What follows belongs to an exercise in optimizing a design on an open flow for small area and a short achievable clock period; a production flow would make more cautious choices.
At most, simulation tests tie the RTL to the original design; equivalence was not proved.
The series may have gaps, and a smaller design here may also do less where the tests do not look.
Only the layout flow was run in runs 2 to 5 and 7; the RTL was not checked for function there.

### Wires at chosen ports, followed through buffers, run 1

(1 px per um)
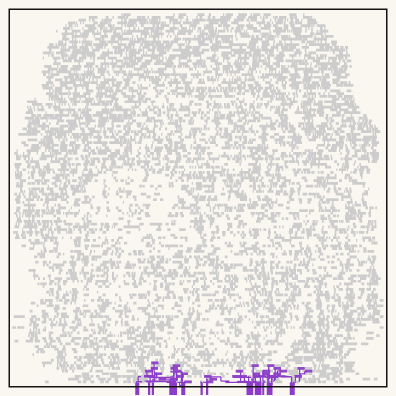
### Finished layout with every layer on, run 1

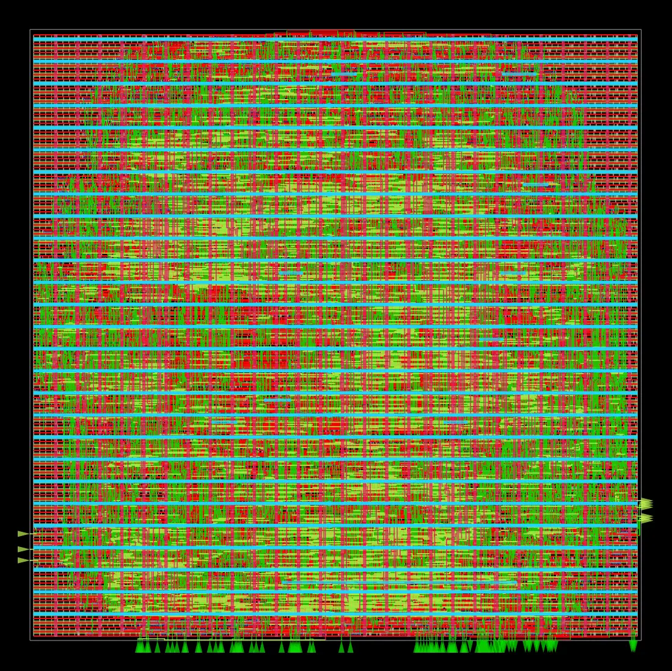
### Clock distribution, run 1

(1 px per um)
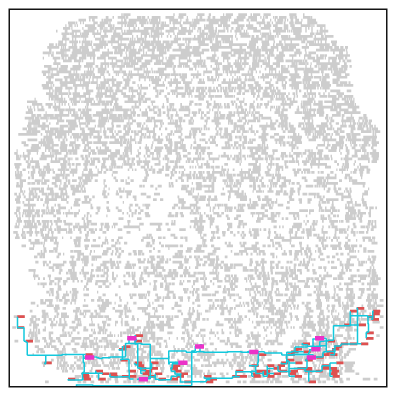
[flow/design.v]
module posit_decode (
  input  logic [31:0]     x,
  input  logic            m16,
  input  logic            m8,
  output logic [24:0]     mw,
  output logic [11:0]     e32,
  output logic [1:0][8:0] e16,
  output logic [3:0][5:0] e8
);
  logic            m32;
  logic [3:0]      f;           
  logic [5:0][31:0] c;          
  logic [4:0][3:0] d;           
  logic            f32;
  logic [1:0]      f16;
  logic [3:0]      f8;
  logic            nz32;
  logic [1:0]      nz16;
  logic [3:0]      nz8;
  logic [4:0]      run32;
  logic [1:0][3:0] run16;
  logic [3:0][2:0] run8;
  logic [5:0]      r32;
  logic [1:0][4:0] r16;
  logic [3:0][3:0] r8;
  assign m32 = ~m16 & ~m8;
  assign f32 = x[31];
  assign f16 = {x[31], x[15]};
  assign f8  = {x[31], x[23], x[15], x[7]};
  assign nz32 = |x;
  assign nz16 = {|x[31:16], |x[15:0]};
  assign nz8  = {|x[31:24], |x[23:16], |x[15:8], |x[7:0]};
  function automatic logic alleq(input logic [15:0] v, input integer k, input logic b);
    alleq = ((v ^ {16{b}}) & ((17'd1 << k) - 17'd1)) == 16'd0;
  endfunction
  always_comb begin
    c[0] = x;
    for (integer t = 0; t < 5; t = t + 1) begin
      integer k;
      k = 16 >> t;
      for (integer s = 0; s < 4; s = s + 1) begin
        logic c32, c16, c8;
        c32 = alleq(16'(c[t][31 -: 16] >> (16 - k)), k, f32);
        c16 = (k <= 8)  ? alleq(16'(c[t][16*(s/2)+15 -: 16] >> (16 - k)), k, f16[s/2]) : 1'b0;
        c8  = (k <= 4)  ? alleq(16'({8'b0, c[t][8*s+7 -: 8]} >> (8 - k)), k, f8[s]) : 1'b0;
        d[t][s] = m8 ? c8 : (m16 ? c16 : c32);
      end
      for (integer j = 0; j < 32; j = j + 1) begin
        logic src;
        integer s;
        s = j / 8;
        if (j - k >= 8 * s)            src = c[t][j-k];
        else if (j - k >= 16 * (s/2))  src = m8 ? 1'b0 : c[t][j-k];
        else if (j - k >= 0)           src = m32 ? c[t][j-k] : 1'b0;
        else                           src = 1'b0;
        c[t+1][j] = d[t][s] ? src : c[t][j];
      end
    end
  end
  assign run32 = {d[0][3], d[1][3], d[2][3], d[3][3], d[4][3]};
  assign run16[1] = {d[1][3], d[2][3], d[3][3], d[4][3]};
  assign run16[0] = {d[1][1], d[2][1], d[3][1], d[4][1]};
  always_comb begin
    for (integer i = 0; i < 4; i = i + 1) run8[i] = {d[2][i], d[3][i], d[4][i]};
  end
  assign r32 = f32 ? ({1'b0, run32} - 6'd1) : (6'd0 - {1'b0, run32});
  always_comb begin
    for (integer i = 0; i < 2; i = i + 1)
      r16[i] = f16[i] ? ({1'b0, run16[i]} - 5'd1) : (5'd0 - {1'b0, run16[i]});
    for (integer i = 0; i < 4; i = i + 1)
      r8[i] = f8[i] ? ({1'b0, run8[i]} - 4'd1) : (4'd0 - {1'b0, run8[i]});
  end
  assign e32 = {r32, c[5][30:25]};
  assign e16[1] = {r16[1], c[5][30:27]};
  assign e16[0] = {r16[0], c[5][14:11]};
  always_comb begin
    for (integer i = 0; i < 4; i = i + 1) e8[i] = {r8[i], c[5][8*i+6 -: 2]};
  end
  always_comb begin
    if (m8) begin
      mw = '0;
      for (integer i = 0; i < 4; i = i + 1) mw[5*i +: 5] = {nz8[i], c[5][8*i+4 -: 4]};
    end else if (m16) begin
      mw = '0;
      mw[10:0]  = {nz16[0], c[5][10:1]};
      mw[24:14] = {nz16[1], c[5][26:17]};
    end else begin
      mw = {nz32, c[5][24:1]};
    end
  end
endmodule
module posit_mul_mant (
  input  logic [24:0] a,
  input  logic [24:0] b,
  input  logic        m16,
  input  logic        m8,
  output logic [49:0] p
);
  logic m32;
  assign m32 = ~m16 & ~m8;
  function automatic integer lane16(input integer i);
    lane16 = (i <= 12) ? 0 : 1;
  endfunction
  function automatic integer lane8(input integer i);
    lane8 = i / 5;
  endfunction
  logic [24:0][49:0] rows;
  always_comb begin
    for (integer i = 0; i < 25; i = i + 1) begin
      rows[i] = '0;
      for (integer j = 0; j < 25; j = j + 1) begin
        logic en;
        en = m32 | (m16 & (lane16(i) == lane16(j))) | (m8 & (lane8(i) == lane8(j)));
        rows[i][i+j] = a[i] & b[j] & en;
      end
    end
    p = '0;
    for (integer i = 0; i < 25; i = i + 1) p = p + rows[i];
  end
endmodule
module posit_add_mant (
  input  logic [27:0]     big,
  input  logic [27:0]     sml,
  input  logic [4:0]      sh32,      
  input  logic [1:0][3:0] sh16,      
  input  logic [3:0][2:0] sh8,       
  input  logic            m16,
  input  logic            m8,
  output logic [27:0]     sum
);
  logic m32;
  logic [5:0][27:0] c;
  logic [4:0][3:0]  d;
  assign m32 = ~m16 & ~m8;
  always_comb begin
    for (integer s = 0; s < 4; s = s + 1) begin
      d[0][s] = m32 & sh32[4];
      d[1][s] = m8 ? 1'b0 : (m16 ? sh16[s/2][3] : sh32[3]);
      d[2][s] = m8 ? sh8[s][2] : (m16 ? sh16[s/2][2] : sh32[2]);
      d[3][s] = m8 ? sh8[s][1] : (m16 ? sh16[s/2][1] : sh32[1]);
      d[4][s] = m8 ? sh8[s][0] : (m16 ? sh16[s/2][0] : sh32[0]);
    end
    c[0] = sml;
    for (integer t = 0; t < 5; t = t + 1) begin
      integer k;
      k = 16 >> t;
      for (integer j = 0; j < 28; j = j + 1) begin
        logic src;
        integer s;
        s = j / 7;
        if (j + k > 27)                     src = 1'b0;
        else if (j + k <= 7 * s + 6)        src = c[t][j+k];
        else if (j + k <= 14 * (s/2) + 13)  src = m8 ? 1'b0 : c[t][j+k];
        else                                src = m32 ? c[t][j+k] : 1'b0;
        c[t+1][j] = d[t][s] ? src : c[t][j];
      end
    end
    sum = big + c[5];
  end
endmodule
module posit_encode (
  input  logic [31:0]     w,
  input  logic [3:0]      g,         
  input  logic [4:0]      s32,
  input  logic [1:0][3:0] s16,
  input  logic [3:0][2:0] s8,
  input  logic            m16,
  input  logic            m8,
  output logic [31:0]     out
);
  logic m32;
  logic [5:0][31:0] c;
  logic [5:0]       r32;
  logic [5:0][1:0]  r16;
  logic [5:0][3:0]  r8;
  logic [4:0][3:0]  d;
  logic [3:0]       fill;
  logic [31:0]      rb;
  assign m32 = ~m16 & ~m8;
  always_comb begin
    for (integer s = 0; s < 4; s = s + 1) begin
      d[0][s] = m32 & s32[4];
      d[1][s] = m8 ? 1'b0 : (m16 ? s16[s/2][3] : s32[3]);
      d[2][s] = m8 ? s8[s][2] : (m16 ? s16[s/2][2] : s32[2]);
      d[3][s] = m8 ? s8[s][1] : (m16 ? s16[s/2][1] : s32[1]);
      d[4][s] = m8 ? s8[s][0] : (m16 ? s16[s/2][0] : s32[0]);
      fill[s] = m8 ? w[8*s+7] : (m16 ? w[16*(s/2)+15] : w[31]);
    end
    c[0] = w;
    r32[0] = g[0];
    r16[0] = {g[2], g[0]};
    r8[0]  = g;
    for (integer t = 0; t < 5; t = t + 1) begin
      integer k;
      k = 16 >> t;
      for (integer j = 0; j < 32; j = j + 1) begin
        logic src;
        integer s;
        s = j / 8;
        if (j + k > 31)                     src = fill[s];
        else if (j + k <= 8 * s + 7)        src = c[t][j+k];
        else if (j + k <= 16 * (s/2) + 15)  src = m8 ? fill[s] : c[t][j+k];
        else                                src = m32 ? c[t][j+k] : fill[s];
        c[t+1][j] = d[t][s] ? src : c[t][j];
      end
      r32[t+1] = d[t][0] ? c[t][k-1] : r32[t];
      for (integer i = 0; i < 2; i = i + 1)
        r16[t+1][i] = (k <= 8 && d[t][2*i]) ? c[t][16*i + k - 1] : r16[t][i];
      for (integer i = 0; i < 4; i = i + 1)
        r8[t+1][i] = (k <= 4 && d[t][i]) ? c[t][8*i + ((k <= 4) ? k : 1) - 1] : r8[t][i];
    end
    rb = '0;
    rb[0]  = m8 ? r8[5][0] : (m16 ? r16[5][0] : r32[5]);
    rb[8]  = m8 ? r8[5][1] : 1'b0;
    rb[16] = m8 ? r8[5][2] : (m16 ? r16[5][1] : 1'b0);
    rb[24] = m8 ? r8[5][3] : 1'b0;
    out = c[5] + rb;
  end
endmodule
module posit_unit (
  input  logic [31:0] in_0,
  input  logic [31:0] in_1,
  input  logic        mul,
  input  logic        m16,
  input  logic        m8,
  output logic [31:0] out
);
  logic m32;
  assign m32 = ~m16 & ~m8;
  logic [24:0]     mw0, mw1;
  logic [11:0]     e32_0, e32_1;
  logic [1:0][8:0] e16_0, e16_1;
  logic [3:0][5:0] e8_0, e8_1;
  posit_decode DEC0 (.x(in_0), .m16(m16), .m8(m8), .mw(mw0), .e32(e32_0), .e16(e16_0), .e8(e8_0));
  posit_decode DEC1 (.x(in_1), .m16(m16), .m8(m8), .mw(mw1), .e32(e32_1), .e16(e16_1), .e8(e8_1));
  logic [49:0] p;
  posit_mul_mant MUL (.a(mw0), .b(mw1), .m16(m16), .m8(m8), .p(p));
  logic [26:0]      pm32;
  logic [1:0][12:0] pm16;
  logic [3:0][6:0]  pm8;
  assign pm32    = p[49:23];
  assign pm16[0] = p[21:9];
  assign pm16[1] = p[49:37];
  always_comb for (integer i = 0; i < 4; i = i + 1) pm8[i] = p[10*i+3 +: 7];
  logic [24:0]      a32_0, a32_1;
  logic [1:0][10:0] a16_0, a16_1;
  logic [3:0][4:0]  a8_0, a8_1;
  assign a32_0 = mw0;
  assign a32_1 = mw1;
  assign a16_0[0] = mw0[10:0];
  assign a16_0[1] = mw0[24:14];
  assign a16_1[0] = mw1[10:0];
  assign a16_1[1] = mw1[24:14];
  always_comb for (integer i = 0; i < 4; i = i + 1) begin
    a8_0[i] = mw0[5*i +: 5];
    a8_1[i] = mw1[5*i +: 5];
  end
  logic            sel32;
  logic [1:0]      sel16;
  logic [3:0]      sel8;
  logic [12:0]     dd32;
  logic [1:0][9:0] dd16;
  logic [3:0][6:0] dd8;
  logic [12:0]     ad32;
  logic [1:0][9:0] ad16;
  logic [3:0][6:0] ad8;
  logic [4:0]      sh32;
  logic [1:0][3:0] sh16;
  logic [3:0][2:0] sh8;
  logic            kill32;
  logic [1:0]      kill16;
  logic [3:0]      kill8;
  logic [11:0]     eb32;
  logic [1:0][8:0] eb16;
  logic [3:0][5:0] eb8;
  always_comb begin
    dd32 = {e32_0[11], e32_0} - {e32_1[11], e32_1};
    sel32 = ~(~mw1[24] | (mw0[24] & ~dd32[12] & (dd32 != 0)));
    ad32 = sel32 ? (13'd0 - dd32) : dd32;
    kill32 = (ad32 > 13'd26);
    sh32 = ad32[4:0];
    eb32 = sel32 ? e32_1 : e32_0;
    for (integer i = 0; i < 2; i = i + 1) begin
      dd16[i] = {e16_0[i][8], e16_0[i]} - {e16_1[i][8], e16_1[i]};
      sel16[i] = ~(~a16_1[i][10] | (a16_0[i][10] & ~dd16[i][9] & (dd16[i] != 0)));
      ad16[i] = sel16[i] ? (10'd0 - dd16[i]) : dd16[i];
      kill16[i] = (ad16[i] > 10'd12);
      sh16[i] = ad16[i][3:0];
      eb16[i] = sel16[i] ? e16_1[i] : e16_0[i];
    end
    for (integer i = 0; i < 4; i = i + 1) begin
      dd8[i] = {e8_0[i][5], e8_0[i]} - {e8_1[i][5], e8_1[i]};
      sel8[i] = ~(~a8_1[i][4] | (a8_0[i][4] & ~dd8[i][6] & (dd8[i] != 0)));
      ad8[i] = sel8[i] ? (7'd0 - dd8[i]) : dd8[i];
      kill8[i] = (ad8[i] > 7'd6);
      sh8[i] = ad8[i][2:0];
      eb8[i] = sel8[i] ? e8_1[i] : e8_0[i];
    end
  end
  logic [27:0] fbig, fsmall, fsum;
  always_comb begin
    fbig = '0;
    fsmall = '0;
    if (m8) begin
      for (integer i = 0; i < 4; i = i + 1) begin
        fbig[7*i+1 +: 5]   = sel8[i] ? a8_1[i] : a8_0[i];
        fsmall[7*i+1 +: 5] = kill8[i] ? 5'd0 : (sel8[i] ? a8_0[i] : a8_1[i]);
      end
    end else if (m16) begin
      for (integer i = 0; i < 2; i = i + 1) begin
        fbig[14*i+1 +: 11]   = sel16[i] ? a16_1[i] : a16_0[i];
        fsmall[14*i+1 +: 11] = kill16[i] ? 11'd0 : (sel16[i] ? a16_0[i] : a16_1[i]);
      end
    end else begin
      fbig[1 +: 25]   = sel32 ? a32_1 : a32_0;
      fsmall[1 +: 25] = kill32 ? 25'd0 : (sel32 ? a32_0 : a32_1);
    end
  end
  posit_add_mant ADD (.big(fbig), .sml(fsmall), .sh32(sh32), .sh16(sh16), .sh8(sh8),
                      .m16(m16), .m8(m8), .sum(fsum));
  logic [26:0]      mo32;
  logic [1:0][12:0] mo16;
  logic [3:0][6:0]  mo8;
  logic [12:0]      eo32;
  logic [1:0][9:0]  eo16;
  logic [3:0][6:0]  eo8;
  always_comb begin
    mo32 = mul ? pm32 : fsum[26:0];
    eo32 = mul ? ({e32_0[11], e32_0} + {e32_1[11], e32_1}) : {eb32[11], eb32};
    for (integer i = 0; i < 2; i = i + 1) begin
      mo16[i] = mul ? pm16[i] : fsum[14*i +: 13];
      eo16[i] = mul ? ({e16_0[i][8], e16_0[i]} + {e16_1[i][8], e16_1[i]}) : {eb16[i][8], eb16[i]};
    end
    for (integer i = 0; i < 4; i = i + 1) begin
      mo8[i] = mul ? pm8[i] : fsum[7*i +: 7];
      eo8[i] = mul ? ({e8_0[i][5], e8_0[i]} + {e8_1[i][5], e8_1[i]}) : {eb8[i][5], eb8[i]};
    end
  end
  logic [12:0]      en32;
  logic [1:0][9:0]  en16;
  logic [3:0][6:0]  en8;
  logic [25:0]      mn32;
  logic [1:0][11:0] mn16;
  logic [3:0][5:0]  mn8;
  always_comb begin
    en32 = eo32 + {12'd0, mo32[26]};
    mn32 = mo32[26] ? mo32[26:1] : mo32[25:0];
    for (integer i = 0; i < 2; i = i + 1) begin
      en16[i] = eo16[i] + {9'd0, mo16[i][12]};
      mn16[i] = mo16[i][12] ? mo16[i][12:1] : mo16[i][11:0];
    end
    for (integer i = 0; i < 4; i = i + 1) begin
      en8[i] = eo8[i] + {6'd0, mo8[i][6]};
      mn8[i] = mo8[i][6] ? mo8[i][6:1] : mo8[i][5:0];
    end
  end
  logic            z32;
  logic [1:0]      z16;
  logic [3:0]      z8;
  logic [32:0]     wd32;
  logic [1:0][16:0] wd16;
  logic [3:0][8:0] wd8;
  logic [4:0]      s32;
  logic [1:0][3:0] s16;
  logic [3:0][2:0] s8;
  always_comb begin
    z32 = ~mn32[25] | ($signed(en32) > $signed(13'd1920)) | ($signed(en32) < $signed(-13'd1984));
    s32 = en32[12] ? ~en32[10:6] : en32[10:6];
    wd32 = z32 ? 33'd0 : {~en32[12], en32[12], en32[5:0], mn32[24:0]};
    for (integer i = 0; i < 2; i = i + 1) begin
      z16[i] = ~mn16[i][11] | ($signed(en16[i]) > $signed(10'd224)) | ($signed(en16[i]) < $signed(-10'd240));
      s16[i] = en16[i][9] ? ~en16[i][7:4] : en16[i][7:4];
      wd16[i] = z16[i] ? 17'd0 : {~en16[i][9], en16[i][9], en16[i][3:0], mn16[i][10:0]};
    end
    for (integer i = 0; i < 4; i = i + 1) begin
      z8[i] = ~mn8[i][5] | ($signed(en8[i]) > $signed(7'd24)) | ($signed(en8[i]) < $signed(-7'd28));
      s8[i] = en8[i][6] ? ~en8[i][4:2] : en8[i][4:2];
      wd8[i] = z8[i] ? 9'd0 : {~en8[i][6], en8[i][6], en8[i][1:0], mn8[i][4:0]};
    end
  end
  logic [31:0] ew;
  logic [3:0]  eg;
  always_comb begin
    if (m8) begin
      for (integer i = 0; i < 4; i = i + 1) begin
        ew[8*i +: 8] = wd8[i][8:1];
        eg[i] = wd8[i][0];
      end
    end else if (m16) begin
      ew = {wd16[1][16:1], wd16[0][16:1]};
      eg = {1'b0, wd16[1][0], 1'b0, wd16[0][0]};
    end else begin
      ew = wd32[32:1];
      eg = {3'b0, wd32[0]};
    end
  end
  posit_encode ENC (.w(ew), .g(eg), .s32(s32), .s16(s16), .s8(s8), .m16(m16), .m8(m8), .out(out));
endmodule
module dpu_pe_operator_top (
  input               clk,
  input        [31:0] in_0,
  input        [31:0] in_1,
  input        [3:0]  opcode,
  input        [1:0]  precision_config,
  output logic [31:0] out
);
  logic [31:0] in_0_q;
  logic [31:0] in_1_q;
  logic [3:0]  opcode_q;
  logic [1:0]  precision_config_q;
  logic [31:0] out_d;
  logic [31:0] posit_out;
  logic        in_0_bigger;
  always_ff @(posedge clk) begin
    in_0_q             <= in_0;
    in_1_q             <= in_1;
    opcode_q           <= opcode;
    precision_config_q <= precision_config;
    out                <= out_d;
  end
  posit_unit PU (.in_0(in_0_q), .in_1(in_1_q), .mul(opcode_q == 4'd2),
                 .m16(precision_config_q == 2'd1), .m8(precision_config_q == 2'd2),
                 .out(posit_out));
  assign in_0_bigger = in_0_q > in_1_q;
  always_comb begin
    case (opcode_q)
      4'd1, 4'd2: out_d = posit_out;
      4'd6:       out_d = in_0_q;
      4'd7:       out_d = in_0_bigger ? in_0_q : in_1_q;
      4'd8:       out_d = in_0_bigger ? in_1_q : in_0_q;
      default:    out_d = '0;
    endcase
  end
endmodule
[flow/run.sh]
#!/bin/bash
# synth_recipe.tcl (not shown) runs the flow's synth.tcl, then flattens the netlist and writes it again
# the make line also repeats each setting of config.mk as NAME=value (left out here)
make -C /OpenROAD-flow-scripts/flow DESIGN_CONFIG=/design/flow/config.mk WORK_HOME=/design/flow/orfs CLKGATE_MAP_FILE= SYNTH_SCRIPT=/design/flow/synth_recipe.tcl finish
[flow/config.mk]
export PLATFORM = sky130hd
export DESIGN_NAME = dpu_pe_operator_top
export DESIGN_NICKNAME = dpu_pe_operator_top
export VERILOG_FILES = /design/flow/design.v
export SDC_FILE = /design/flow/constraint.sdc
export NUM_CORES = 4
export LEC_CHECK = 0
export CAP_MARGIN = 20
export CORE_MARGIN = 2
export CORE_UTILIZATION = 40
export SLEW_MARGIN = 20
[flow/constraint.sdc]
create_clock -name core_clock -period 30.0 [get_ports {clk}]
set_input_delay 6.0000 -clock core_clock [delete_from_list [all_inputs] [get_ports {clk}]]
set_output_delay 6.0000 -clock core_clock [all_outputs]
set_load 0.01 [all_outputs]
==> run_results.csv, run 1 <==
group,metric,value,unit
clocking,cts_setup_buffers,0,
detailed_routing,drc_errors,0,
clocking,cts_buffers,9,
grt,busiest_layer,"met2",
placement,gp_congestion,1.103,
setup_path,cp.required,30.32,ns
synth,synth_area_per_cell,7.288,sq um
setup_path,rrSetupSlack,4.20,ns
sta,setup-violations-final,0,
setup_path,slowest_stage,"o21ai_0",
finish,drive_gt1_frac,0.07546,
hold_path,whs_path_depth,1,
die,core_area,0.1373,sq mm
grt,grt_pass1_vias,57650,
detailed_routing,wl_met3,36.45,mm
detailed_routing,final_antenna_net_count,0,
outcome,status,"finished clean",
grt,grt.total_usage,0.3941,
grt,grt_max_degree,110,
grt,grt_pass1_wl,412.7,mm
setup_path,cp.depth,94,
Back to the opening pictures, 'Wires at chosen ports, followed through buffers':
in_0 -> purple  # bits 32, direction input, edge bottom, end cells 32, buffers 32, wire 790 um

Back to the opening pictures, 'Finished layout with every layer on':
Top Ports: 103
Die Span X: 376.0 um
Final Core Density: 0.4265

Back to the opening pictures, 'Clock distribution':
flip-flops -> red  # count 102
clock-net drivers -> magenta  # count 9
clock wires -> cyan  # length 1,670 um
routed clock nets = 10
Clk Latency, worst-skew pair: 0.39 ns

run 1: cell type report:
class | instances | area (sq um)
Inverter | 734 | 2764
Multi-Input combinational cell | 6313 | 48780
Clock buffer | 9 | 225.2
Clock inverter | 7 | 76.32
Antenna cell | 9 | 22.52
Fill cell | 14260 | 78750
Sequential cell | 102 | 2042
Timing Repair Buffer | 283 | 2417
Tap cell | 1794 | 2245
run 1: metrics by stage:
stage	utilization	std cells	hold WS [ns]	setup slack, ns	cell area (sq um)
2_1_floorplan	-	7594	0.5062	10.21	55350
3_3_place_gp	0.4240	9225	0.6471	5.312	58220
3_5_place_dp	0.4241	9225	0.6298	5.015	58240
4_1_cts	0.4263	9241	0.6525	4.953	58540
5_1_grt	0.4264	9243	0.6801	3.053	58550
6_report	0.4265	9251	0.6396	4.195	58570
run 1: worst min path at each step:
stage,startpoint,to,slack [ns]
2_1_floorplan,in_1_q[27],out[27],0.51
3_3_place_gp,opcode_q[3],out[0],0.65
3_5_place_dp,opcode_q[3],out[1],0.63
4_1_cts,opcode_q[3],out[1],0.65
5_1_grt,opcode_q[3],out[1],0.68
6_report,opcode_q[3],out[1],0.64
### The metal 2 layer, run 1

(1 px per um)
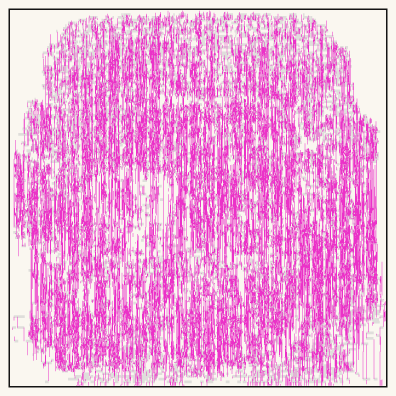

--- run 2: outline of the changes from run 1 ---
flow/design.v: 434 -> 2705 lines; modules unchanged: 1
  posit_mul_mant: edited, 29 -> 2179 lines
  posit_decode: edited, 91 -> 72 lines
  posit_expo: new, 36 lines
  lane_add28: new, 16 lines
  posit_encode: edited, 59 -> 61 lines
  posit_core: new, 218 lines
  dpu_pe_operator_top: edited, 36 -> 83 lines
  removed: posit_unit
==> module posit_decode as of run 2 <==
module posit_decode (
  input  logic [31:0] x,
  input  logic        m16,
  input  logic        m8,
  output logic [24:0] mw,
  output logic [7:0]  esw,
  output logic [14:0] dr,
  output logic [3:0]  fl
);
  logic             m32;
  logic [5:0][31:0] c;          
  logic [4:0][3:0]  d;          
  logic             f32;
  logic [1:0]       f16;
  logic [3:0]       f8;
  logic             nz32;
  logic [1:0]       nz16;
  logic [3:0]       nz8;
  assign m32 = ~m16 & ~m8;
  assign f32 = x[31];
  assign f16 = {x[31], x[15]};
  assign f8  = {x[31], x[23], x[15], x[7]};
  assign fl  = f8;
  assign nz8  = {|x[31:24], |x[23:16], |x[15:8], |x[7:0]};
  assign nz16 = {nz8[3] | nz8[2], nz8[1] | nz8[0]};
  assign nz32 = |nz8;
  function automatic logic alleq(input logic [15:0] v, input integer k, input logic b);
    alleq = ((v ^ {16{b}}) & ((17'd1 << k) - 17'd1)) == 16'd0;
  endfunction
  always_comb begin
    c[0] = x;
    for (integer t = 0; t < 5; t = t + 1) begin
      integer k;
      k = 16 >> t;
      for (integer s = 0; s < 4; s = s + 1) begin
        logic c32, c16, c8;
        c32 = alleq(16'(c[t][30 -: 16] >> (16 - k)), k, f32);
        c16 = (k <= 8)  ? alleq(16'({1'b0, c[t][16*(s/2)+14 -: 15]} >> (15 - k)), k, f16[s/2]) : 1'b0;
        c8  = (k <= 4)  ? alleq(16'({9'b0, c[t][8*s+6 -: 7]} >> (7 - k)), k, f8[s]) : 1'b0;
        d[t][s] = m8 ? c8 : (m16 ? c16 : c32);
      end
      for (integer j = 0; j < 32; j = j + 1) begin
        logic src;
        integer s;
        s = j / 8;
        if (j - k >= 8 * s)            src = c[t][j-k];
        else if (j - k >= 16 * (s/2))  src = m8 ? 1'b0 : c[t][j-k];
        else if (j - k >= 0)           src = m32 ? c[t][j-k] : 1'b0;
        else                           src = 1'b0;
        c[t+1][j] = d[t][s] ? src : c[t][j];
      end
    end
  end
  assign dr = {d[0][3], d[1][3], d[1][1], d[2], d[3], d[4]};
  always_comb begin
    if (m8) begin
      mw = '0;
      for (integer i = 0; i < 4; i = i + 1) begin
        mw[6*i +: 5]  = {nz8[i], c[5][8*i+3 -: 4]};
        esw[2*i +: 2] = c[5][8*i+5 -: 2];
      end
    end else if (m16) begin
      mw = '0;
      mw[10:0]  = {nz16[0], c[5][9:0]};
      mw[24:14] = {nz16[1], c[5][25:16]};
      esw = {c[5][29:26], c[5][13:10]};
    end else begin
      mw = {nz32, c[5][23:0]};
      esw = {2'b0, c[5][29:24]};
    end
  end
endmodule
==> module posit_encode as of run 2 <==
module posit_encode (
  input  logic [31:0] w,
  input  logic [3:0]  g,
  input  logic        d16,         
  input  logic [1:0]  d8,          
  input  logic [3:0]  d4,          
  input  logic [3:0]  d2,
  input  logic [3:0]  d1,
  input  logic        m16,
  input  logic        m8,
  output logic [31:0] out
);
  logic m32;
  logic [5:0][31:0] c;
  logic [5:0]       r32;
  logic [5:0][1:0]  r16;
  logic [5:0][3:0]  r8;
  logic [4:0][3:0]  d;
  logic [3:0]       fill;
  logic [31:0]      rb;
  assign m32 = ~m16 & ~m8;
  always_comb begin
    for (integer s = 0; s < 4; s = s + 1) begin
      d[0][s] = d16;
      d[1][s] = d8[s/2];
      d[2][s] = d4[s];
      d[3][s] = d2[s];
      d[4][s] = d1[s];
      fill[s] = m8 ? w[8*s+7] : (m16 ? w[16*(s/2)+15] : w[31]);
    end
    c[0] = w;
    r32[0] = g[0];
    r16[0] = {g[2], g[0]};
    r8[0]  = g;
    for (integer t = 0; t < 5; t = t + 1) begin
      integer k;
      k = 16 >> t;
      for (integer j = 0; j < 32; j = j + 1) begin
        logic src;
        integer s;
        s = j / 8;
        if (j + k > 31)                     src = fill[s];
        else if (j + k <= 8 * s + 7)        src = c[t][j+k];
        else if (j + k <= 16 * (s/2) + 15)  src = m8 ? fill[s] : c[t][j+k];
        else                                src = m32 ? c[t][j+k] : fill[s];
        c[t+1][j] = d[t][s] ? src : c[t][j];
      end
      r32[t+1] = d[t][0] ? c[t][k-1] : r32[t];
      for (integer i = 0; i < 2; i = i + 1)
        r16[t+1][i] = (k <= 8 && d[t][2*i]) ? c[t][16*i + k - 1] : r16[t][i];
      for (integer i = 0; i < 4; i = i + 1)
        r8[t+1][i] = (k <= 4 && d[t][i]) ? c[t][8*i + ((k <= 4) ? k : 1) - 1] : r8[t][i];
    end
    rb = '0;
    rb[0]  = m8 ? r8[5][0] : (m16 ? r16[5][0] : r32[5]);
    rb[8]  = m8 & r8[5][1];
    rb[16] = m8 ? r8[5][2] : (m16 & r16[5][1]);
    rb[24] = m8 & r8[5][3];
    out = c[5] + rb;
  end
endmodule
==> module posit_expo as of run 2 <==
module posit_expo (
  input  logic [7:0]  esw,
  input  logic [14:0] dr,
  input  logic [3:0]  fl,
  input  logic        m16,
  input  logic        m8,
  output logic [27:0] ew
);
  logic [4:0]      run32;
  logic [1:0][3:0] run16;
  logic [3:0][2:0] run8;
  logic [5:0]      r32;
  logic [1:0][4:0] r16;
  logic [3:0][3:0] r8;
  logic [3:0]      d4, d2, d1;
  assign {d4, d2, d1} = dr[11:0];
  assign run32    = {dr[14], dr[13], d4[3], d2[3], d1[3]};
  assign run16[1] = {dr[13], d4[3], d2[3], d1[3]};
  assign run16[0] = {dr[12], d4[1], d2[1], d1[1]};
  always_comb begin
    for (integer i = 0; i < 4; i = i + 1) run8[i] = {d4[i], d2[i], d1[i]};
    r32 = {~fl[3], run32 ^ {5{~fl[3]}}};
    for (integer i = 0; i < 2; i = i + 1)
      r16[i] = {~fl[2*i+1], run16[i] ^ {4{~fl[2*i+1]}}};
    for (integer i = 0; i < 4; i = i + 1)
      r8[i] = {~fl[i], run8[i] ^ {3{~fl[i]}}};
    ew = '0;
    if (m8) begin
      for (integer i = 0; i < 4; i = i + 1) ew[7*i +: 7] = {r8[i][3], r8[i], esw[2*i +: 2]};
    end else if (m16) begin
      for (integer i = 0; i < 2; i = i + 1) ew[14*i +: 14] = {{5{r16[i][4]}}, r16[i], esw[4*i +: 4]};
    end else begin
      ew[13:0] = {{2{r32[5]}}, r32, esw[5:0]};
    end
  end
endmodule
==> module dpu_pe_operator_top as of run 2 <==
module dpu_pe_operator_top (
  input               clk,
  input        [31:0] in_0,
  input        [31:0] in_1,
  input        [3:0]  opcode,
  input        [1:0]  precision_config,
  output logic [31:0] out
);
  logic        m16_a, m8_a;
  logic [24:0] mw0_a, mw1_a;
  logic [7:0]  esw0_a, esw1_a;
  logic [14:0] dr0_a, dr1_a;
  logic [3:0]  fl0_a, fl1_a;
  logic [31:0] np_a;
  logic        in_0_bigger;
  assign m16_a = (precision_config == 2'd1);
  assign m8_a  = (precision_config == 2'd2);
  posit_decode DEC0 (.x(in_0), .m16(m16_a), .m8(m8_a), .mw(mw0_a), .esw(esw0_a), .dr(dr0_a), .fl(fl0_a));
  posit_decode DEC1 (.x(in_1), .m16(m16_a), .m8(m8_a), .mw(mw1_a), .esw(esw1_a), .dr(dr1_a), .fl(fl1_a));
  assign in_0_bigger = in_0 > in_1;
  always_comb begin
    case (opcode)
      4'd6:    np_a = in_0;
      4'd7:    np_a = in_0_bigger ? in_0 : in_1;
      4'd8:    np_a = in_0_bigger ? in_1 : in_0;
      default: np_a = '0;
    endcase
  end
  logic [24:0] mw0_q, mw1_q;
  logic [7:0]  esw0_q, esw1_q;
  logic [14:0] dr0_q, dr1_q;
  logic [3:0]  fl0_q, fl1_q;
  logic [31:0] np_q;
  logic        posit_q, mul_q, m16_q, m8_q;
  logic        mm32_q, mn8_q, mn16_q;
  always_ff @(posedge clk) begin
    mw0_q   <= mw0_a;
    mw1_q   <= mw1_a;
    esw0_q  <= esw0_a;
    esw1_q  <= esw1_a;
    dr0_q   <= dr0_a;
    dr1_q   <= dr1_a;
    fl0_q   <= fl0_a;
    fl1_q   <= fl1_a;
    np_q    <= np_a;
    posit_q <= (opcode == 4'd1) | (opcode == 4'd2);
    mul_q   <= (opcode == 4'd2);
    m16_q   <= m16_a;
    m8_q    <= m8_a;
    mm32_q  <= (precision_config == 2'd0);
    mn8_q   <= (precision_config != 2'd2);
    mn16_q  <= (precision_config != 2'd1);
  end
  logic [31:0] w_b;
  logic [3:0]  g_b;
  logic        d16_b;
  logic [1:0]  d8_b;
  logic [3:0]  d4_b, d2_b, d1_b;
  posit_core CORE (.mw0(mw0_q), .mw1(mw1_q), .esw0(esw0_q), .esw1(esw1_q), .dr0(dr0_q), .dr1(dr1_q),
                   .fl0(fl0_q), .fl1(fl1_q), .np(np_q),
                   .posit(posit_q), .mul(mul_q), .m16(m16_q), .m8(m8_q),
                   .mm32(mm32_q), .mn8(mn8_q), .mn16(mn16_q),
                   .w(w_b), .g(g_b), .d16(d16_b), .d8(d8_b), .d4(d4_b), .d2(d2_b), .d1(d1_b));
  logic [31:0] w_q;
  logic [3:0]  g_q;
  logic        d16_q;
  logic [1:0]  d8_q;
  logic [3:0]  d4_q, d2_q, d1_q;
  logic        m16_qq, m8_qq;
  always_ff @(posedge clk) begin
    w_q    <= w_b;
    g_q    <= g_b;
    d16_q  <= d16_b;
    d8_q   <= d8_b;
    d4_q   <= d4_b;
    d2_q   <= d2_b;
    d1_q   <= d1_b;
    m16_qq <= m16_q;
    m8_qq  <= m8_q;
  end
  posit_encode ENC (.w(w_q), .g(g_q), .d16(d16_q), .d8(d8_q), .d4(d4_q), .d2(d2_q), .d1(d1_q),
                    .m16(m16_qq), .m8(m8_qq), .out(out));
endmodule
==> module lane_add28 as of run 2 <==
module lane_add28 (
  input  logic [27:0] a,
  input  logic [27:0] b,
  input  logic [3:0]  cin,
  input  logic        brk,
  output logic [27:0] s
);
  logic [15:0] x0, y0, z0, x1, y1, z1;
  assign x0 = {a[13:7],  brk ? cin[1] : 1'b1, a[6:0],   cin[0]};
  assign y0 = {b[13:7],  brk & cin[1],        b[6:0],   cin[0]};
  assign x1 = {a[27:21], brk ? cin[3] : 1'b1, a[20:14], cin[2]};
  assign y1 = {b[27:21], brk & cin[3],        b[20:14], cin[2]};
  assign z0 = x0 + y0;
  assign z1 = x1 + y1;
  assign s = {z1[15:9], z1[7:1], z0[15:9], z0[7:1]};
endmodule
==> flow/flow/run.sh (new file) <==
#!/bin/bash
# Standard layout (standard.sh: the standard synthesis and ORFS
# steps at the design's clock period and constraints), with the timing
# repair steps asked to keep a larger setup slack margin so that they size
# and buffer the critical paths. The log of the whole run is standard.log.
bash standard.sh SETUP_SLACK_MARGIN=20 finish > standard.log 2>&1
==> flow/standard.sh (new file) <==
#!/bin/bash
# synth_recipe.tcl (not shown) runs the flow's synth.tcl, then flattens the netlist and writes it again
# the make line also repeats each setting of config.mk as NAME=value (left out here)
make -C /OpenROAD-flow-scripts/flow DESIGN_CONFIG=/design/flow/config.mk WORK_HOME=/design/flow/orfs CLKGATE_MAP_FILE= SYNTH_SCRIPT=/design/flow/synth_recipe.tcl "${@:-finish}"
--- a/flow/config.mk
+++ b/flow/config.mk
@@ -6,4 +6,5 @@
 export NUM_CORES = 4
 export LEC_CHECK = 0
+export ABC_AREA = 1
 export CAP_MARGIN = 20
 export CORE_MARGIN = 2
removed: flow/run.sh
### The metal 2 layer, run 2

(1.5 px per um)
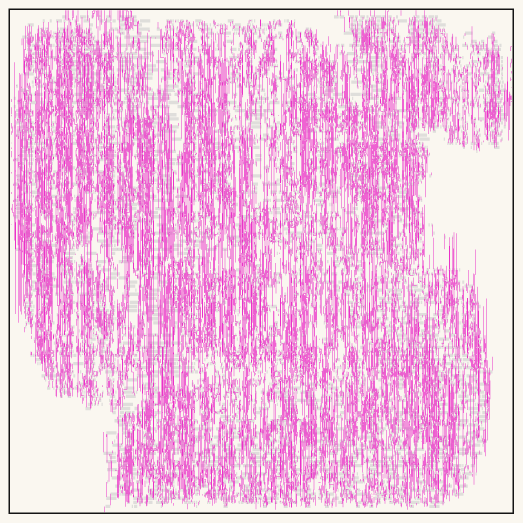
main direction = vertical
wire length on this layer = 88.7 mm
share of all routed wire = 43%
detailed-route via count: 51,800
DRT Wirelength: 205.0 mm
met2 GRT Util: 0.5517

### Finished layout with every layer on, run 2

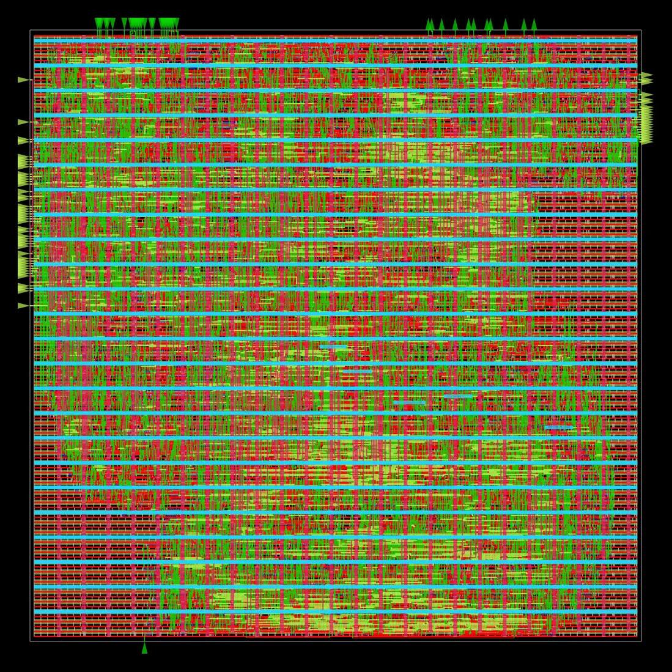
Die Span X: 335.0 um
Final Core Density: 0.4651

==> run 2 against run 1 <==
Still clean. Flip-flop and latch count up 94. Worst setup slack better by 15 ns. Synthesized cell count fell by 6.1%. Sequential share of layout area grew 4.3 points. Critical path depth is 65 lower. Non-clock buffer count rose by 143.
==> run_results.csv, run 2 <==
group,metric,value,unit
setup_path,rrSetupSlack,20.15,ns
finish,multi_input_area,0.03656,sq mm
clocking,worstSkewPairLatency,0.52,ns
finish,fin_cells,8688,
die,core_area,0.1087,sq mm
grt,grt_util_met1,0.4589,
sta,finClkSkew,0.03255,ns
setup_path,critPathLaunchType,"flop",
hold_path,whs_path_depth,2,
hold_path,worstHoldStart,"np_q[20]",
setup_path,cp.depth,29,
die,ioPinCount,103,
placement,gp_congestion,1.040,
setup_path,max_stage_delay,0.40,ns
placement,place_area,0.04588,sq mm
sta,finalMaxSlewViolations,0,
grt,busiest_layer,"met2",
clocking,cts_buffers,17,
finish,final_area,0.05056,sq mm
synth,synthesis.nets,7677,
setup_path,slowest_stage,"dfxtp_4",
setup_path,cp.required,24.00,ns
detailed_routing,drc_errors,0,
placement,pre_cts_slack,17.15,ns
finish,seqCellArea,0.003941,sq mm
hold_path,min_path_type,"flop to flop",
sta,setup-violations-final,0,
clocking,cts_setup_buffers,144,
finish,drive_gt1_frac,0.1222,
detailed_routing,final_antenna_net_count,0,
sta,hold_ws,0.4658,ns
grt,grt_pass1_wl,302.4,mm
detailed_routing,wl_met1,83.25,mm
detailed_routing,wl_met3,20.12,mm
outcome,status,"finished clean",
synth,syn_area,0.04383,sq mm
sta,fin_ws,19.11,ns
grt,grt_max_degree,77,
hold_path,hold_end,"w_q[20]",
placement,dp_cells,8397,
grt,grt_pass1_vias,48240,
finish,fill_cells,11400,
synth,synth_area_per_cell,6.147,sq um
setup_path,cp_max_fo,7,
### Wires at chosen ports, followed through buffers, run 2

(1.5 px per um)
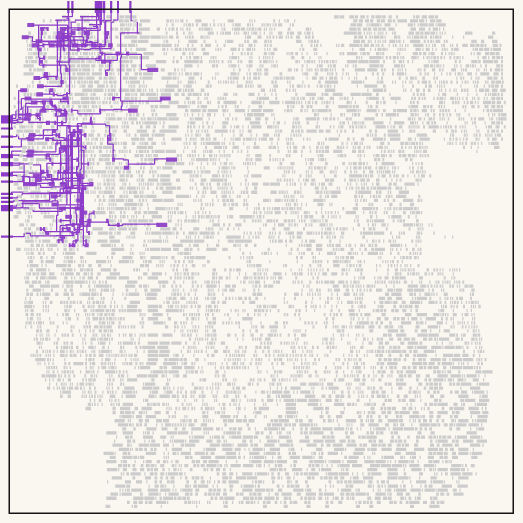
in_0 -> purple  # bits 32, direction input, edge 21 left, 11 top, end cells 185, buffers 35, wire 3,280 um
input/output buffers: 102

[run 2: cell count changes in the layout (fill, tap and decap cells not counted), sizes merged, moves of 141 or more]
cell,previous run,this run
ha,365,211
o22ai,66,405
xor2,64,412
nand2,926,1691
nor2,695,546
o21ai,382,636
nand3,201,504
a21oi,474,333
inv,726,976
nor3,219,54
xnor2,207,38
mux2i,180,18
buf,180,345
fa,525,265
[run 2: cell families (layout without fill, tap and decap cells)]
logic type	Yosys count	after routing
AND/OR/NAND/NOR	2944	2961
AO/OA/AOI/OAI	1693	1693
buffers and inverters	1352	1477
adder cells (fa/ha/maj)	476	476
XOR/XNOR	450	450
flip-flops	196	196
multiplexers	19	19
other	0	2
[run 2: final cells by class]
type / instances / area share
Timing Repair Buffer: 426 / 0.07484
Inverter: 1017 / 0.07741
Clock buffer: 19 / 0.008563
Timing Repair inverter: 2 / 0.0002475
Tap cell: 1414 / 0.03499
Clock inverter: 13 / 0.002722
Sequential cell: 196 / 0.07796
Antenna cell: 2 / 0.00009900
Multi-Input combinational cell: 5599 / 0.7232
### Clock distribution, run 2

(1.5 px per um)
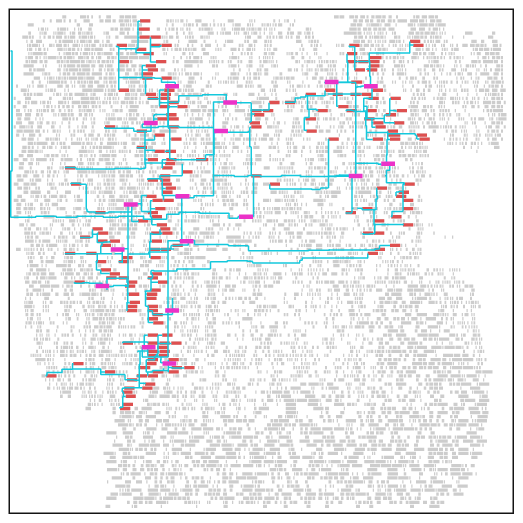

==> run 3, diff against run 2 <==
==> flow/run.sh (new file) <==
#!/bin/bash
# synth_recipe.tcl (not shown) runs the flow's synth.tcl, then flattens the netlist and writes it again
# the make line also repeats each setting of config.mk as NAME=value (left out here)
make -C /OpenROAD-flow-scripts/flow DESIGN_CONFIG=/design/flow/config.mk WORK_HOME=/design/flow/orfs CLKGATE_MAP_FILE= SYNTH_SCRIPT=/design/flow/synth_recipe.tcl finish
--- a/flow/config.mk
+++ b/flow/config.mk
@@ -7,6 +7,6 @@
 export LEC_CHECK = 0
 export ABC_AREA = 1
-export CAP_MARGIN = 20
+export CAP_MARGIN = 60
 export CORE_MARGIN = 2
 export CORE_UTILIZATION = 40
-export SLEW_MARGIN = 20
+export SLEW_MARGIN = 80
removed: flow/flow/run.sh
removed: flow/standard.sh
### Clock distribution, run 3

(1.5 px per um)
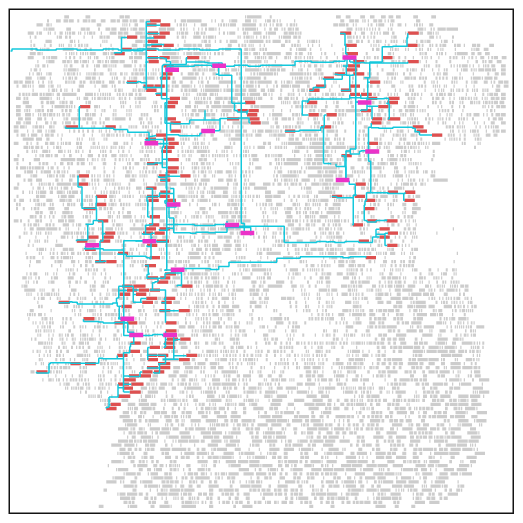
clock-net drivers -> magenta  # count 17
flip-flops -> red  # count 196
clock wires -> cyan  # length 3,440 um
routed clock nets = 18
clk_skew: 0.02312 ns
Clk Latency, worst-skew pair: 0.51 ns

### Finished layout with every layer on, run 3

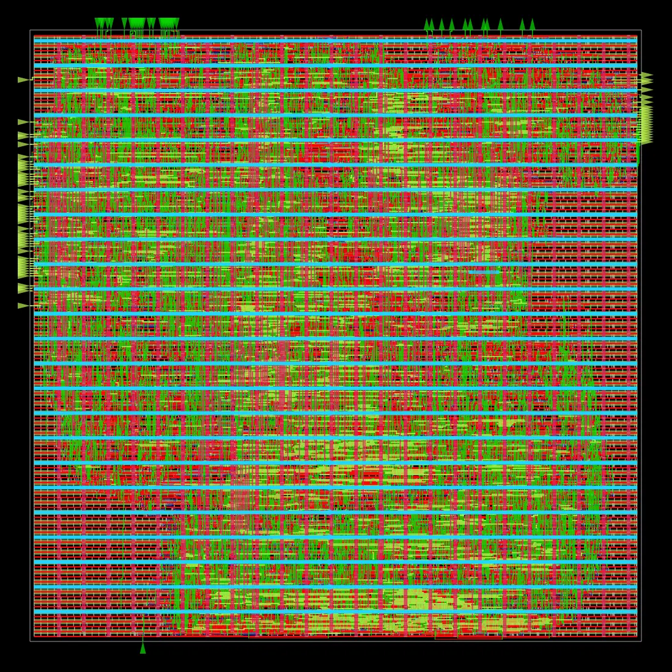
cell area after layout: 0.05141 sq mm
Die Ht: 335.0 um
Die Area: 0.1122 sq mm
row count: 121

### The metal 2 layer, run 3

(1.5 px per um)
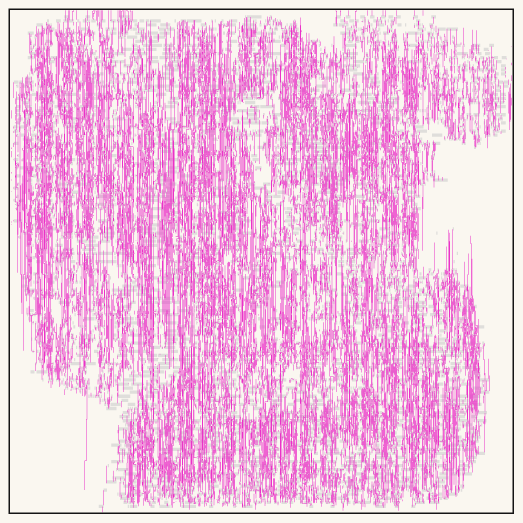
longest straight run = 104 um
main direction = vertical
DRT Wirelength: 198.8 mm
met2 GRT Util: 0.5388
detailed-route via count: 50,980

==> run 3 against run 2 <==
Still clean. Wire length down 3.0%. Die area did not move. Maximum frequency down 9.8%. Clock skew fell by 0.0094 ns. Critical path type unchanged. Highest routed layer unchanged.
==> run_results.csv, run 3 <==
group,metric,value,unit
outcome,status,"finished clean",
hold_path,min_path_type,"flop to flop",
finish,design.seq.count,196,
die,die_x,335.0,um
grt,grt-ovfl-total,0,
hold_path,worstHoldStart,"np_q[12]",
setup_path,rrSetupSlack,19.75,ns
die,core_area,0.1087,sq mm
finish,signal_buffers,309,
finish,inv_count,1017,
finish,clock_buffers,18,
clocking,cts_buffers,17,
die,taps,1414,
finish,multi_input_area_share,0.7359,
grt,grt.total_usage,0.3456,
setup_path,slowest_stage,"clkdlybuf4s50_1",
finish,seq_share,0.07860,
finish,nMultiInputCombCells,5582,
finish,fill_cells,11380,
placement,gp_congestion,1.068,
detailed_routing,final_antenna_net_count,0,
synth,syn_area,0.04383,sq mm
sta,setup-violations-final,0,
detailed_routing,wl_met3,19.06,mm
finish,nonClkBufAreaFrac,0.06276,
placement,place_area,0.04971,sq mm
grt,grt_pass1_vias,47970,
grt,grt_util_met1,0.4562,
finish,largestClassByArea,"multi-input gates",
finish,multi_input_area,0.03784,sq mm
hold_path,whs_path_depth,2,
sta,finalMaxSlewViolations,0,
finish,drive_gt1_frac,0.1410,
synth,synthesis.nets,7677,
grt,busiest_layer,"met2",
synth,synth_area_per_cell,6.147,sq um
finish,clk_share,0.01205,
setup_path,cp.required,24.00,ns
setup_path,cp_max_fo,20,
die,ioPinCount,103,
synth,yosysWarnings,6,
finish,seqCellArea,0.004041,sq mm
setup_path,critPathLaunchType,"flop",
run 3: cell counts after synthesis:
Identical to the previous run, type by type.
run 3: through the flow:
step / util / worst slack (ns) / hold WS [ns] / std cells
after global routing: 0.4730 / 17.18 / 0.4719 / 8550
final: 0.4730 / 17.93 / 0.4677 / 8550
after CTS: 0.4630 / 17.93 / 0.4616 / 8529
after detailed placement: 0.4573 / 18.27 / 0.4500 / 8497
after global placement: 0.4222 / 17.90 / 0.4511 / 8404
after floorplan: - / 19.97 / 0.3319 / 7130
run 3: kinds of logic after synthesis:
logic type / after synthesis / synth area share
buffers and inverters: 1352 / 0.1206
AO/OA/AOI/OAI: 1693 / 0.2262
flip-flops: 196 / 0.08952
adder cells (fa/ha/maj): 476 / 0.1813
multiplexers: 19 / 0.004367
AND/OR/NAND/NOR: 2944 / 0.2879
XOR/XNOR: 450 / 0.09009
### Wires at chosen ports, followed through buffers, run 3

(1.5 px per um)
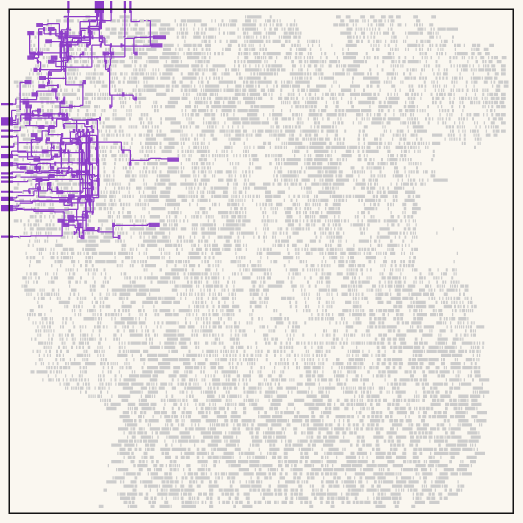

==> run 4, diff against run 3 <==
--- a/flow/design.v
+++ b/flow/design.v
@@ -2176,5 +2176,65 @@
   assign x = {s973, s971, s969, s967, s965, s963, s961, s959, s957, s955, s953, s951, s949, s947, s945, s943, s941, s939, s937, s935, s933, s931, s929, s927, s925, s923, s921, s919, s917, s915, s913, s911, s909, s907, s905, s903, s901, s899, s897, s895, s893, s891, s889, s887, s885, s883, s881, neg1, pp2, pp1};
   assign y = {c972, c970, c968, c966, c964, c962, c960, c958, c956, c954, c952, c950, c948, c946, c944, c942, c940, c938, c936, c934, c932, c930, c928, c926, c924, c922, c920, c918, c916, c914, c912, c910, c908, c906, c904, c902, c900, c898, c896, c894, c892, c890, c888, c886, c884, c882, c880, s879, 1'b0, neg0};
-  assign p = x + y;
+  logic co;
+  padd #(.N(50), .BK(0)) CPA (.a(x), .b(y), .ci(1'b0), .s(p), .co(co));
+endmodule
+module padd #(parameter N = 32, parameter BK = 0) (
+  input  logic [N-1:0] a,
+  input  logic [N-1:0] b,
+  input  logic         ci,
+  output logic [N-1:0] s,
+  output logic         co
+);
+  localparam L = $clog2(N + 1);
+  logic [N:0] g0, p0;
+  logic [2*L:0][N:0] gl, pl;
+  assign g0 = {a & b, ci};
+  assign p0 = {a ^ b, 1'b0};
+  always_comb begin
+    gl = '0;
+    pl = '0;
+    gl[0] = g0;
+    pl[0] = p0;
+    if (BK == 0) begin
+      for (integer l = 0; l < L; l = l + 1) begin
+        for (integer i = 0; i <= N; i = i + 1) begin
+          if ((i >> l) & 1) begin
+            gl[l+1][i] = gl[l][i] | (pl[l][i] & gl[l][((i >> l) << l) - 1]);
+            pl[l+1][i] = pl[l][i] & pl[l][((i >> l) << l) - 1];
+          end else begin
+            gl[l+1][i] = gl[l][i];
+            pl[l+1][i] = pl[l][i];
+          end
+        end
+      end
+      for (integer l = L; l < 2 * L; l = l + 1) begin
+        gl[l+1] = gl[l];
+        pl[l+1] = pl[l];
+      end
+    end else begin
+      for (integer l = 0; l < L; l = l + 1) begin
+        gl[l+1] = gl[l];
+        pl[l+1] = pl[l];
+        for (integer i = 0; i <= N; i = i + 1)
+          if (((i + 1) % (2 << l)) == 0) begin
+            gl[l+1][i] = gl[l][i] | (pl[l][i] & gl[l][i - (1 << l)]);
+            pl[l+1][i] = pl[l][i] & pl[l][i - (1 << l)];
+          end
+      end
+      for (integer l = L - 1; l >= 1; l = l - 1) begin
+        gl[2*L-l] = gl[2*L-l-1];
+        pl[2*L-l] = pl[2*L-l-1];
+        for (integer i = 0; i <= N; i = i + 1)
+          if (((i + 1) % (1 << l)) == (1 << (l - 1)) && i >= (1 << l)) begin
+            gl[2*L-l][i] = gl[2*L-l-1][i] | (pl[2*L-l-1][i] & gl[2*L-l-1][i - (1 << (l-1))]);
+            pl[2*L-l][i] = pl[2*L-l-1][i] & pl[2*L-l-1][i - (1 << (l-1))];
+          end
+      end
+      gl[2*L] = gl[2*L-1];
+      pl[2*L] = pl[2*L-1];
+    end
+  end
+  assign s  = p0[N:1] ^ gl[2*L][N-1:0];
+  assign co = gl[2*L][N];
 endmodule
 module posit_decode (
@@ -2323,6 +2383,7 @@
       end
     end
-    sum = big + c[5];
   end
+  logic co;
+  padd #(.N(28), .BK(0)) ADD (.a(big), .b(c[5]), .ci(1'b0), .s(sum), .co(co));
 endmodule
 module lane_add28 (
@@ -2338,6 +2399,7 @@
   assign x1 = {a[27:21], brk ? cin[3] : 1'b1, a[20:14], cin[2]};
   assign y1 = {b[27:21], brk & cin[3],        b[20:14], cin[2]};
-  assign z0 = x0 + y0;
-  assign z1 = x1 + y1;
+  logic co0, co1;
+  padd #(.N(16), .BK(0)) ADD0 (.a(x0), .b(y0), .ci(1'b0), .s(z0), .co(co0));
+  padd #(.N(16), .BK(0)) ADD1 (.a(x1), .b(y1), .ci(1'b0), .s(z1), .co(co1));
   assign s = {z1[15:9], z1[7:1], z0[15:9], z0[7:1]};
 endmodule
@@ -2400,6 +2462,7 @@
     rb[16] = m8 ? r8[5][2] : (m16 & r16[5][1]);
     rb[24] = m8 & r8[5][3];
-    out = c[5] + rb;
   end
+  logic co;
+  padd #(.N(32), .BK(0)) INC (.a(c[5]), .b(rb), .ci(1'b0), .s(out), .co(co));
 endmodule
 module posit_core (
@@ -2640,5 +2703,6 @@
   posit_decode DEC0 (.x(in_0), .m16(m16_a), .m8(m8_a), .mw(mw0_a), .esw(esw0_a), .dr(dr0_a), .fl(fl0_a));
   posit_decode DEC1 (.x(in_1), .m16(m16_a), .m8(m8_a), .mw(mw1_a), .esw(esw1_a), .dr(dr1_a), .fl(fl1_a));
-  assign in_0_bigger = in_0 > in_1;
+  logic [31:0] cmp_s;
+  padd #(.N(32), .BK(1)) CMP (.a(in_0), .b(~in_1), .ci(1'b0), .s(cmp_s), .co(in_0_bigger));
   always_comb begin
     case (opcode)
==> flow/flow/run.sh (new file) <==
#!/bin/bash
# Standard layout (standard.sh: the standard synthesis and ORFS
# steps at the design's clock period and constraints), with the timing
# repair steps asked to keep a larger setup slack margin so that they size
# and buffer the critical paths. The log of the whole run is standard.log.
bash standard.sh SETUP_SLACK_MARGIN=18.5 finish > standard.log 2>&1
==> flow/standard.sh (new file) <==
#!/bin/bash
# synth_recipe.tcl (not shown) runs the flow's synth.tcl, then flattens the netlist and writes it again
# the make line also repeats each setting of config.mk as NAME=value (left out here)
make -C /OpenROAD-flow-scripts/flow DESIGN_CONFIG=/design/flow/config.mk WORK_HOME=/design/flow/orfs CLKGATE_MAP_FILE= SYNTH_SCRIPT=/design/flow/synth_recipe.tcl "${@:-finish}"
--- a/flow/config.mk
+++ b/flow/config.mk
@@ -7,6 +7,6 @@
 export LEC_CHECK = 0
 export ABC_AREA = 1
-export CAP_MARGIN = 60
+export CAP_MARGIN = 20
 export CORE_MARGIN = 2
 export CORE_UTILIZATION = 40
-export SLEW_MARGIN = 80
+export SLEW_MARGIN = 20
removed: flow/run.sh
### Wires at chosen ports, followed through buffers, run 4

(1.5 px per um)
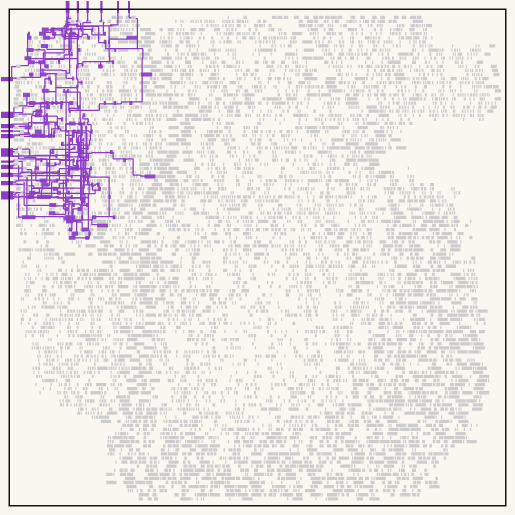
in_0 -> purple  # bits 32, direction input, edge 25 left, 7 top, end cells 165, buffers 32, wire 3,310 um

### Finished layout with every layer on, run 4

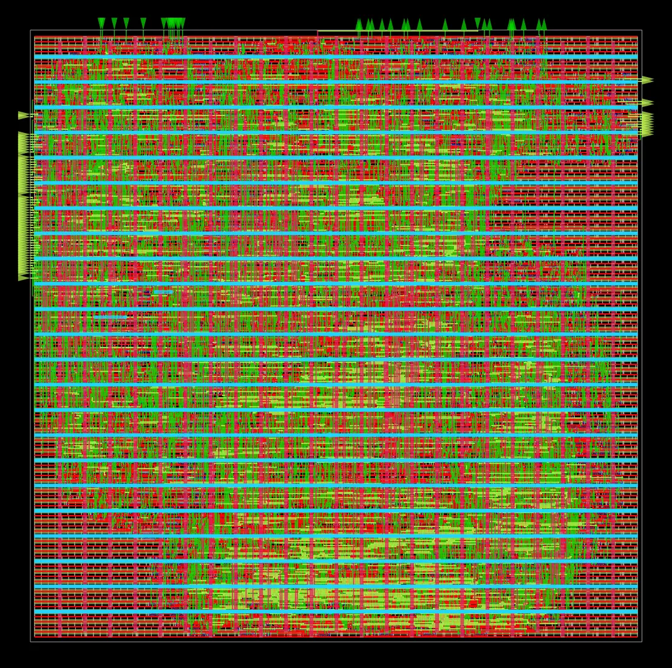
Die Span X: 330.0 um
Die Ht: 330.0 um
Final Core Density: 0.4354
cell area after layout: 0.04584 sq mm
Layout Cells excl Fill: 8,230

### Routed metal, one colour a layer, run 4

(1.5 px per um) Only two layers are drawn.
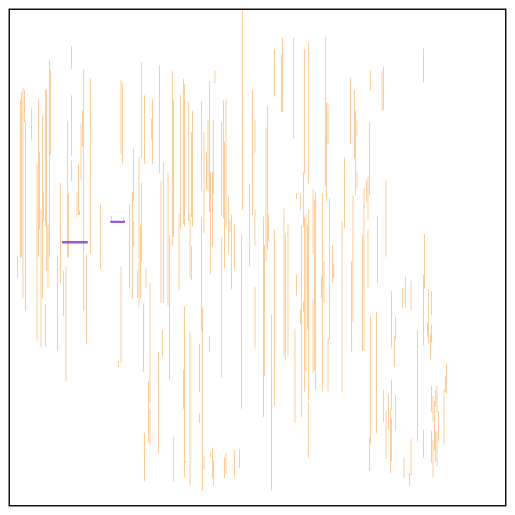
M4 -> orange  # wire length 11,800 um
M5 -> purple  # wire length 23.9 um

==> run 4 against run 3 <==
Still clean on timing, DRC and antenna. Via count down 5.7%. Worst setup slack better by 0.98 ns. Count of clock-buffer cells in the layout up 1. Utilization down 3.8 points. Die area down 3.0%. Critical path type unchanged. Critical endpoint is now out[17]. Largest cell class unchanged.
==> run_results.csv, run 4 <==
group,metric,value,unit
die,taps,1391,
finish,seq_share,0.08593,
die,dieArea,0.1089,sq mm
finish,clock_buffers,19,
finish,nonClkBufAreaFrac,0.04504,
grt,grt.total_usage,0.3453,
placement,place_area,0.04452,sq mm
clocking,cts_buffers,17,
sta,setup-violations-final,0,
finish,n_antenna_cell,1,
hold_path,worstHoldStart,"m16_q",
sta,finClkSkew,0.02011,ns
finish,drive_gt1_frac,0.05543,
placement,dp_cells,8152,
finish,largestClassByArea,"multi-input gates",
placement,pre_cts_slack,17.48,ns
detailed_routing,routed_wl,192.9,mm
setup_path,slowest_stage,"clkdlybuf4s50_1",
clocking,worstSkewPairLatency,0.49,ns
setup_path,critPathLaunchType,"flop",
grt,grt_max_degree,110,
setup_path,cp.required,24.00,ns
synth,synth_area_per_cell,6.163,sq um
grt,grt_pass1_wl,284.5,mm
finish,design.seq.count,196,
synth,synthesis.nets,7460,
detailed_routing,final_antenna_net_count,0,
finish,fill_cells,11450,
grt,grt-ovfl-total,0,
placement,portBuffers,102,
synth,yosysWarnings,11,
setup_path,cp_max_fo,14,
finish,multi_input_area,0.03366,sq mm
sta,hold_ws,0.5988,ns
outcome,status,"finished clean",
placement,gp_congestion,1.033,
finish,inv_count,1009,
hold_path,min_path_type,"flop to flop",
[run 4: cells by family after synthesis]
family,Yosys count,share of synthesized area
compound gates,1502,0.2052
fa+ha+maj,493,0.1935
mux,12,0.002826
simple gates,2924,0.2929
flops,196,0.09232
buf+inv,1331,0.1228
xor+xnor,438,0.09044
[run 4: path summary, 6_finish.rpt]
kind,end,slack (ns),depth (start not counted)
min,m16_qq,0.60,1
max reg2reg,w_q[24],19.24,58
max,out[17],18.91,30
min reg2reg,m16_qq,0.60,1
[run 4: repair_timing]
item                                    4_1_cts  5_1_grt
hold buffers                                  0        0
resized for setup                            33       94
pin swaps                                     6       13
gates cloned                                  4        4
buffers inserted                             14       23
endpoints found under the setup margin      111      132
[run 4: per-layer routing]
metal	global-route usage	wire [um]
met1	0.4524	78720
met2	0.5398	83860
met3	0.06215	18550
met4	0.1836	11760
met5	0	23
### Clock distribution, run 4

(1.5 px per um)
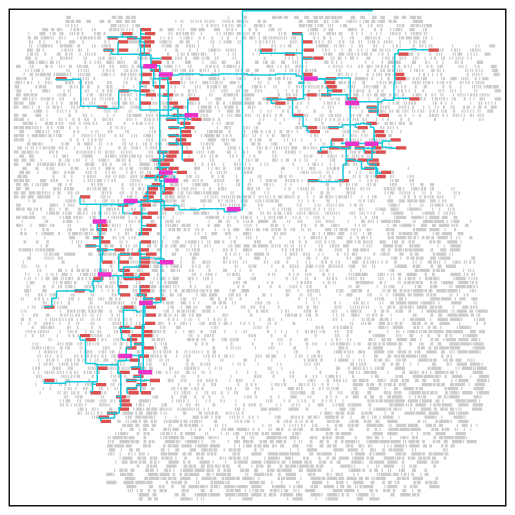

==> run 5, diff against run 4 <==
--- a/flow/design.v
+++ b/flow/design.v
@@ -2412,9 +2412,11 @@
   input  logic [3:0]  d2,
   input  logic [3:0]  d1,
+  input  logic [3:0]  fill,        
+  input  logic        xh,          
+  input  logic        xf,          
   input  logic        m16,
   input  logic        m8,
   output logic [31:0] out
 );
-  logic m32;
   logic [5:0][31:0] c;
   logic [5:0]       r32;
@@ -2422,7 +2424,5 @@
   logic [5:0][3:0]  r8;
   logic [4:0][3:0]  d;
-  logic [3:0]       fill;
   logic [31:0]      rb;
-  assign m32 = ~m16 & ~m8;
   always_comb begin
     for (integer s = 0; s < 4; s = s + 1) begin
@@ -2432,5 +2432,4 @@
       d[3][s] = d2[s];
       d[4][s] = d1[s];
-      fill[s] = m8 ? w[8*s+7] : (m16 ? w[16*(s/2)+15] : w[31]);
     end
     c[0] = w;
@@ -2447,6 +2446,6 @@
         if (j + k > 31)                     src = fill[s];
         else if (j + k <= 8 * s + 7)        src = c[t][j+k];
-        else if (j + k <= 16 * (s/2) + 15)  src = m8 ? fill[s] : c[t][j+k];
-        else                                src = m32 ? c[t][j+k] : fill[s];
+        else if (j + k <= 16 * (s/2) + 15)  src = xh ? c[t][j+k] : fill[s];
+        else                                src = xf ? c[t][j+k] : fill[s];
         c[t+1][j] = d[t][s] ? src : c[t][j];
       end
@@ -2489,5 +2488,6 @@
   output logic [3:0]  d4,
   output logic [3:0]  d2,
-  output logic [3:0]  d1
+  output logic [3:0]  d1,
+  output logic [3:0]  fill
 );
   logic       m32;
@@ -2682,4 +2682,6 @@
       end
     end
+    for (integer s = 0; s < 4; s = s + 1)
+      fill[s] = m8 ? w[8*s+7] : (m16 ? w[16*(s/2)+15] : w[31]);
   end
 endmodule
@@ -2743,9 +2745,10 @@
   logic [1:0]  d8_b;
   logic [3:0]  d4_b, d2_b, d1_b;
+  logic [3:0]  fill_b;
   posit_core CORE (.mw0(mw0_q), .mw1(mw1_q), .esw0(esw0_q), .esw1(esw1_q), .dr0(dr0_q), .dr1(dr1_q),
                    .fl0(fl0_q), .fl1(fl1_q), .np(np_q),
                    .posit(posit_q), .mul(mul_q), .m16(m16_q), .m8(m8_q),
                    .mm32(mm32_q), .mn8(mn8_q), .mn16(mn16_q),
-                   .w(w_b), .g(g_b), .d16(d16_b), .d8(d8_b), .d4(d4_b), .d2(d2_b), .d1(d1_b));
+                   .w(w_b), .g(g_b), .d16(d16_b), .d8(d8_b), .d4(d4_b), .d2(d2_b), .d1(d1_b), .fill(fill_b));
   logic [31:0] w_q;
   logic [3:0]  g_q;
@@ -2754,4 +2757,6 @@
   logic [3:0]  d4_q, d2_q, d1_q;
   logic        m16_qq, m8_qq;
+  logic [3:0]  fill_q;
+  logic        xh_q, xf_q;
   always_ff @(posedge clk) begin
     w_q    <= w_b;
@@ -2764,6 +2769,10 @@
     m16_qq <= m16_q;
     m8_qq  <= m8_q;
+    fill_q <= fill_b;
+    xh_q   <= ~m8_q;
+    xf_q   <= ~m8_q & ~m16_q;
   end
   posit_encode ENC (.w(w_q), .g(g_q), .d16(d16_q), .d8(d8_q), .d4(d4_q), .d2(d2_q), .d1(d1_q),
+                    .fill(fill_q), .xh(xh_q), .xf(xf_q),
                     .m16(m16_qq), .m8(m8_qq), .out(out));
 endmodule
--- a/flow/flow/run.sh
+++ b/flow/flow/run.sh
@@ -4,3 +4,3 @@
 # repair steps asked to keep a larger setup slack margin so that they size
 # and buffer the critical paths. The log of the whole run is standard.log.
-bash standard.sh SETUP_SLACK_MARGIN=18.5 finish > standard.log 2>&1
+bash standard.sh SETUP_SLACK_MARGIN=20 finish > standard.log 2>&1
### Clock distribution, run 5

(1.5 px per um)
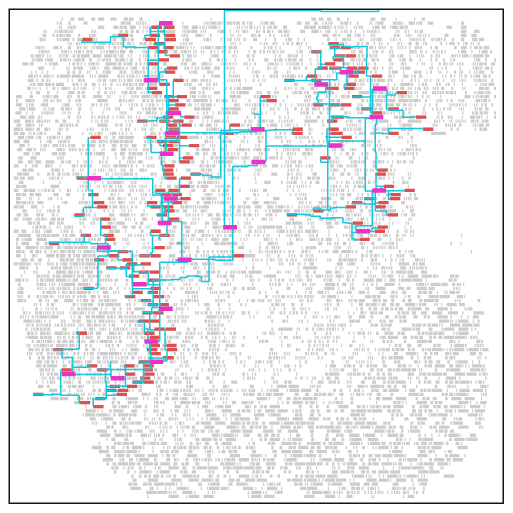
clock-net drivers -> magenta  # count 26
clock wires -> cyan  # length 3,440 um
flip-flops -> red  # count 201
routed clock nets = 27

### Finished layout with every layer on, run 5

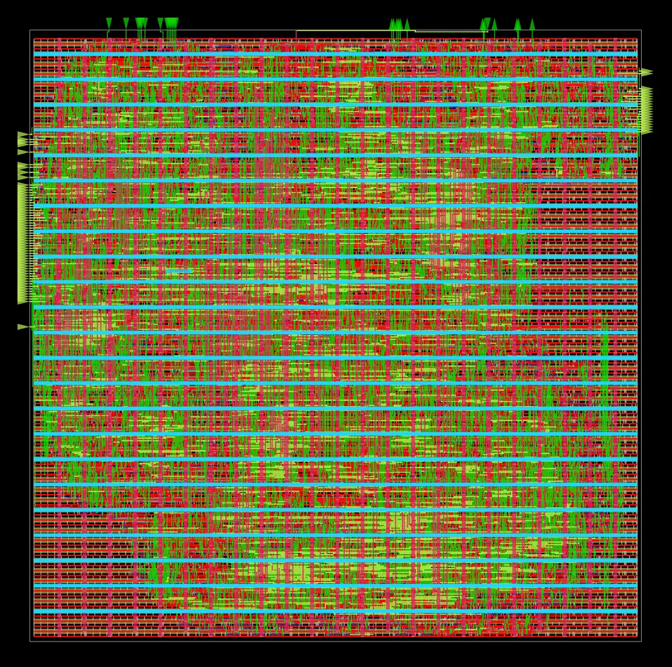
Die Ht: 328.4 um
Die Span X: 328.4 um
row count: 118

==> run 5 against run 4 <==
Still clean. Synthesized cell count is 2.5% lower. Highest routed layer unchanged. Critical path depth is 2 lower. Die area is 0.95% lower. Largest cell class unchanged. Critical endpoint is now out[27].
==> run_results.csv, run 5 <==
group,metric,value,unit
outcome,status,"finished clean",
synth,synth_area_per_cell,6.258,sq um
sta,setup-violations-final,0,
finish,fin_util,0.4730,
grt,grt_max_degree,84,
clocking,cts_buffers,26,
grt,grt_pass1_wl,286.2,mm
die,ioPinCount,103,
detailed_routing,top_layer,"met5",
synth,yosys.area_share.simple,0.2756,
die,dieArea,0.1078,sq mm
clocking,cts_setup_buffers,105,
setup_path,r2r_end,"g_q[2]",
detailed_routing,wl_met1,78.06,mm
placement,portBuffers,102,
placement,pre_cts_slack,17.13,ns
setup_path,rrSetupSlack,20.36,ns
setup_path,max_stage_delay,0.37,ns
synth,muxShareOfSynthArea,0.001427,
detailed_routing,drc_errors,0,
synth,synth_compound_area_frac,0.2163,
detailed_routing,final_antenna_net_count,0,
sta,finClkSkew,0.04258,ns
finish,drive_gt1_frac,0.1301,
grt,grt_pass1_vias,45460,
synth,synth-adder-area-share,0.1954,
grt,grt_use_met2,0.5443,
synth,synth_top_family_by_area,"simple AND/OR/NAND/NOR gates",
hold_path,worstHoldStart,"np_q[22]",
clocking,worstSkewPairLatency,0.59,ns
placement,dp_cells,7973,
grt,grt-ovfl-total,0,
sta,hold_ws,0.5227,ns
clocking,postCtsHoldBufs,0,
synth,syn_area,0.04209,sq mm
hold_path,hold_end,"w_q[22]",
grt,grt_util_met1,0.4532,
detailed_routing,wl_met2,85.65,mm
setup_path,rr_worst_depth,32,
clocking,ctsResizeCount,367,
setup_path,critPathLaunchType,"flop",
detailed_routing,wl_met3,18.73,mm
synth,synthesis.nets,7290,
### The metal 2 layer, run 5

(1.5 px per um)
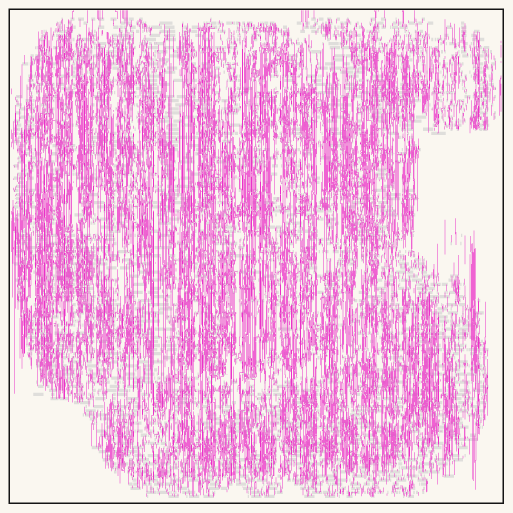
share of all routed wire = 44%
wire length on this layer = 85.6 mm
longest straight run = 122 um
detailed-route via count: 48,940
DRT Wirelength: 195.8 mm

run 5: worst max-delay path by stage:
stage	end	startpoint	slack (ns)	cells after the start
6_report	out[27]	d16_q	19.57	28
5_1_grt	out[28]	d16_q	19.30	29
4_1_cts	out[31]	d16_q	19.47	28
3_5_place_dp	fill_q[0]	m8_q	17.13	58
3_3_place_gp	fill_q[0]	m8_q	17.45	58
2_1_floorplan	out[20]	xf_q	20.32	27
run 5: layout make-up:
| type | count | area, sq um |
|---|---|---|
| repair buffers | 403 | 3646 |
| diodes | 1 | 2.502 |
| inverters | 994 | 3856 |
| flip-flops and latches | 201 | 4050 |
| multi-input cells | 5227 | 34920 |
| clock buffers | 32 | 703.2 |
| repair inverters | 4 | 22.52 |
| well taps | 1380 | 1727 |
| clock inverters | 16 | 237.7 |
| fillers | 10900 | 54780 |
### Routed metal, one colour a layer, run 5

(1.5 px per um) Only two layers are drawn.
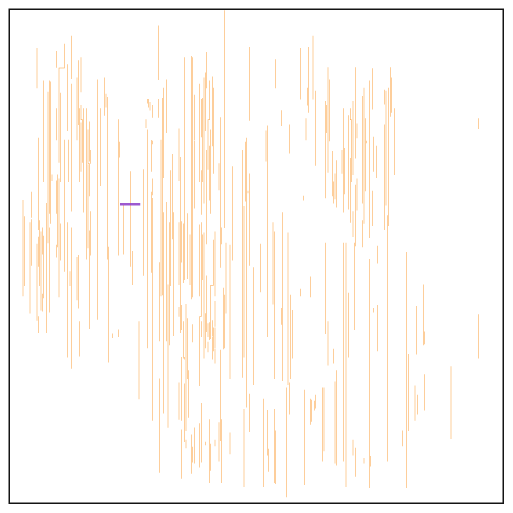

==> run 6, diff against run 5 <==
--- a/flow/design.v
+++ b/flow/design.v
@@ -2264,7 +2264,38 @@
   assign nz16 = {nz8[3] | nz8[2], nz8[1] | nz8[0]};
   assign nz32 = |nz8;
-  function automatic logic alleq(input logic [15:0] v, input integer k, input logic b);
-    alleq = ((v ^ {16{b}}) & ((17'd1 << k) - 17'd1)) == 16'd0;
-  endfunction
+  logic [31:0]     y, yl;
+  logic [3:0]      z8;            
+  logic [3:0][2:0] c8;            
+  logic [4:0]      l32;
+  logic [1:0][3:0] l16;
+  logic [3:0][2:0] l8;
+  always_comb begin
+    for (integer j = 0; j < 32; j = j + 1)
+      y[j] = x[j] ^ (m8 ? f8[j/8] : (m16 ? f16[j/16] : f32));
+    yl = {y[30:0], 1'b1};
+    yl[8]  = m8 ? 1'b1 : y[7];
+    yl[16] = (m8 | m16) ? 1'b1 : y[15];
+    yl[24] = m8 ? 1'b1 : y[23];
+    for (integer s = 0; s < 4; s = s + 1) begin
+      z8[s] = (yl[8*s +: 8] == 8'd0);
+      c8[s] = 3'd7;
+      for (integer i = 0; i < 8; i = i + 1)
+        if (yl[8*s + i]) c8[s] = 3'(7 - i);
+    end
+    l8 = c8;
+    for (integer i = 0; i < 2; i = i + 1)
+      l16[i] = z8[2*i+1] ? {1'b1, c8[2*i]} : {1'b0, c8[2*i+1]};
+    if (!z8[3])      l32 = {2'b00, c8[3]};
+    else if (!z8[2]) l32 = {2'b01, c8[2]};
+    else if (!z8[1]) l32 = {2'b10, c8[1]};
+    else             l32 = {2'b11, c8[0]};
+    for (integer s = 0; s < 4; s = s + 1) begin
+      d[0][s] = m32 & l32[4];
+      d[1][s] = m8 ? 1'b0 : (m16 ? l16[s/2][3] : l32[3]);
+      d[2][s] = m8 ? l8[s][2] : (m16 ? l16[s/2][2] : l32[2]);
+      d[3][s] = m8 ? l8[s][1] : (m16 ? l16[s/2][1] : l32[1]);
+      d[4][s] = m8 ? l8[s][0] : (m16 ? l16[s/2][0] : l32[0]);
+    end
+  end
   always_comb begin
     c[0] = x;
@@ -2272,11 +2303,4 @@
       integer k;
       k = 16 >> t;
-      for (integer s = 0; s < 4; s = s + 1) begin
-        logic c32, c16, c8;
-        c32 = alleq(16'(c[t][30 -: 16] >> (16 - k)), k, f32);
-        c16 = (k <= 8)  ? alleq(16'({1'b0, c[t][16*(s/2)+14 -: 15]} >> (15 - k)), k, f16[s/2]) : 1'b0;
-        c8  = (k <= 4)  ? alleq(16'({9'b0, c[t][8*s+6 -: 7]} >> (7 - k)), k, f8[s]) : 1'b0;
-        d[t][s] = m8 ? c8 : (m16 ? c16 : c32);
-      end
       for (integer j = 0; j < 32; j = j + 1) begin
         logic src;
--- a/flow/flow/run.sh
+++ b/flow/flow/run.sh
@@ -4,3 +4,3 @@
 # repair steps asked to keep a larger setup slack margin so that they size
 # and buffer the critical paths. The log of the whole run is standard.log.
-bash standard.sh SETUP_SLACK_MARGIN=20 finish > standard.log 2>&1
+bash standard.sh SETUP_SLACK_MARGIN=19.5 finish > standard.log 2>&1
--- a/flow/config.mk
+++ b/flow/config.mk
@@ -9,4 +9,4 @@
 export CAP_MARGIN = 20
 export CORE_MARGIN = 2
-export CORE_UTILIZATION = 40
+export CORE_UTILIZATION = 55
 export SLEW_MARGIN = 20
### Routed metal, one colour a layer, run 6

(1.5 px per um) Only two layers are drawn.
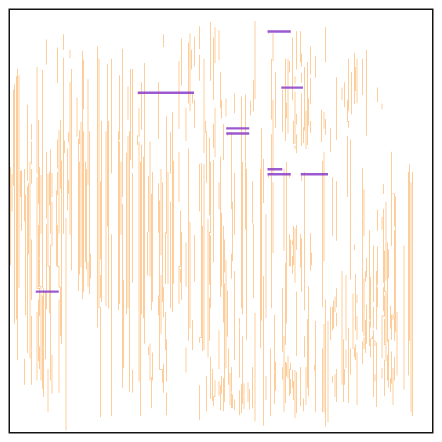
M5 -> purple  # wire length 143 um
M4 -> orange  # wire length 19,200 um
DRT Wirelength: 186.1 mm
GRT Total Usage: 0.4631
WL per Instance: 24.57 um
detailed-route via count: 47,970

### The metal 2 layer, run 6

(1.5 px per um)
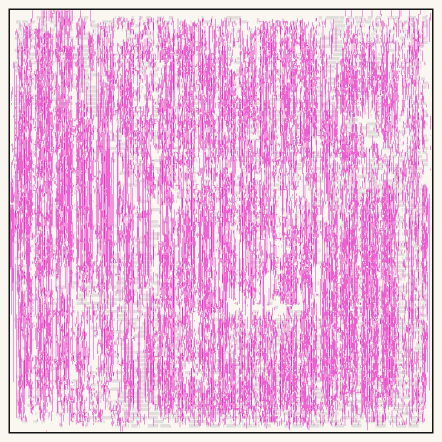
share of all routed wire = 42%
main direction = vertical
wire length on this layer = 77.4 mm

==> run 6 against run 5 <==
Via count fell by 2.0%. Non-clock buffer count fell by 208. Flip-flop and latch count did not move. Maximum frequency rose by 0.82%. Cell count fell by 8.2%. Register-to-register slack got worse by 0.23 ns. Critical path type is now input port to flop.
==> run_results.csv, run 6 <==
group,metric,value,unit
grt,grt-ovfl-total,0,
grt,grt_pass1_wl,276.8,mm
detailed_routing,wl_met2,77.37,mm
finish,clk_share,0.01911,
finish,multi_input_area_share,0.7414,
outcome,status,"finished clean",
grt,grt_pass1_vias,44980,
sta,finalMaxSlewViolations,0,
synth,yosysWarnings,11,
finish,clock_buffers,30,
synth,synth_xor_area_frac,0.1028,
setup_path,cp.depth,13,
placement,gp_congestion,1.080,
clocking,cts_buffers,25,
hold_path,min_path_type,"flop to flop",
synth,synth_area_per_cell,6.394,sq um
die,die_y,281.3,um
synth,syn_area,0.04228,sq mm
grt,grt_use_met2,0.7039,
finish,nMultiInputCombCells,5142,
die,rows,101,
synth,synth_compound_area_frac,0.2293,
placement,place_area,0.04377,sq mm
clocking,ctsResizeCount,26,
finish,fill_cells,7569,
finish,fin_cells,7577,
finish,fin_util,0.5930,
grt,grt_max_degree,74,
finish,design.seq.count,201,
### Clock distribution, run 6

(1.5 px per um)
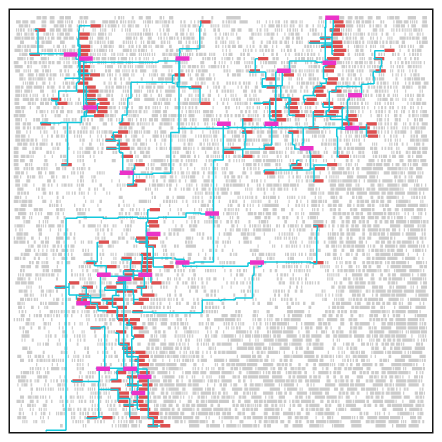
clock-net drivers -> magenta  # count 25
flip-flops -> red  # count 201
clock wires -> cyan  # length 3,350 um
routed clock nets = 26

run 6: changes by cell type after synthesis, moves of 14 or more:
cell | before | now
nand2_1 | 1483 | 1516
nor2_4 | 0 | 14
xor2_1 | 399 | 435
o21ai_1 | 56 | 118
inv_1 | 914 | 861
clkbuf_1 | 226 | 183
nor2_1 | 492 | 384
o211ai_1 | 49 | 108
o21ai_0 | 548 | 479
inv_2 | 40 | 54
o221ai_1 | 55 | 41
buf_2 | 16 | 39
nand3_1 | 476 | 345
run 6: cell families after synthesis:
kind of cell	Yosys count
buffers and inverters	1270
adder cells (fa/ha/maj)	493
XOR/XNOR	490
AO/OA/AOI/OAI	1613
AND/OR/NAND/NOR	2528
multiplexers	17
flip-flops	201
run 6: path summary, 6_finish.rpt:
check | startpoint | endpoint | slack (ns)
worst min-delay path | np_q[4] | w_q[4] | 0.50
worst max register to register | m8_q | w_q[21] | 20.13
worst min register to register | np_q[4] | w_q[4] | 0.50
worst max-delay path | in_1[7] | np_q[1] | 19.65
### Finished layout with every layer on, run 6

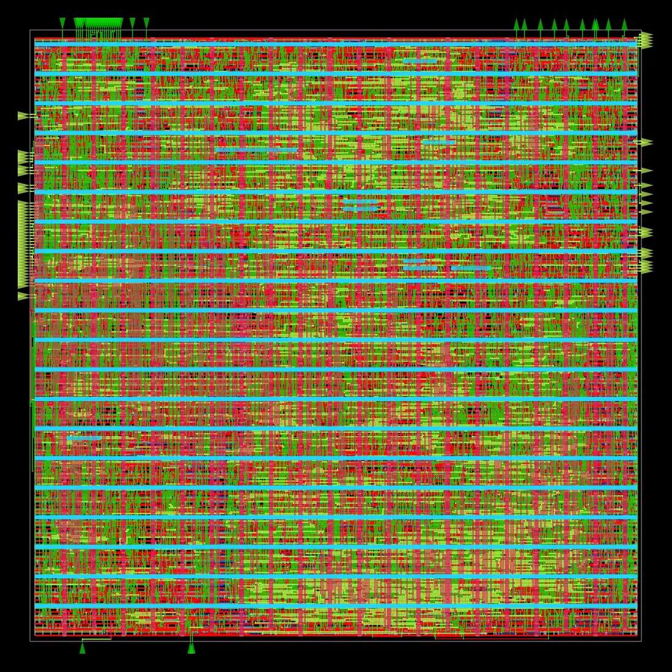

## Run 7: large edit since run 6, in outline
flow/design.v: 2802 -> 2786 lines; modules unchanged: 6
  posit_mul_mant: edited, 2180 -> 2164 lines
  posit_core: edited, 221 -> 223 lines
  dpu_pe_operator_top: edited, 91 -> 89 lines
==> module posit_core as of run 7 <==
module posit_core (
  input  logic [24:0] mw0,
  input  logic [24:0] mw1,
  input  logic [7:0]  esw0,
  input  logic [7:0]  esw1,
  input  logic [14:0] dr0,
  input  logic [14:0] dr1,
  input  logic [3:0]  fl0,
  input  logic [3:0]  fl1,
  input  logic [31:0] np,
  input  logic        posit,
  input  logic        mul,
  input  logic        m16,
  input  logic        m8,
  input  logic        m16p,        
  input  logic        m8p,
  input  logic        mm32,        
  input  logic        mn8,         
  input  logic        mn16,        
  output logic [31:0] w,
  output logic [3:0]  g,
  output logic        d16,
  output logic [1:0]  d8,
  output logic [3:0]  d4,
  output logic [3:0]  d2,
  output logic [3:0]  d1,
  output logic [3:0]  fill
);
  logic       m32;
  assign m32 = ~m16 & ~m8;
  logic       nz0_32, nz1_32;
  logic [1:0] nz0_16, nz1_16;
  logic [3:0] nz0_8,  nz1_8;
  assign nz0_32 = mw0[24];
  assign nz1_32 = mw1[24];
  assign nz0_16 = {mw0[24], mw0[10]};
  assign nz1_16 = {mw1[24], mw1[10]};
  assign nz0_8  = {mw0[22], mw0[16], mw0[10], mw0[4]};
  assign nz1_8  = {mw1[22], mw1[16], mw1[10], mw1[4]};
  logic [27:0] ew0, ew1;
  posit_expo EXP0 (.esw(esw0), .dr(dr0), .fl(fl0), .m16(m16), .m8(m8), .ew(ew0));
  posit_expo EXP1 (.esw(esw1), .dr(dr1), .fl(fl1), .m16(m16), .m8(m8), .ew(ew1));
  logic [49:0] p;
  posit_mul_mant MUL (.a(mw0), .b(mw1), .m32(mm32), .n8(mn8), .n16(mn16), .p(p));
  logic [27:0] dd;
  lane_add28 SUB (.a(ew0), .b(~ew1), .cin(4'b1111), .brk(m8), .s(dd));
  logic       sel32;
  logic [1:0] sel16;
  logic [3:0] sel8;
  logic [3:0] sels;      
  always_comb begin
    sel32 = nz1_32 & (~nz0_32 | dd[13]);
    for (integer i = 0; i < 2; i = i + 1) sel16[i] = nz1_16[i] & (~nz0_16[i] | dd[14*i+13]);
    for (integer i = 0; i < 4; i = i + 1) sel8[i]  = nz1_8[i]  & (~nz0_8[i]  | dd[7*i+6]);
    for (integer s = 0; s < 4; s = s + 1) sels[s] = m8 ? sel8[s] : ((m16 || s >= 2) ? sel16[s/2] : sel32);
  end
  logic [27:0]     ad;
  logic [4:0]      sh32;
  logic [1:0][3:0] sh16;
  logic [3:0][2:0] sh8;
  logic            kill32;
  logic [1:0]      kill16;
  logic [3:0]      kill8;
  always_comb begin
    for (integer s = 0; s < 4; s = s + 1) ad[7*s +: 7] = dd[7*s +: 7] ^ {7{sels[s]}};
    sh32 = ad[4:0];
    kill32 = |ad[13:5];
    for (integer i = 0; i < 2; i = i + 1) begin
      sh16[i] = ad[14*i +: 4];
      kill16[i] = |ad[14*i+4 +: 10];
    end
    for (integer i = 0; i < 4; i = i + 1) begin
      sh8[i] = ad[7*i +: 3];
      kill8[i] = |ad[7*i+3 +: 4];
    end
  end
  logic [24:0]      a32_0, a32_1;
  logic [1:0][10:0] a16_0, a16_1;
  logic [3:0][4:0]  a8_0, a8_1;
  assign a32_0 = mw0;
  assign a32_1 = mw1;
  assign a16_0[0] = mw0[10:0];
  assign a16_0[1] = mw0[24:14];
  assign a16_1[0] = mw1[10:0];
  assign a16_1[1] = mw1[24:14];
  always_comb for (integer i = 0; i < 4; i = i + 1) begin
    a8_0[i] = mw0[6*i +: 5];
    a8_1[i] = mw1[6*i +: 5];
  end
  logic [27:0] fbig, fsml, fsum;
  always_comb begin
    fbig = '0;
    fsml = '0;
    if (m8) begin
      for (integer i = 0; i < 4; i = i + 1) begin
        fbig[7*i+1 +: 5] = sel8[i] ? a8_1[i] : a8_0[i];
        if (!kill8[i]) begin
          if (sel8[i]) fsml[7*i +: 5]   = a8_0[i];
          else         fsml[7*i+1 +: 5] = a8_1[i];
        end
      end
    end else if (m16) begin
      for (integer i = 0; i < 2; i = i + 1) begin
        fbig[14*i+1 +: 11] = sel16[i] ? a16_1[i] : a16_0[i];
        if (!kill16[i]) begin
          if (sel16[i]) fsml[14*i +: 11]   = a16_0[i];
          else          fsml[14*i+1 +: 11] = a16_1[i];
        end
      end
    end else begin
      fbig[1 +: 25] = sel32 ? a32_1 : a32_0;
      if (!kill32) begin
        if (sel32) fsml[0 +: 25] = a32_0;
        else       fsml[1 +: 25] = a32_1;
      end
    end
  end
  posit_add_mant ADD (.big(fbig), .sml(fsml), .sh32(sh32), .sh16(sh16), .sh8(sh8),
                      .m16(m16), .m8(m8), .sum(fsum));
  logic [27:0] ea, eb, en0, en1;
  always_comb begin
    for (integer s = 0; s < 4; s = s + 1) begin
      ea[7*s +: 7] = (mul | ~sels[s]) ? ew0[7*s +: 7] : ew1[7*s +: 7];
      eb[7*s +: 7] = mul ? ew1[7*s +: 7] : 7'd0;
    end
  end
  lane_add28 EADD0 (.a(ea), .b(eb), .cin(4'b0000), .brk(m8), .s(en0));
  lane_add28 EADD1 (.a(ea), .b(eb), .cin(4'b1111), .brk(m8), .s(en1));
  logic [26:0]      mo32;
  logic [1:0][12:0] mo16;
  logic [3:0][6:0]  mo8;
  always_comb begin
    mo32 = mul ? p[49:23] : fsum[26:0];
    mo16[0] = mul ? p[21:9]  : fsum[12:0];
    mo16[1] = mul ? p[49:37] : fsum[26:14];
    for (integer i = 0; i < 4; i = i + 1) mo8[i] = mul ? p[12*i+3 +: 7] : fsum[7*i +: 7];
  end
  logic [1:0][32:0]      wd32_n;
  logic [1:0][4:0]       s32_n;
  logic [1:0][1:0][16:0] wd16_n;
  logic [1:0][1:0][3:0]  s16_n;
  logic [1:0][3:0][8:0]  wd8_n;
  logic [1:0][3:0][2:0]  s8_n;
  always_comb begin
    for (integer n = 0; n < 2; n = n + 1) begin
      logic [27:0] e;
      logic        z;
      e = n ? en1 : en0;
      z = ~mo32[25 + n] | ($signed(e[12:0]) > $signed(13'd1920)) | ($signed(e[12:0]) < $signed(-13'd1984));
      s32_n[n]  = e[12] ? ~e[10:6] : e[10:6];
      wd32_n[n] = z ? 33'd0 : {~e[12], e[12], e[5:0], mo32[n +: 25]};
      for (integer i = 0; i < 2; i = i + 1) begin
        logic [9:0] el;
        el = e[14*i +: 10];
        z = ~mo16[i][11 + n] | ($signed(el) > $signed(10'd224)) | ($signed(el) < $signed(-10'd240));
        s16_n[n][i]  = el[9] ? ~el[7:4] : el[7:4];
        wd16_n[n][i] = z ? 17'd0 : {~el[9], el[9], el[3:0], mo16[i][n +: 11]};
      end
      for (integer i = 0; i < 4; i = i + 1) begin
        logic [6:0] el;
        el = e[7*i +: 7];
        z = ~mo8[i][5 + n] | ($signed(el) > $signed(7'd24)) | ($signed(el) < $signed(-7'd28));
        s8_n[n][i]  = el[6] ? ~el[4:2] : el[4:2];
        wd8_n[n][i] = z ? 9'd0 : {~el[6], el[6], el[1:0], mo8[i][n +: 5]};
      end
    end
  end
  logic [32:0]      wd32;
  logic [4:0]       s32;
  logic [1:0][16:0] wd16;
  logic [1:0][3:0]  s16;
  logic [3:0][8:0]  wd8;
  logic [3:0][2:0]  s8;
  always_comb begin
    wd32 = mo32[26] ? wd32_n[1] : wd32_n[0];
    s32  = mo32[26] ? s32_n[1]  : s32_n[0];
    for (integer i = 0; i < 2; i = i + 1) begin
      wd16[i] = mo16[i][12] ? wd16_n[1][i] : wd16_n[0][i];
      s16[i]  = mo16[i][12] ? s16_n[1][i]  : s16_n[0][i];
    end
    for (integer i = 0; i < 4; i = i + 1) begin
      wd8[i] = mo8[i][6] ? wd8_n[1][i] : wd8_n[0][i];
      s8[i]  = mo8[i][6] ? s8_n[1][i]  : s8_n[0][i];
    end
  end
  always_comb begin
    w = np;
    g = '0;
    d16 = 1'b0;
    d8 = '0;
    d4 = '0;
    d2 = '0;
    d1 = '0;
    if (posit) begin
      if (m8p) begin
        for (integer i = 0; i < 4; i = i + 1) begin
          w[8*i +: 8] = wd8[i][8:1];
          g[i]  = wd8[i][0];
          d4[i] = s8[i][2];
          d2[i] = s8[i][1];
          d1[i] = s8[i][0];
        end
      end else if (m16p) begin
        w = {wd16[1][16:1], wd16[0][16:1]};
        g = {1'b0, wd16[1][0], 1'b0, wd16[0][0]};
        d8 = {s16[1][3], s16[0][3]};
        d4 = {{2{s16[1][2]}}, {2{s16[0][2]}}};
        d2 = {{2{s16[1][1]}}, {2{s16[0][1]}}};
        d1 = {{2{s16[1][0]}}, {2{s16[0][0]}}};
      end else begin
        w = wd32[32:1];
        g = {3'b0, wd32[0]};
        d16 = s32[4];
        d8 = {2{s32[3]}};
        d4 = {4{s32[2]}};
        d2 = {4{s32[1]}};
        d1 = {4{s32[0]}};
      end
    end
    for (integer s = 0; s < 4; s = s + 1)
      fill[s] = m8p ? w[8*s+7] : (m16p ? w[16*(s/2)+15] : w[31]);
  end
endmodule
==> flow/flow/run.sh (replaced) <==
#!/bin/bash
# Standard layout (standard.sh: the standard synthesis and ORFS
# steps at the design's clock period and constraints) with two changes to
# how it is optimised:
#  - every input and output port still gets its buffer, but a plain buf_2
#    instead of the delay-cell buffer the default picks;
#  - the timing repair steps keep a larger setup slack margin, so that they
#    size and buffer the critical paths.
# The make output is in standard.log, each step's log under orfs/logs.
bash standard.sh "BUFFER_PORTS_ARGS=-buffer_cell sky130_fd_sc_hd__buf_2" \
  SETUP_SLACK_MARGIN=19.5 finish > standard.log 2>&1
### Finished layout with every layer on, run 7

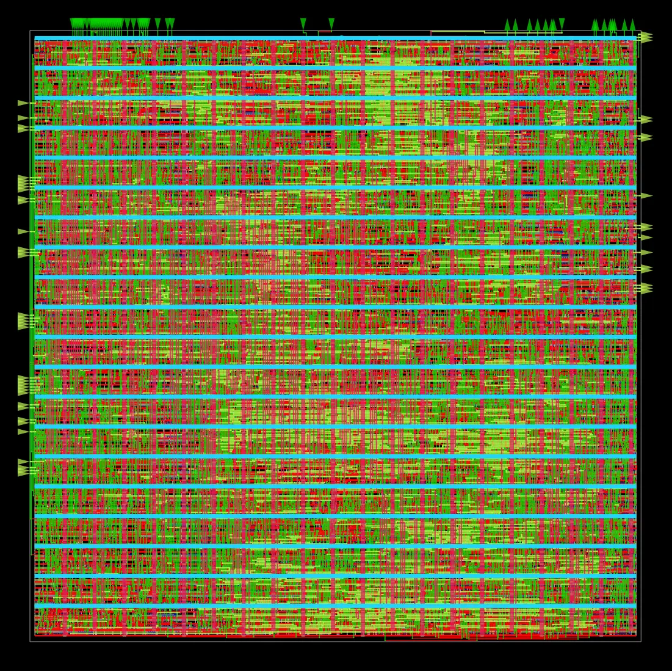
row count: 100
cell area after layout: 0.04362 sq mm
Layout Cells excl Fill: 7,451
Final Core Density: 0.5860
Die Span X: 278.2 um

### Wires at chosen ports, followed through buffers, run 7

(1.5 px per um)
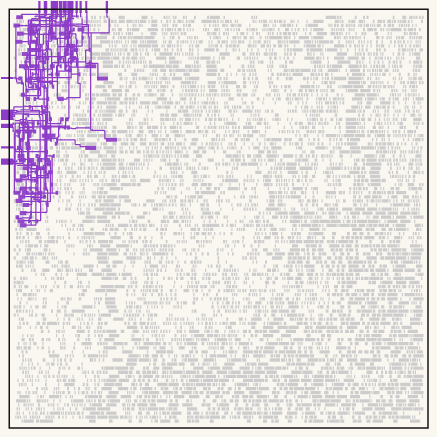
in_0 -> purple  # bits 32, direction input, edge 20 top, 12 left, end cells 161, buffers 32, wire 3,360 um

==> run 7 against run 6 <==
Hold slack got worse by 0.0035 ns. Maximum frequency grew 1.5%. Highest routed layer is now met4. Non-clock buffer count fell by 7. Sequential share of layout area is 0.38 points higher.
==> run_results.csv, run 7 <==
group,metric,value,unit
placement,place_area,0.04245,sq mm
synth,synth_top_family_by_area,"simple AND/OR/NAND/NOR gates",
detailed_routing,top_layer,"met4",
hold_path,min_path_type,"flop to flop",
grt,grt-ovfl-total,0,
synth,synthesis.nets,7083,
grt,grt_max_degree,49,
grt,met3_usage,0.09956,
placement,gp_congestion,1.080,
setup_path,rr_worst_depth,50,
detailed_routing,wl_met2,75.44,mm
hold_path,whs_path_depth,2,
placement,portBuffers,102,
die,dieArea,0.07741,sq mm
synth,yosysWarnings,10,
hold_path,worstHoldStart,"np_q[10]",
detailed_routing,wl_met3,20.16,mm
synth,synth_compound_area_frac,0.2211,
setup_path,max_stage_delay,0.40,ns
synth,synth_xor_area_frac,0.1035,
grt,grt_util_met1,0.5523,
hold_path,hold_end,"w_q[10]",
detailed_routing,routedWlPerCell,23.67,um
grt,grt_pass1_wl,264.8,mm
setup_path,rrSetupSlack,20.07,ns
finish,n_antenna_cell,0,
setup_path,endpoint,"out[20]",
detailed_routing,final_antenna_net_count,0,
clocking,cts_buffers,26,
clocking,worstSkewPairLatency,0.59,ns
grt,grt_pass1_vias,43780,
outcome,status,"finished clean",
detailed_routing,vias,46570,
clocking,postCtsHoldBufs,0,
setup_path,cp-startpoint,"xf_q",
synth,synth-adder-area-share,0.1967,
grt,grt_use_met2,0.6945,
setup_path,cp_max_fo,12,
sta,finalMaxSlewViolations,0,
detailed_routing,wl_met1,66.68,mm
sta,finClkSkew,0.04984,ns
setup_path,reg2reg_from,"m16_q",
### Clock distribution, run 7

(1.5 px per um)
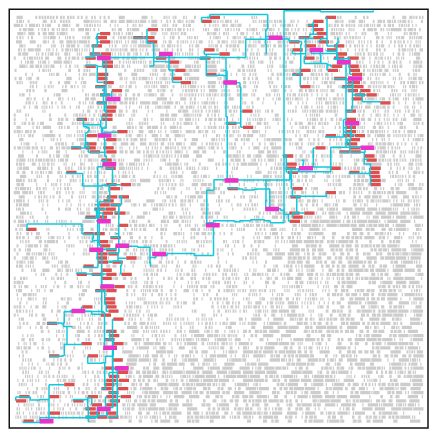
clock wires -> cyan  # length 3,220 um
clock-net drivers -> magenta  # count 26
flip-flops -> red  # count 203
routed clock nets = 27

==> run 7: layout make-up <==
| cell class | count | area, sq um |
|---|---|---|
| tap | 969 | 1212 |
| timing repair buffer | 188 | 1169 |
| inverter | 946 | 3578 |
| multi-input combinational | 5097 | 32700 |
| clock buffer | 33 | 726.9 |
| sequential | 203 | 4075 |
| clock inverter | 15 | 165.2 |
| fill | 7580 | 30820 |
==> run 7: timing repair <==
action,CTS,global route
pin swaps,0,4
setup endpoints to repair,46,116
cloned,0,1
buffers inserted,0,12
gates resized for setup,5,43
==> run 7: through the flow <==
stage | hold WS (ns) | utilization | std cells | worst slack (ns)
after floorplan | 0.3258 | - | 6528 | 20.70
after global placement | 0.4521 | 0.5702 | 7390 | 18.69
after detailed placement | 0.4691 | 0.5702 | 7390 | 18.68
after CTS | 0.4850 | 0.5824 | 7438 | 19.53
after global routing | 0.5207 | 0.5860 | 7451 | 19.48
final | 0.4994 | 0.5860 | 7451 | 19.81
==> run 7: critical path, delay by kind of cell (launching register included) <==
family	cells	cell delay, ns
simple gates	12	1.30
fa+ha+maj	1	0.18
flops	1	0.40
buf+inv	2	0.35
xor+xnor	1	0.15
compound gates	7	1.23
### Routed metal, one colour a layer, run 7

(1.5 px per um) Only two layers are drawn.
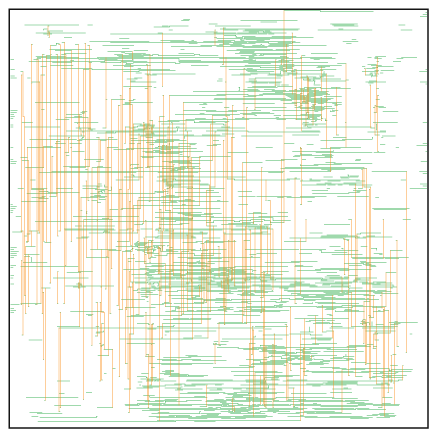

==> run 8, diff against run 7 <==
--- a/flow/design.v
+++ b/flow/design.v
@@ -2710,4 +2710,6 @@
   logic [3:0]  fl0_a, fl1_a;
   logic [31:0] np_a;
+  logic        posit_a;
+  assign posit_a = (opcode == 4'd1) | (opcode == 4'd2);
   logic        in_0_bigger;
   assign m16_a = (precision_config == 2'd1);
@@ -2725,11 +2727,10 @@
   logic [14:0] dr0_q, dr1_q;
   logic [3:0]  fl0_q, fl1_q;
-  logic [31:0] np_q;
   logic        posit_q, mul_q, m16_q, m8_q, m16p_q, m8p_q;
   logic        mm32_q, mn8_q, mn16_q;
   always_ff @(posedge clk) begin
-    mw0_q   <= mw0_a;
+    mw0_q   <= posit_a ? mw0_a : np_a[24:0];
     mw1_q   <= mw1_a;
-    esw0_q  <= esw0_a;
+    esw0_q  <= posit_a ? esw0_a : {1'b0, np_a[31:25]};
     esw1_q  <= esw1_a;
     dr0_q   <= dr0_a;
@@ -2737,6 +2738,5 @@
     fl0_q   <= fl0_a;
     fl1_q   <= fl1_a;
-    np_q    <= np_a;
-    posit_q <= (opcode == 4'd1) | (opcode == 4'd2);
+    posit_q <= posit_a;
     mul_q   <= (opcode == 4'd2);
     m16_q   <= m16_a;
@@ -2755,5 +2755,5 @@
   logic [3:0]  fill_b;
   posit_core CORE (.mw0(mw0_q), .mw1(mw1_q), .esw0(esw0_q), .esw1(esw1_q), .dr0(dr0_q), .dr1(dr1_q),
-                   .fl0(fl0_q), .fl1(fl1_q), .np(np_q),
+                   .fl0(fl0_q), .fl1(fl1_q), .np({esw0_q[6:0], mw0_q}),
                    .posit(posit_q), .mul(mul_q), .m16(m16_q), .m8(m8_q),
                    .m16p(m16p_q), .m8p(m8p_q), .mm32(mm32_q), .mn8(mn8_q), .mn16(mn16_q),
--- a/flow/flow/run.sh
+++ b/flow/flow/run.sh
@@ -9,3 +9,3 @@
 # The make output is in standard.log, each step's log under orfs/logs.
 bash standard.sh "BUFFER_PORTS_ARGS=-buffer_cell sky130_fd_sc_hd__buf_2" \
-  SETUP_SLACK_MARGIN=19.5 finish > standard.log 2>&1
+  SETUP_SLACK_MARGIN=20.5 finish > standard.log 2>&1
### Routed metal, one colour a layer, run 8

(1.5 px per um) Only two layers are drawn.
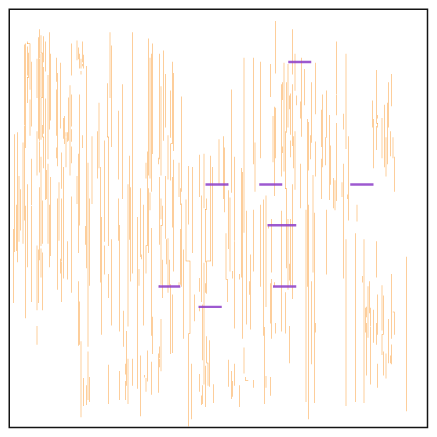
M4 -> orange  # wire length 13,400 um
M5 -> purple  # wire length 113 um

### Clock distribution, run 8

(1.5 px per um)
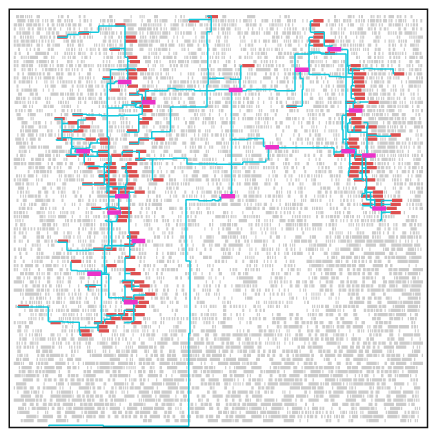
clock wires -> cyan  # length 2,890 um
flip-flops -> red  # count 171
clock-net drivers -> magenta  # count 17
routed clock nets = 18

==> run 8 against run 7 <==
Flip-flop and latch count fell by 32. Count of clock-buffer cells in the layout down 14. Still clean. Via count grew 1.6%. Utilization grew 1.7 points. Wire length is 0.84% higher. Non-clock buffer count up 92. Register-to-register slack gained 0.85 ns. Global-route usage up 0.068 points. Critical path depth shrank 3. Highest routed layer is now met5. First-iteration DRC count up 1.4%. Die area shrank 0.29%.
==> run_results.csv, run 8 <==
group,metric,value,unit
finish,clk_share,0.01345,
grt,grt_max_degree,70,
setup_path,slowest_stage,"dfxtp_4",
grt,grt.total_usage,0.4453,
finish,multi_input_area_share,0.7554,
grt,met3_usage,0.1145,
setup_path,cp.required,24.00,ns
placement,gp_congestion,1.061,
die,taps,969,
grt,grt_pass1_vias,43680,
detailed_routing,wl_met2,74.24,mm
detailed_routing,final_antenna_net_count,0,
detailed_routing,routedWlPerCell,23.51,um
finish,n_antenna_cell,3,
grt,busiest_layer,"met2",
finish,inv_count,947,
placement,portBuffers,102,
grt,grt_use_met2,0.6740,
clocking,worstSkewPairLatency,0.51,ns
finish,seq_share,0.07694,
synth,yosysWarnings,10,
setup_path,reg2reg_from,"mw1_q[7]",
setup_path,max_stage_delay,0.48,ns
clocking,postCtsHoldBufs,0,
sta,finalMaxSlewViolations,0,
placement,place_area,0.04220,sq mm
die,rows,100,
setup_path,critPathLaunchType,"flop",
die,core_area,0.07432,sq mm
die,ioPinCount,103,
outcome,status,"finished clean",
synth,synthesis.nets,7121,
setup_path,rrSetupSlack,20.92,ns
sta,finClkSkew,0.02388,ns
hold_path,whs_path_depth,0,
finish,multi_input_area,0.03388,sq mm
sta,hold_ws,0.5843,ns
synth,syn_area,0.04123,sq mm
finish,largestClassByArea,"multi-input gates",
### Wires at chosen ports, followed through buffers, run 8

(1.5 px per um)
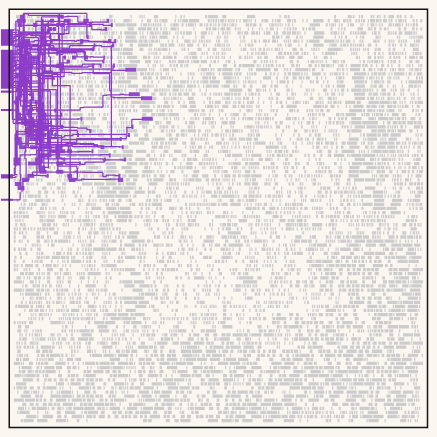
in_0 -> purple  # bits 32, direction input, edge left, end cells 157, buffers 32, wire 5,580 um

## run 8: changes by cell type in the layout (fill, tap and decap cells not counted), moves of 16 or more
cell / delta
nand2_2: +29
nor2_4: +16
nand3_1: +22
a21oi_1: +18
clkinv_1: -16
o21ai_1: +18
inv_1: -27
o21ai_0: -91
buf_4: +77
a22oi_1: -18
inv_2: +26
nand4_1: -22
dfxtp_1: -37
## run 8: cells by family after synthesis
| group | Yosys count | share of synthesized area |
|---|---|---|
| buffers and inverters | 1238 | 0.1167 |
| xor gates and xnor gates | 492 | 0.1067 |
| AOI/OAI and AO/OA | 1513 | 0.2214 |
| muxes | 18 | 0.004369 |
| DFF | 171 | 0.08302 |
| and+or+nand+nor | 2650 | 0.2705 |
| adders and majority gates | 484 | 0.1973 |
## run 8: worst max-delay path, delay by kind of cell, from the launching register on
family	cells	cell delay, ns
adders and majority gates	1	0.34
AOI/OAI and AO/OA	6	0.91
DFF	1	0.48
buffers and inverters	4	0.60
and+or+nand+nor	9	0.98
## run 8: timing repair
item / 4_1_cts / 5_1_grt
gates resized for setup: 95 / 198
setup endpoints to repair: 153 / 142
gates cloned: 5 / 5
buffers inserted: 28 / 83
pin swaps: 22 / 45
### The metal 2 layer, run 8

(1.5 px per um)
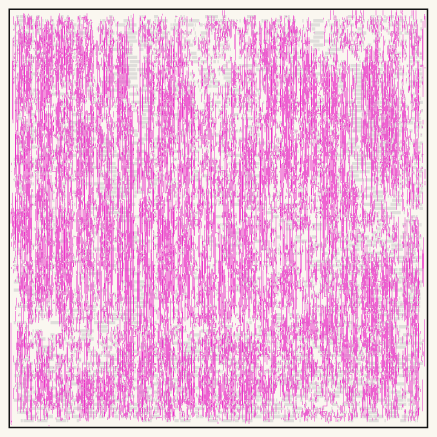

==> run 9, diff against run 8 <==
--- a/flow/flow/run.sh
+++ b/flow/flow/run.sh
@@ -9,3 +9,3 @@
 # The make output is in standard.log, each step's log under orfs/logs.
 bash standard.sh "BUFFER_PORTS_ARGS=-buffer_cell sky130_fd_sc_hd__buf_2" \
-  SETUP_SLACK_MARGIN=20.5 finish > standard.log 2>&1
+  SETUP_SLACK_MARGIN=20 finish > standard.log 2>&1
### The metal 2 layer, run 9

(1.5 px per um)
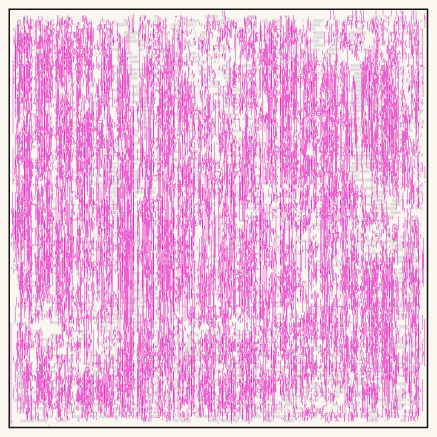
longest straight run = 103 um
share of all routed wire = 42%
nets with wire on the layer = 5,676
wire length on this layer = 73.7 mm
main direction = vertical

### Wires at chosen ports, followed through buffers, run 9

(1.5 px per um)
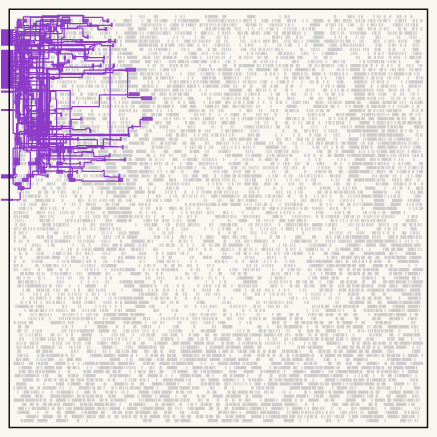
in_0 -> purple  # bits 32, direction input, edge left, end cells 157, buffers 32, wire 5,670 um

### Routed metal, one colour a layer, run 9

(1.5 px per um) Only two layers are drawn.
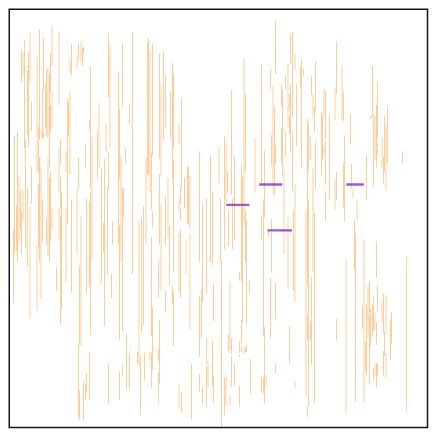
M4 -> orange  # wire length 12,600 um
M5 -> purple  # wire length 52.4 um
detailed-route via count: 47,030
WL per Instance: 23.45 um
GRT Total Usage: 0.4429
DRT Wirelength: 176.2 mm

==> run 9 against run 8 <==
Non-clock buffer count shrank 48. Worst setup slack worse by 0.043 ns. Clock skew up 0.0058 ns. Still clean. Maximum frequency down 0.44%.
==> run_results.csv, run 9 <==
group,metric,value,unit
hold_path,min_path_type,"flop to flop",
sta,setup-violations-final,0,
detailed_routing,wl_met2,73.69,mm
clocking,cts_buffers,17,
synth,syn_area,0.04123,sq mm
synth,muxShareOfSynthArea,0.004369,
grt,grt_pass1_wl,262.2,mm
die,core_area,0.07432,sq mm
die,die_x,277.8,um
setup_path,endpoint,"out[30]",
die,rows,100,
synth,yosys.area_share.simple,0.2705,
setup_path,rr_worst_depth,53,
synth,synth_top_family_by_area,"simple AND/OR/NAND/NOR gates",
setup_path,cp-startpoint,"d16_q",
grt,busiest_layer,"met2",
setup_path,cp.required,24.00,ns
setup_path,crit_family,"compound AO/OA/AOI/OAI gates",
detailed_routing,top_layer,"met5",
sta,finalMaxSlewViolations,0,
hold_path,worstHoldStart,"m16_q",
finish,drive_gt1_frac,0.09184,
grt,met3_usage,0.1180,
setup_path,critPathLaunchType,"flop",
outcome,status,"finished clean",
placement,portBuffers,102,
grt,grt_use_met2,0.6706,
synth,synthesis.nets,7121,
detailed_routing,drc_errors,0,
detailed_routing,wl_met3,21.93,mm
run 9: stage by stage:
step | worst slack, ns | util | std cells | cell area (sq um)
global placement | 18.73 | 0.5678 | 7409 | 42200
global route | 19.87 | 0.5916 | 7513 | 43970
detailed placement | 18.65 | 0.5678 | 7409 | 42200
CTS | 20.00 | 0.5790 | 7451 | 43030
floorplan | 20.91 | - | 6566 | 41230
finish | 20.12 | 0.5917 | 7516 | 43980
run 9: timing repair:
item | 4_1_cts | 5_1_grt
endpoints found under the setup margin | 121 | 135
gates resized for setup | 39 | 133
cloned | 1 | 5
pin swaps | 5 | 33
setup buffers | 9 | 57
hold buffers | 0 | 0
run 9: area by class of cell:
cell class / instances / area, sq um
Antenna cell: 3 / 7.507
Clock buffer: 19 / 452.9
Clock inverter: 13 / 150.1
Fill cell: 7554 / 30350
Inverter: 946 / 3610
Multi-Input combinational cell: 5162 / 33530
Sequential cell: 171 / 3442
Tap cell: 969 / 1212
Timing Repair Buffer: 232 / 1564
Timing Repair inverter: 1 / 5.005
### Finished layout with every layer on, run 9

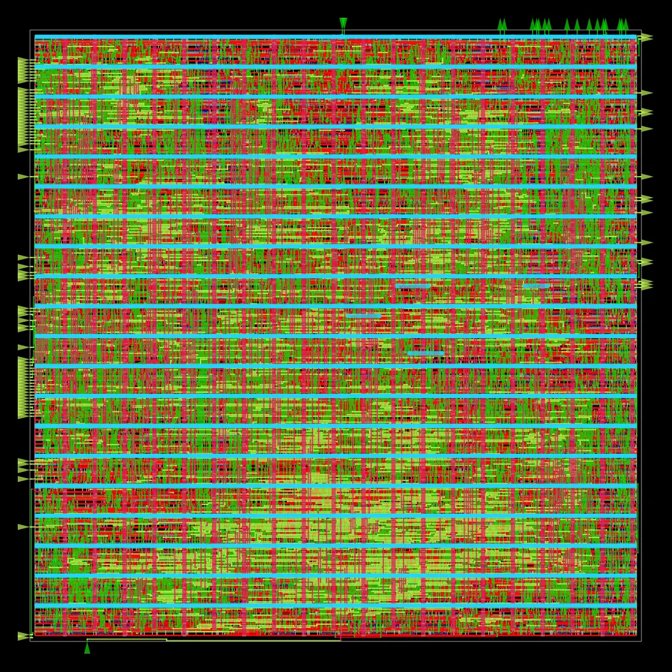

==> run 10, diff against run 9 <==
--- a/flow/flow/run.sh
+++ b/flow/flow/run.sh
@@ -9,3 +9,3 @@
 # The make output is in standard.log, each step's log under orfs/logs.
 bash standard.sh "BUFFER_PORTS_ARGS=-buffer_cell sky130_fd_sc_hd__buf_2" \
-  SETUP_SLACK_MARGIN=20 finish > standard.log 2>&1
+  SETUP_SLACK_MARGIN=20.2 finish > standard.log 2>&1
### Finished layout with every layer on, run 10

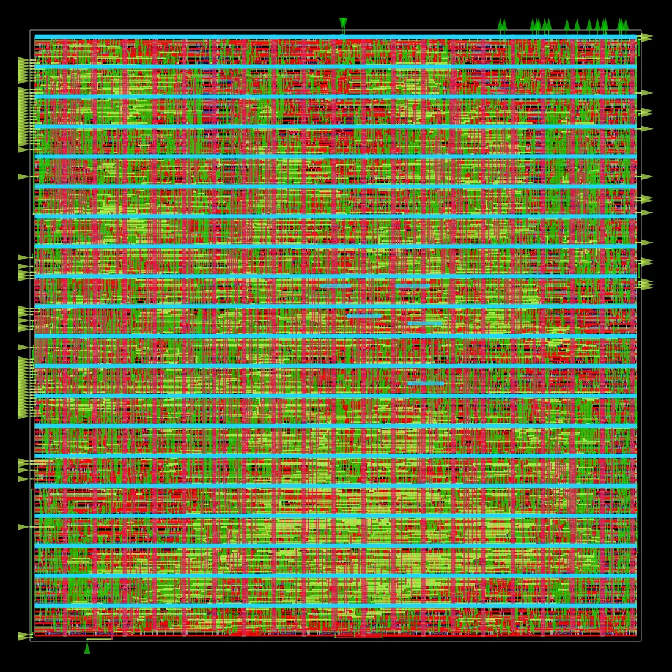
Layout Cells excl Fill: 7,523
Die Ht: 277.8 um
Final Core Density: 0.5946
DRT Wirelength: 176.9 mm
Die Span X: 277.8 um

### Wires at chosen ports, followed through buffers, run 10

(1.5 px per um)
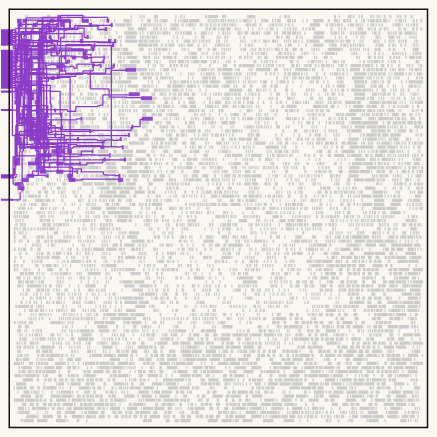
in_0 -> purple  # bits 32, direction input, edge left, end cells 157, buffers 32, wire 5,670 um

==> run 10 against run 9 <==
Via count is 0.41% higher. Wire length is 0.36% higher. Final area is 0.49% higher. Register-to-register slack better by 0.15 ns. Flip-flop and latch count stayed put. Worst setup slack better by 0.032 ns. Critical path type unchanged. Die area stayed put. Cell count hardly changed. Non-clock buffer count is 10 higher. Still clean.
==> run_results.csv, run 10 <==
group,metric,value,unit
finish,multi_input_area_share,0.7613,
finish,n_antenna_cell,0,
setup_path,r2r_end,"fill_q[0]",
grt,busiest_layer,"met2",
grt,grt-ovfl-total,0,
detailed_routing,wl_met1,67.76,mm
setup_path,cp_max_fo,6,
synth,synth_area_per_cell,6.280,sq um
finish,drive_gt1_frac,0.09567,
hold_path,min_path_type,"flop to flop",
finish,final_area,0.04419,sq mm
die,taps,969,
detailed_routing,wl_met2,73.40,mm
hold_path,whs_path_depth,0,
detailed_routing,drc_errors,0,
setup_path,max_stage_delay,0.48,ns
placement,pre_cts_slack,18.65,ns
synth,yosysWarnings,10,
sta,hold_ws,0.5714,ns
finish,clock_buffers,19,
grt,grt_max_degree,70,
finish,seqCellArea,0.003443,sq mm
detailed_routing,final_antenna_net_count,0,
detailed_routing,top_layer,"met5",
setup_path,rrSetupSlack,20.58,ns
setup_path,critPathLaunchType,"flop",
die,dieArea,0.07718,sq mm
grt,met3_usage,0.1140,
hold_path,worstHoldStart,"m8_q",
clocking,postCtsHoldBufs,0,
sta,setup-violations-final,0,
detailed_routing,wl_met3,22.21,mm
sta,finClkSkew,0.02644,ns
setup_path,crit_family,"compound AO/OA/AOI/OAI gates",
setup_path,slowest_stage,"dfxtp_4",
die,core_area,0.07432,sq mm
die,ioPinCount,103,
finish,fill_cells,7518,
outcome,status,"finished clean",
grt,grt_pass1_wl,262.8,mm
### The metal 2 layer, run 10

(1.5 px per um)
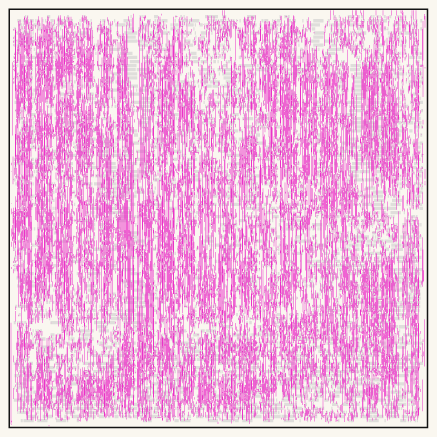
nets with wire on the layer = 5,680
share of all routed wire = 42%
wire length on this layer = 73.4 mm
longest straight run = 114 um
main direction = vertical
met2 GRT Util: 0.6677
detailed-route via count: 47,220

## run 10: cell families (layout without fill, tap and decap cells)
group / after synthesis / count (layout) / synth area share
AO/OA/AOI/OAI: 1513 / 1513 / 0.2214
buffers and inverters: 1238 / 1221 / 0.1167
adder cells (fa/ha/maj): 484 / 484 / 0.1973
multiplexers: 18 / 18 / 0.004369
XOR/XNOR: 492 / 492 / 0.1067
flip-flops: 171 / 171 / 0.08302
AND/OR/NAND/NOR: 2650 / 2655 / 0.2705
## run 10: worst max path at each step
stage / start / end / slack, ns / cells past startpoint
after floorplan: xf_q / out[22] / 20.91 / 20
after global placement: m16_q / fill_q[1] / 18.73 / 50
after detailed placement: m16_q / fill_q[0] / 18.65 / 50
after CTS: xf_q / out[30] / 20.14 / 18
after global routing: xf_q / out[30] / 19.92 / 22
final: xf_q / out[30] / 20.16 / 18

==> layout pictures side by side <==
Routed metal, one colour a layer.
image #1
(1.5 px per um) Only two layers are drawn.
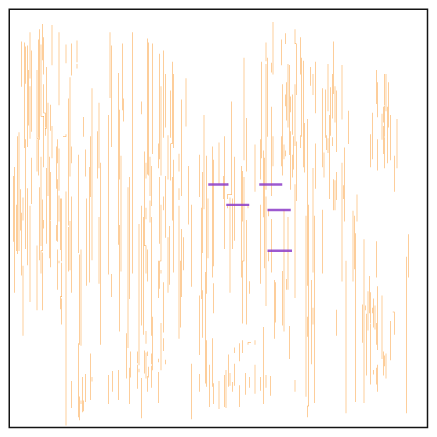
image #2
(1 px per um) Only two layers are drawn.
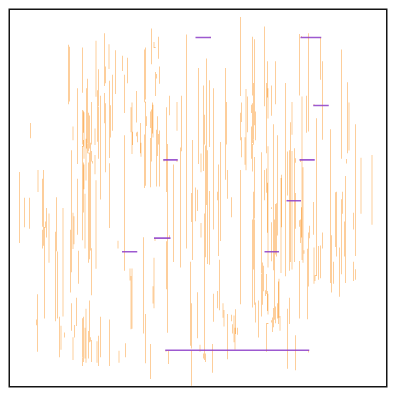
image #3
(1.5 px per um) Only two layers are drawn.
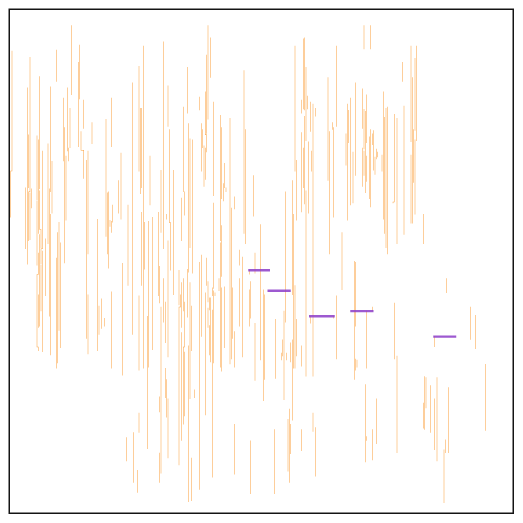
- least wire: image #1
- most wire: image #2
- run 1 = image #2
- run 10 = image #1
- run 2 = image #3

Key to image #1:
M4 -> orange  # wire length 13,400 um
M5 -> purple  # wire length 68.1 um

re-timing with driven ports:
The results above use ideal ports. As a check the final layouts listed here were re-extracted and re-timed, cells and wires unchanged. Step 1 (the two cells are an assumption about what drives the block):
set clk [get_ports {clk}]
set_driving_cell -lib_cell sky130_fd_sc_hd__clkbuf_16 $clk
set_driving_cell -lib_cell sky130_fd_sc_hd__buf_2 [delete_from_list [all_inputs] $clk]
Step 2 adds t to the input delays and takes it off the output delays; t is the mean of the earliest and latest rising clock arrival at the registers after step 1. Input paths then give back, and output paths get back, about the clock's delay inside the block. Slacks: ideal ports / drivers / drivers and shift; pairs: ideal ports / drivers.
run | t (ns) | slack for setup (ns) | hold slack, ns | latest minus earliest clock arrival (ns) | cell pins on the clock port's net
run 1 | 0.426 | 4.195 / 4.195 / 4.195 | 0.640 / 0.640 / 0.640 | 0.019 / 0.019 | 1
run 2 | 0.579 | 19.111 / 19.039 / 19.570 | 0.466 / 0.466 / 0.466 | 0.033 / 0.033 | 1
run 3 | 0.572 | 17.926 / 17.852 / 18.283 | 0.468 / 0.468 / 0.468 | 0.023 / 0.023 | 1
run 4 | 0.546 | 18.911 / 18.852 / 18.408 | 0.599 / 0.599 / 0.599 | 0.027 / 0.027 | 1
run 5 | 0.627 | 19.570 / 19.511 / 19.400 | 0.523 / 0.523 / 0.523 | 0.043 / 0.043 | 1
run 6 | 0.636 | 19.655 / 19.702 / 19.066 | 0.503 / 0.503 / 0.503 | 0.064 / 0.064 | 1
run 7 | 0.633 | 19.812 / 19.743 / 19.482 | 0.499 / 0.499 / 0.499 | 0.050 / 0.051 | 1
run 8 | 0.560 | 20.167 / 20.101 / 20.095 | 0.584 / 0.584 / 0.584 | 0.024 / 0.024 | 1
run 9 | 0.563 | 20.124 / 20.059 / 19.759 | 0.579 / 0.579 / 0.579 | 0.030 / 0.030 | 1
run 10 | 0.573 | 20.155 / 20.080 / 19.830 | 0.571 / 0.571 / 0.571 | 0.027 / 0.027 | 1
After both steps setup and hold are still met in every run listed. For run 6, which loses most, drivers alone change the setup slack by +0.047 ns; drivers and shift together by -0.589 ns.
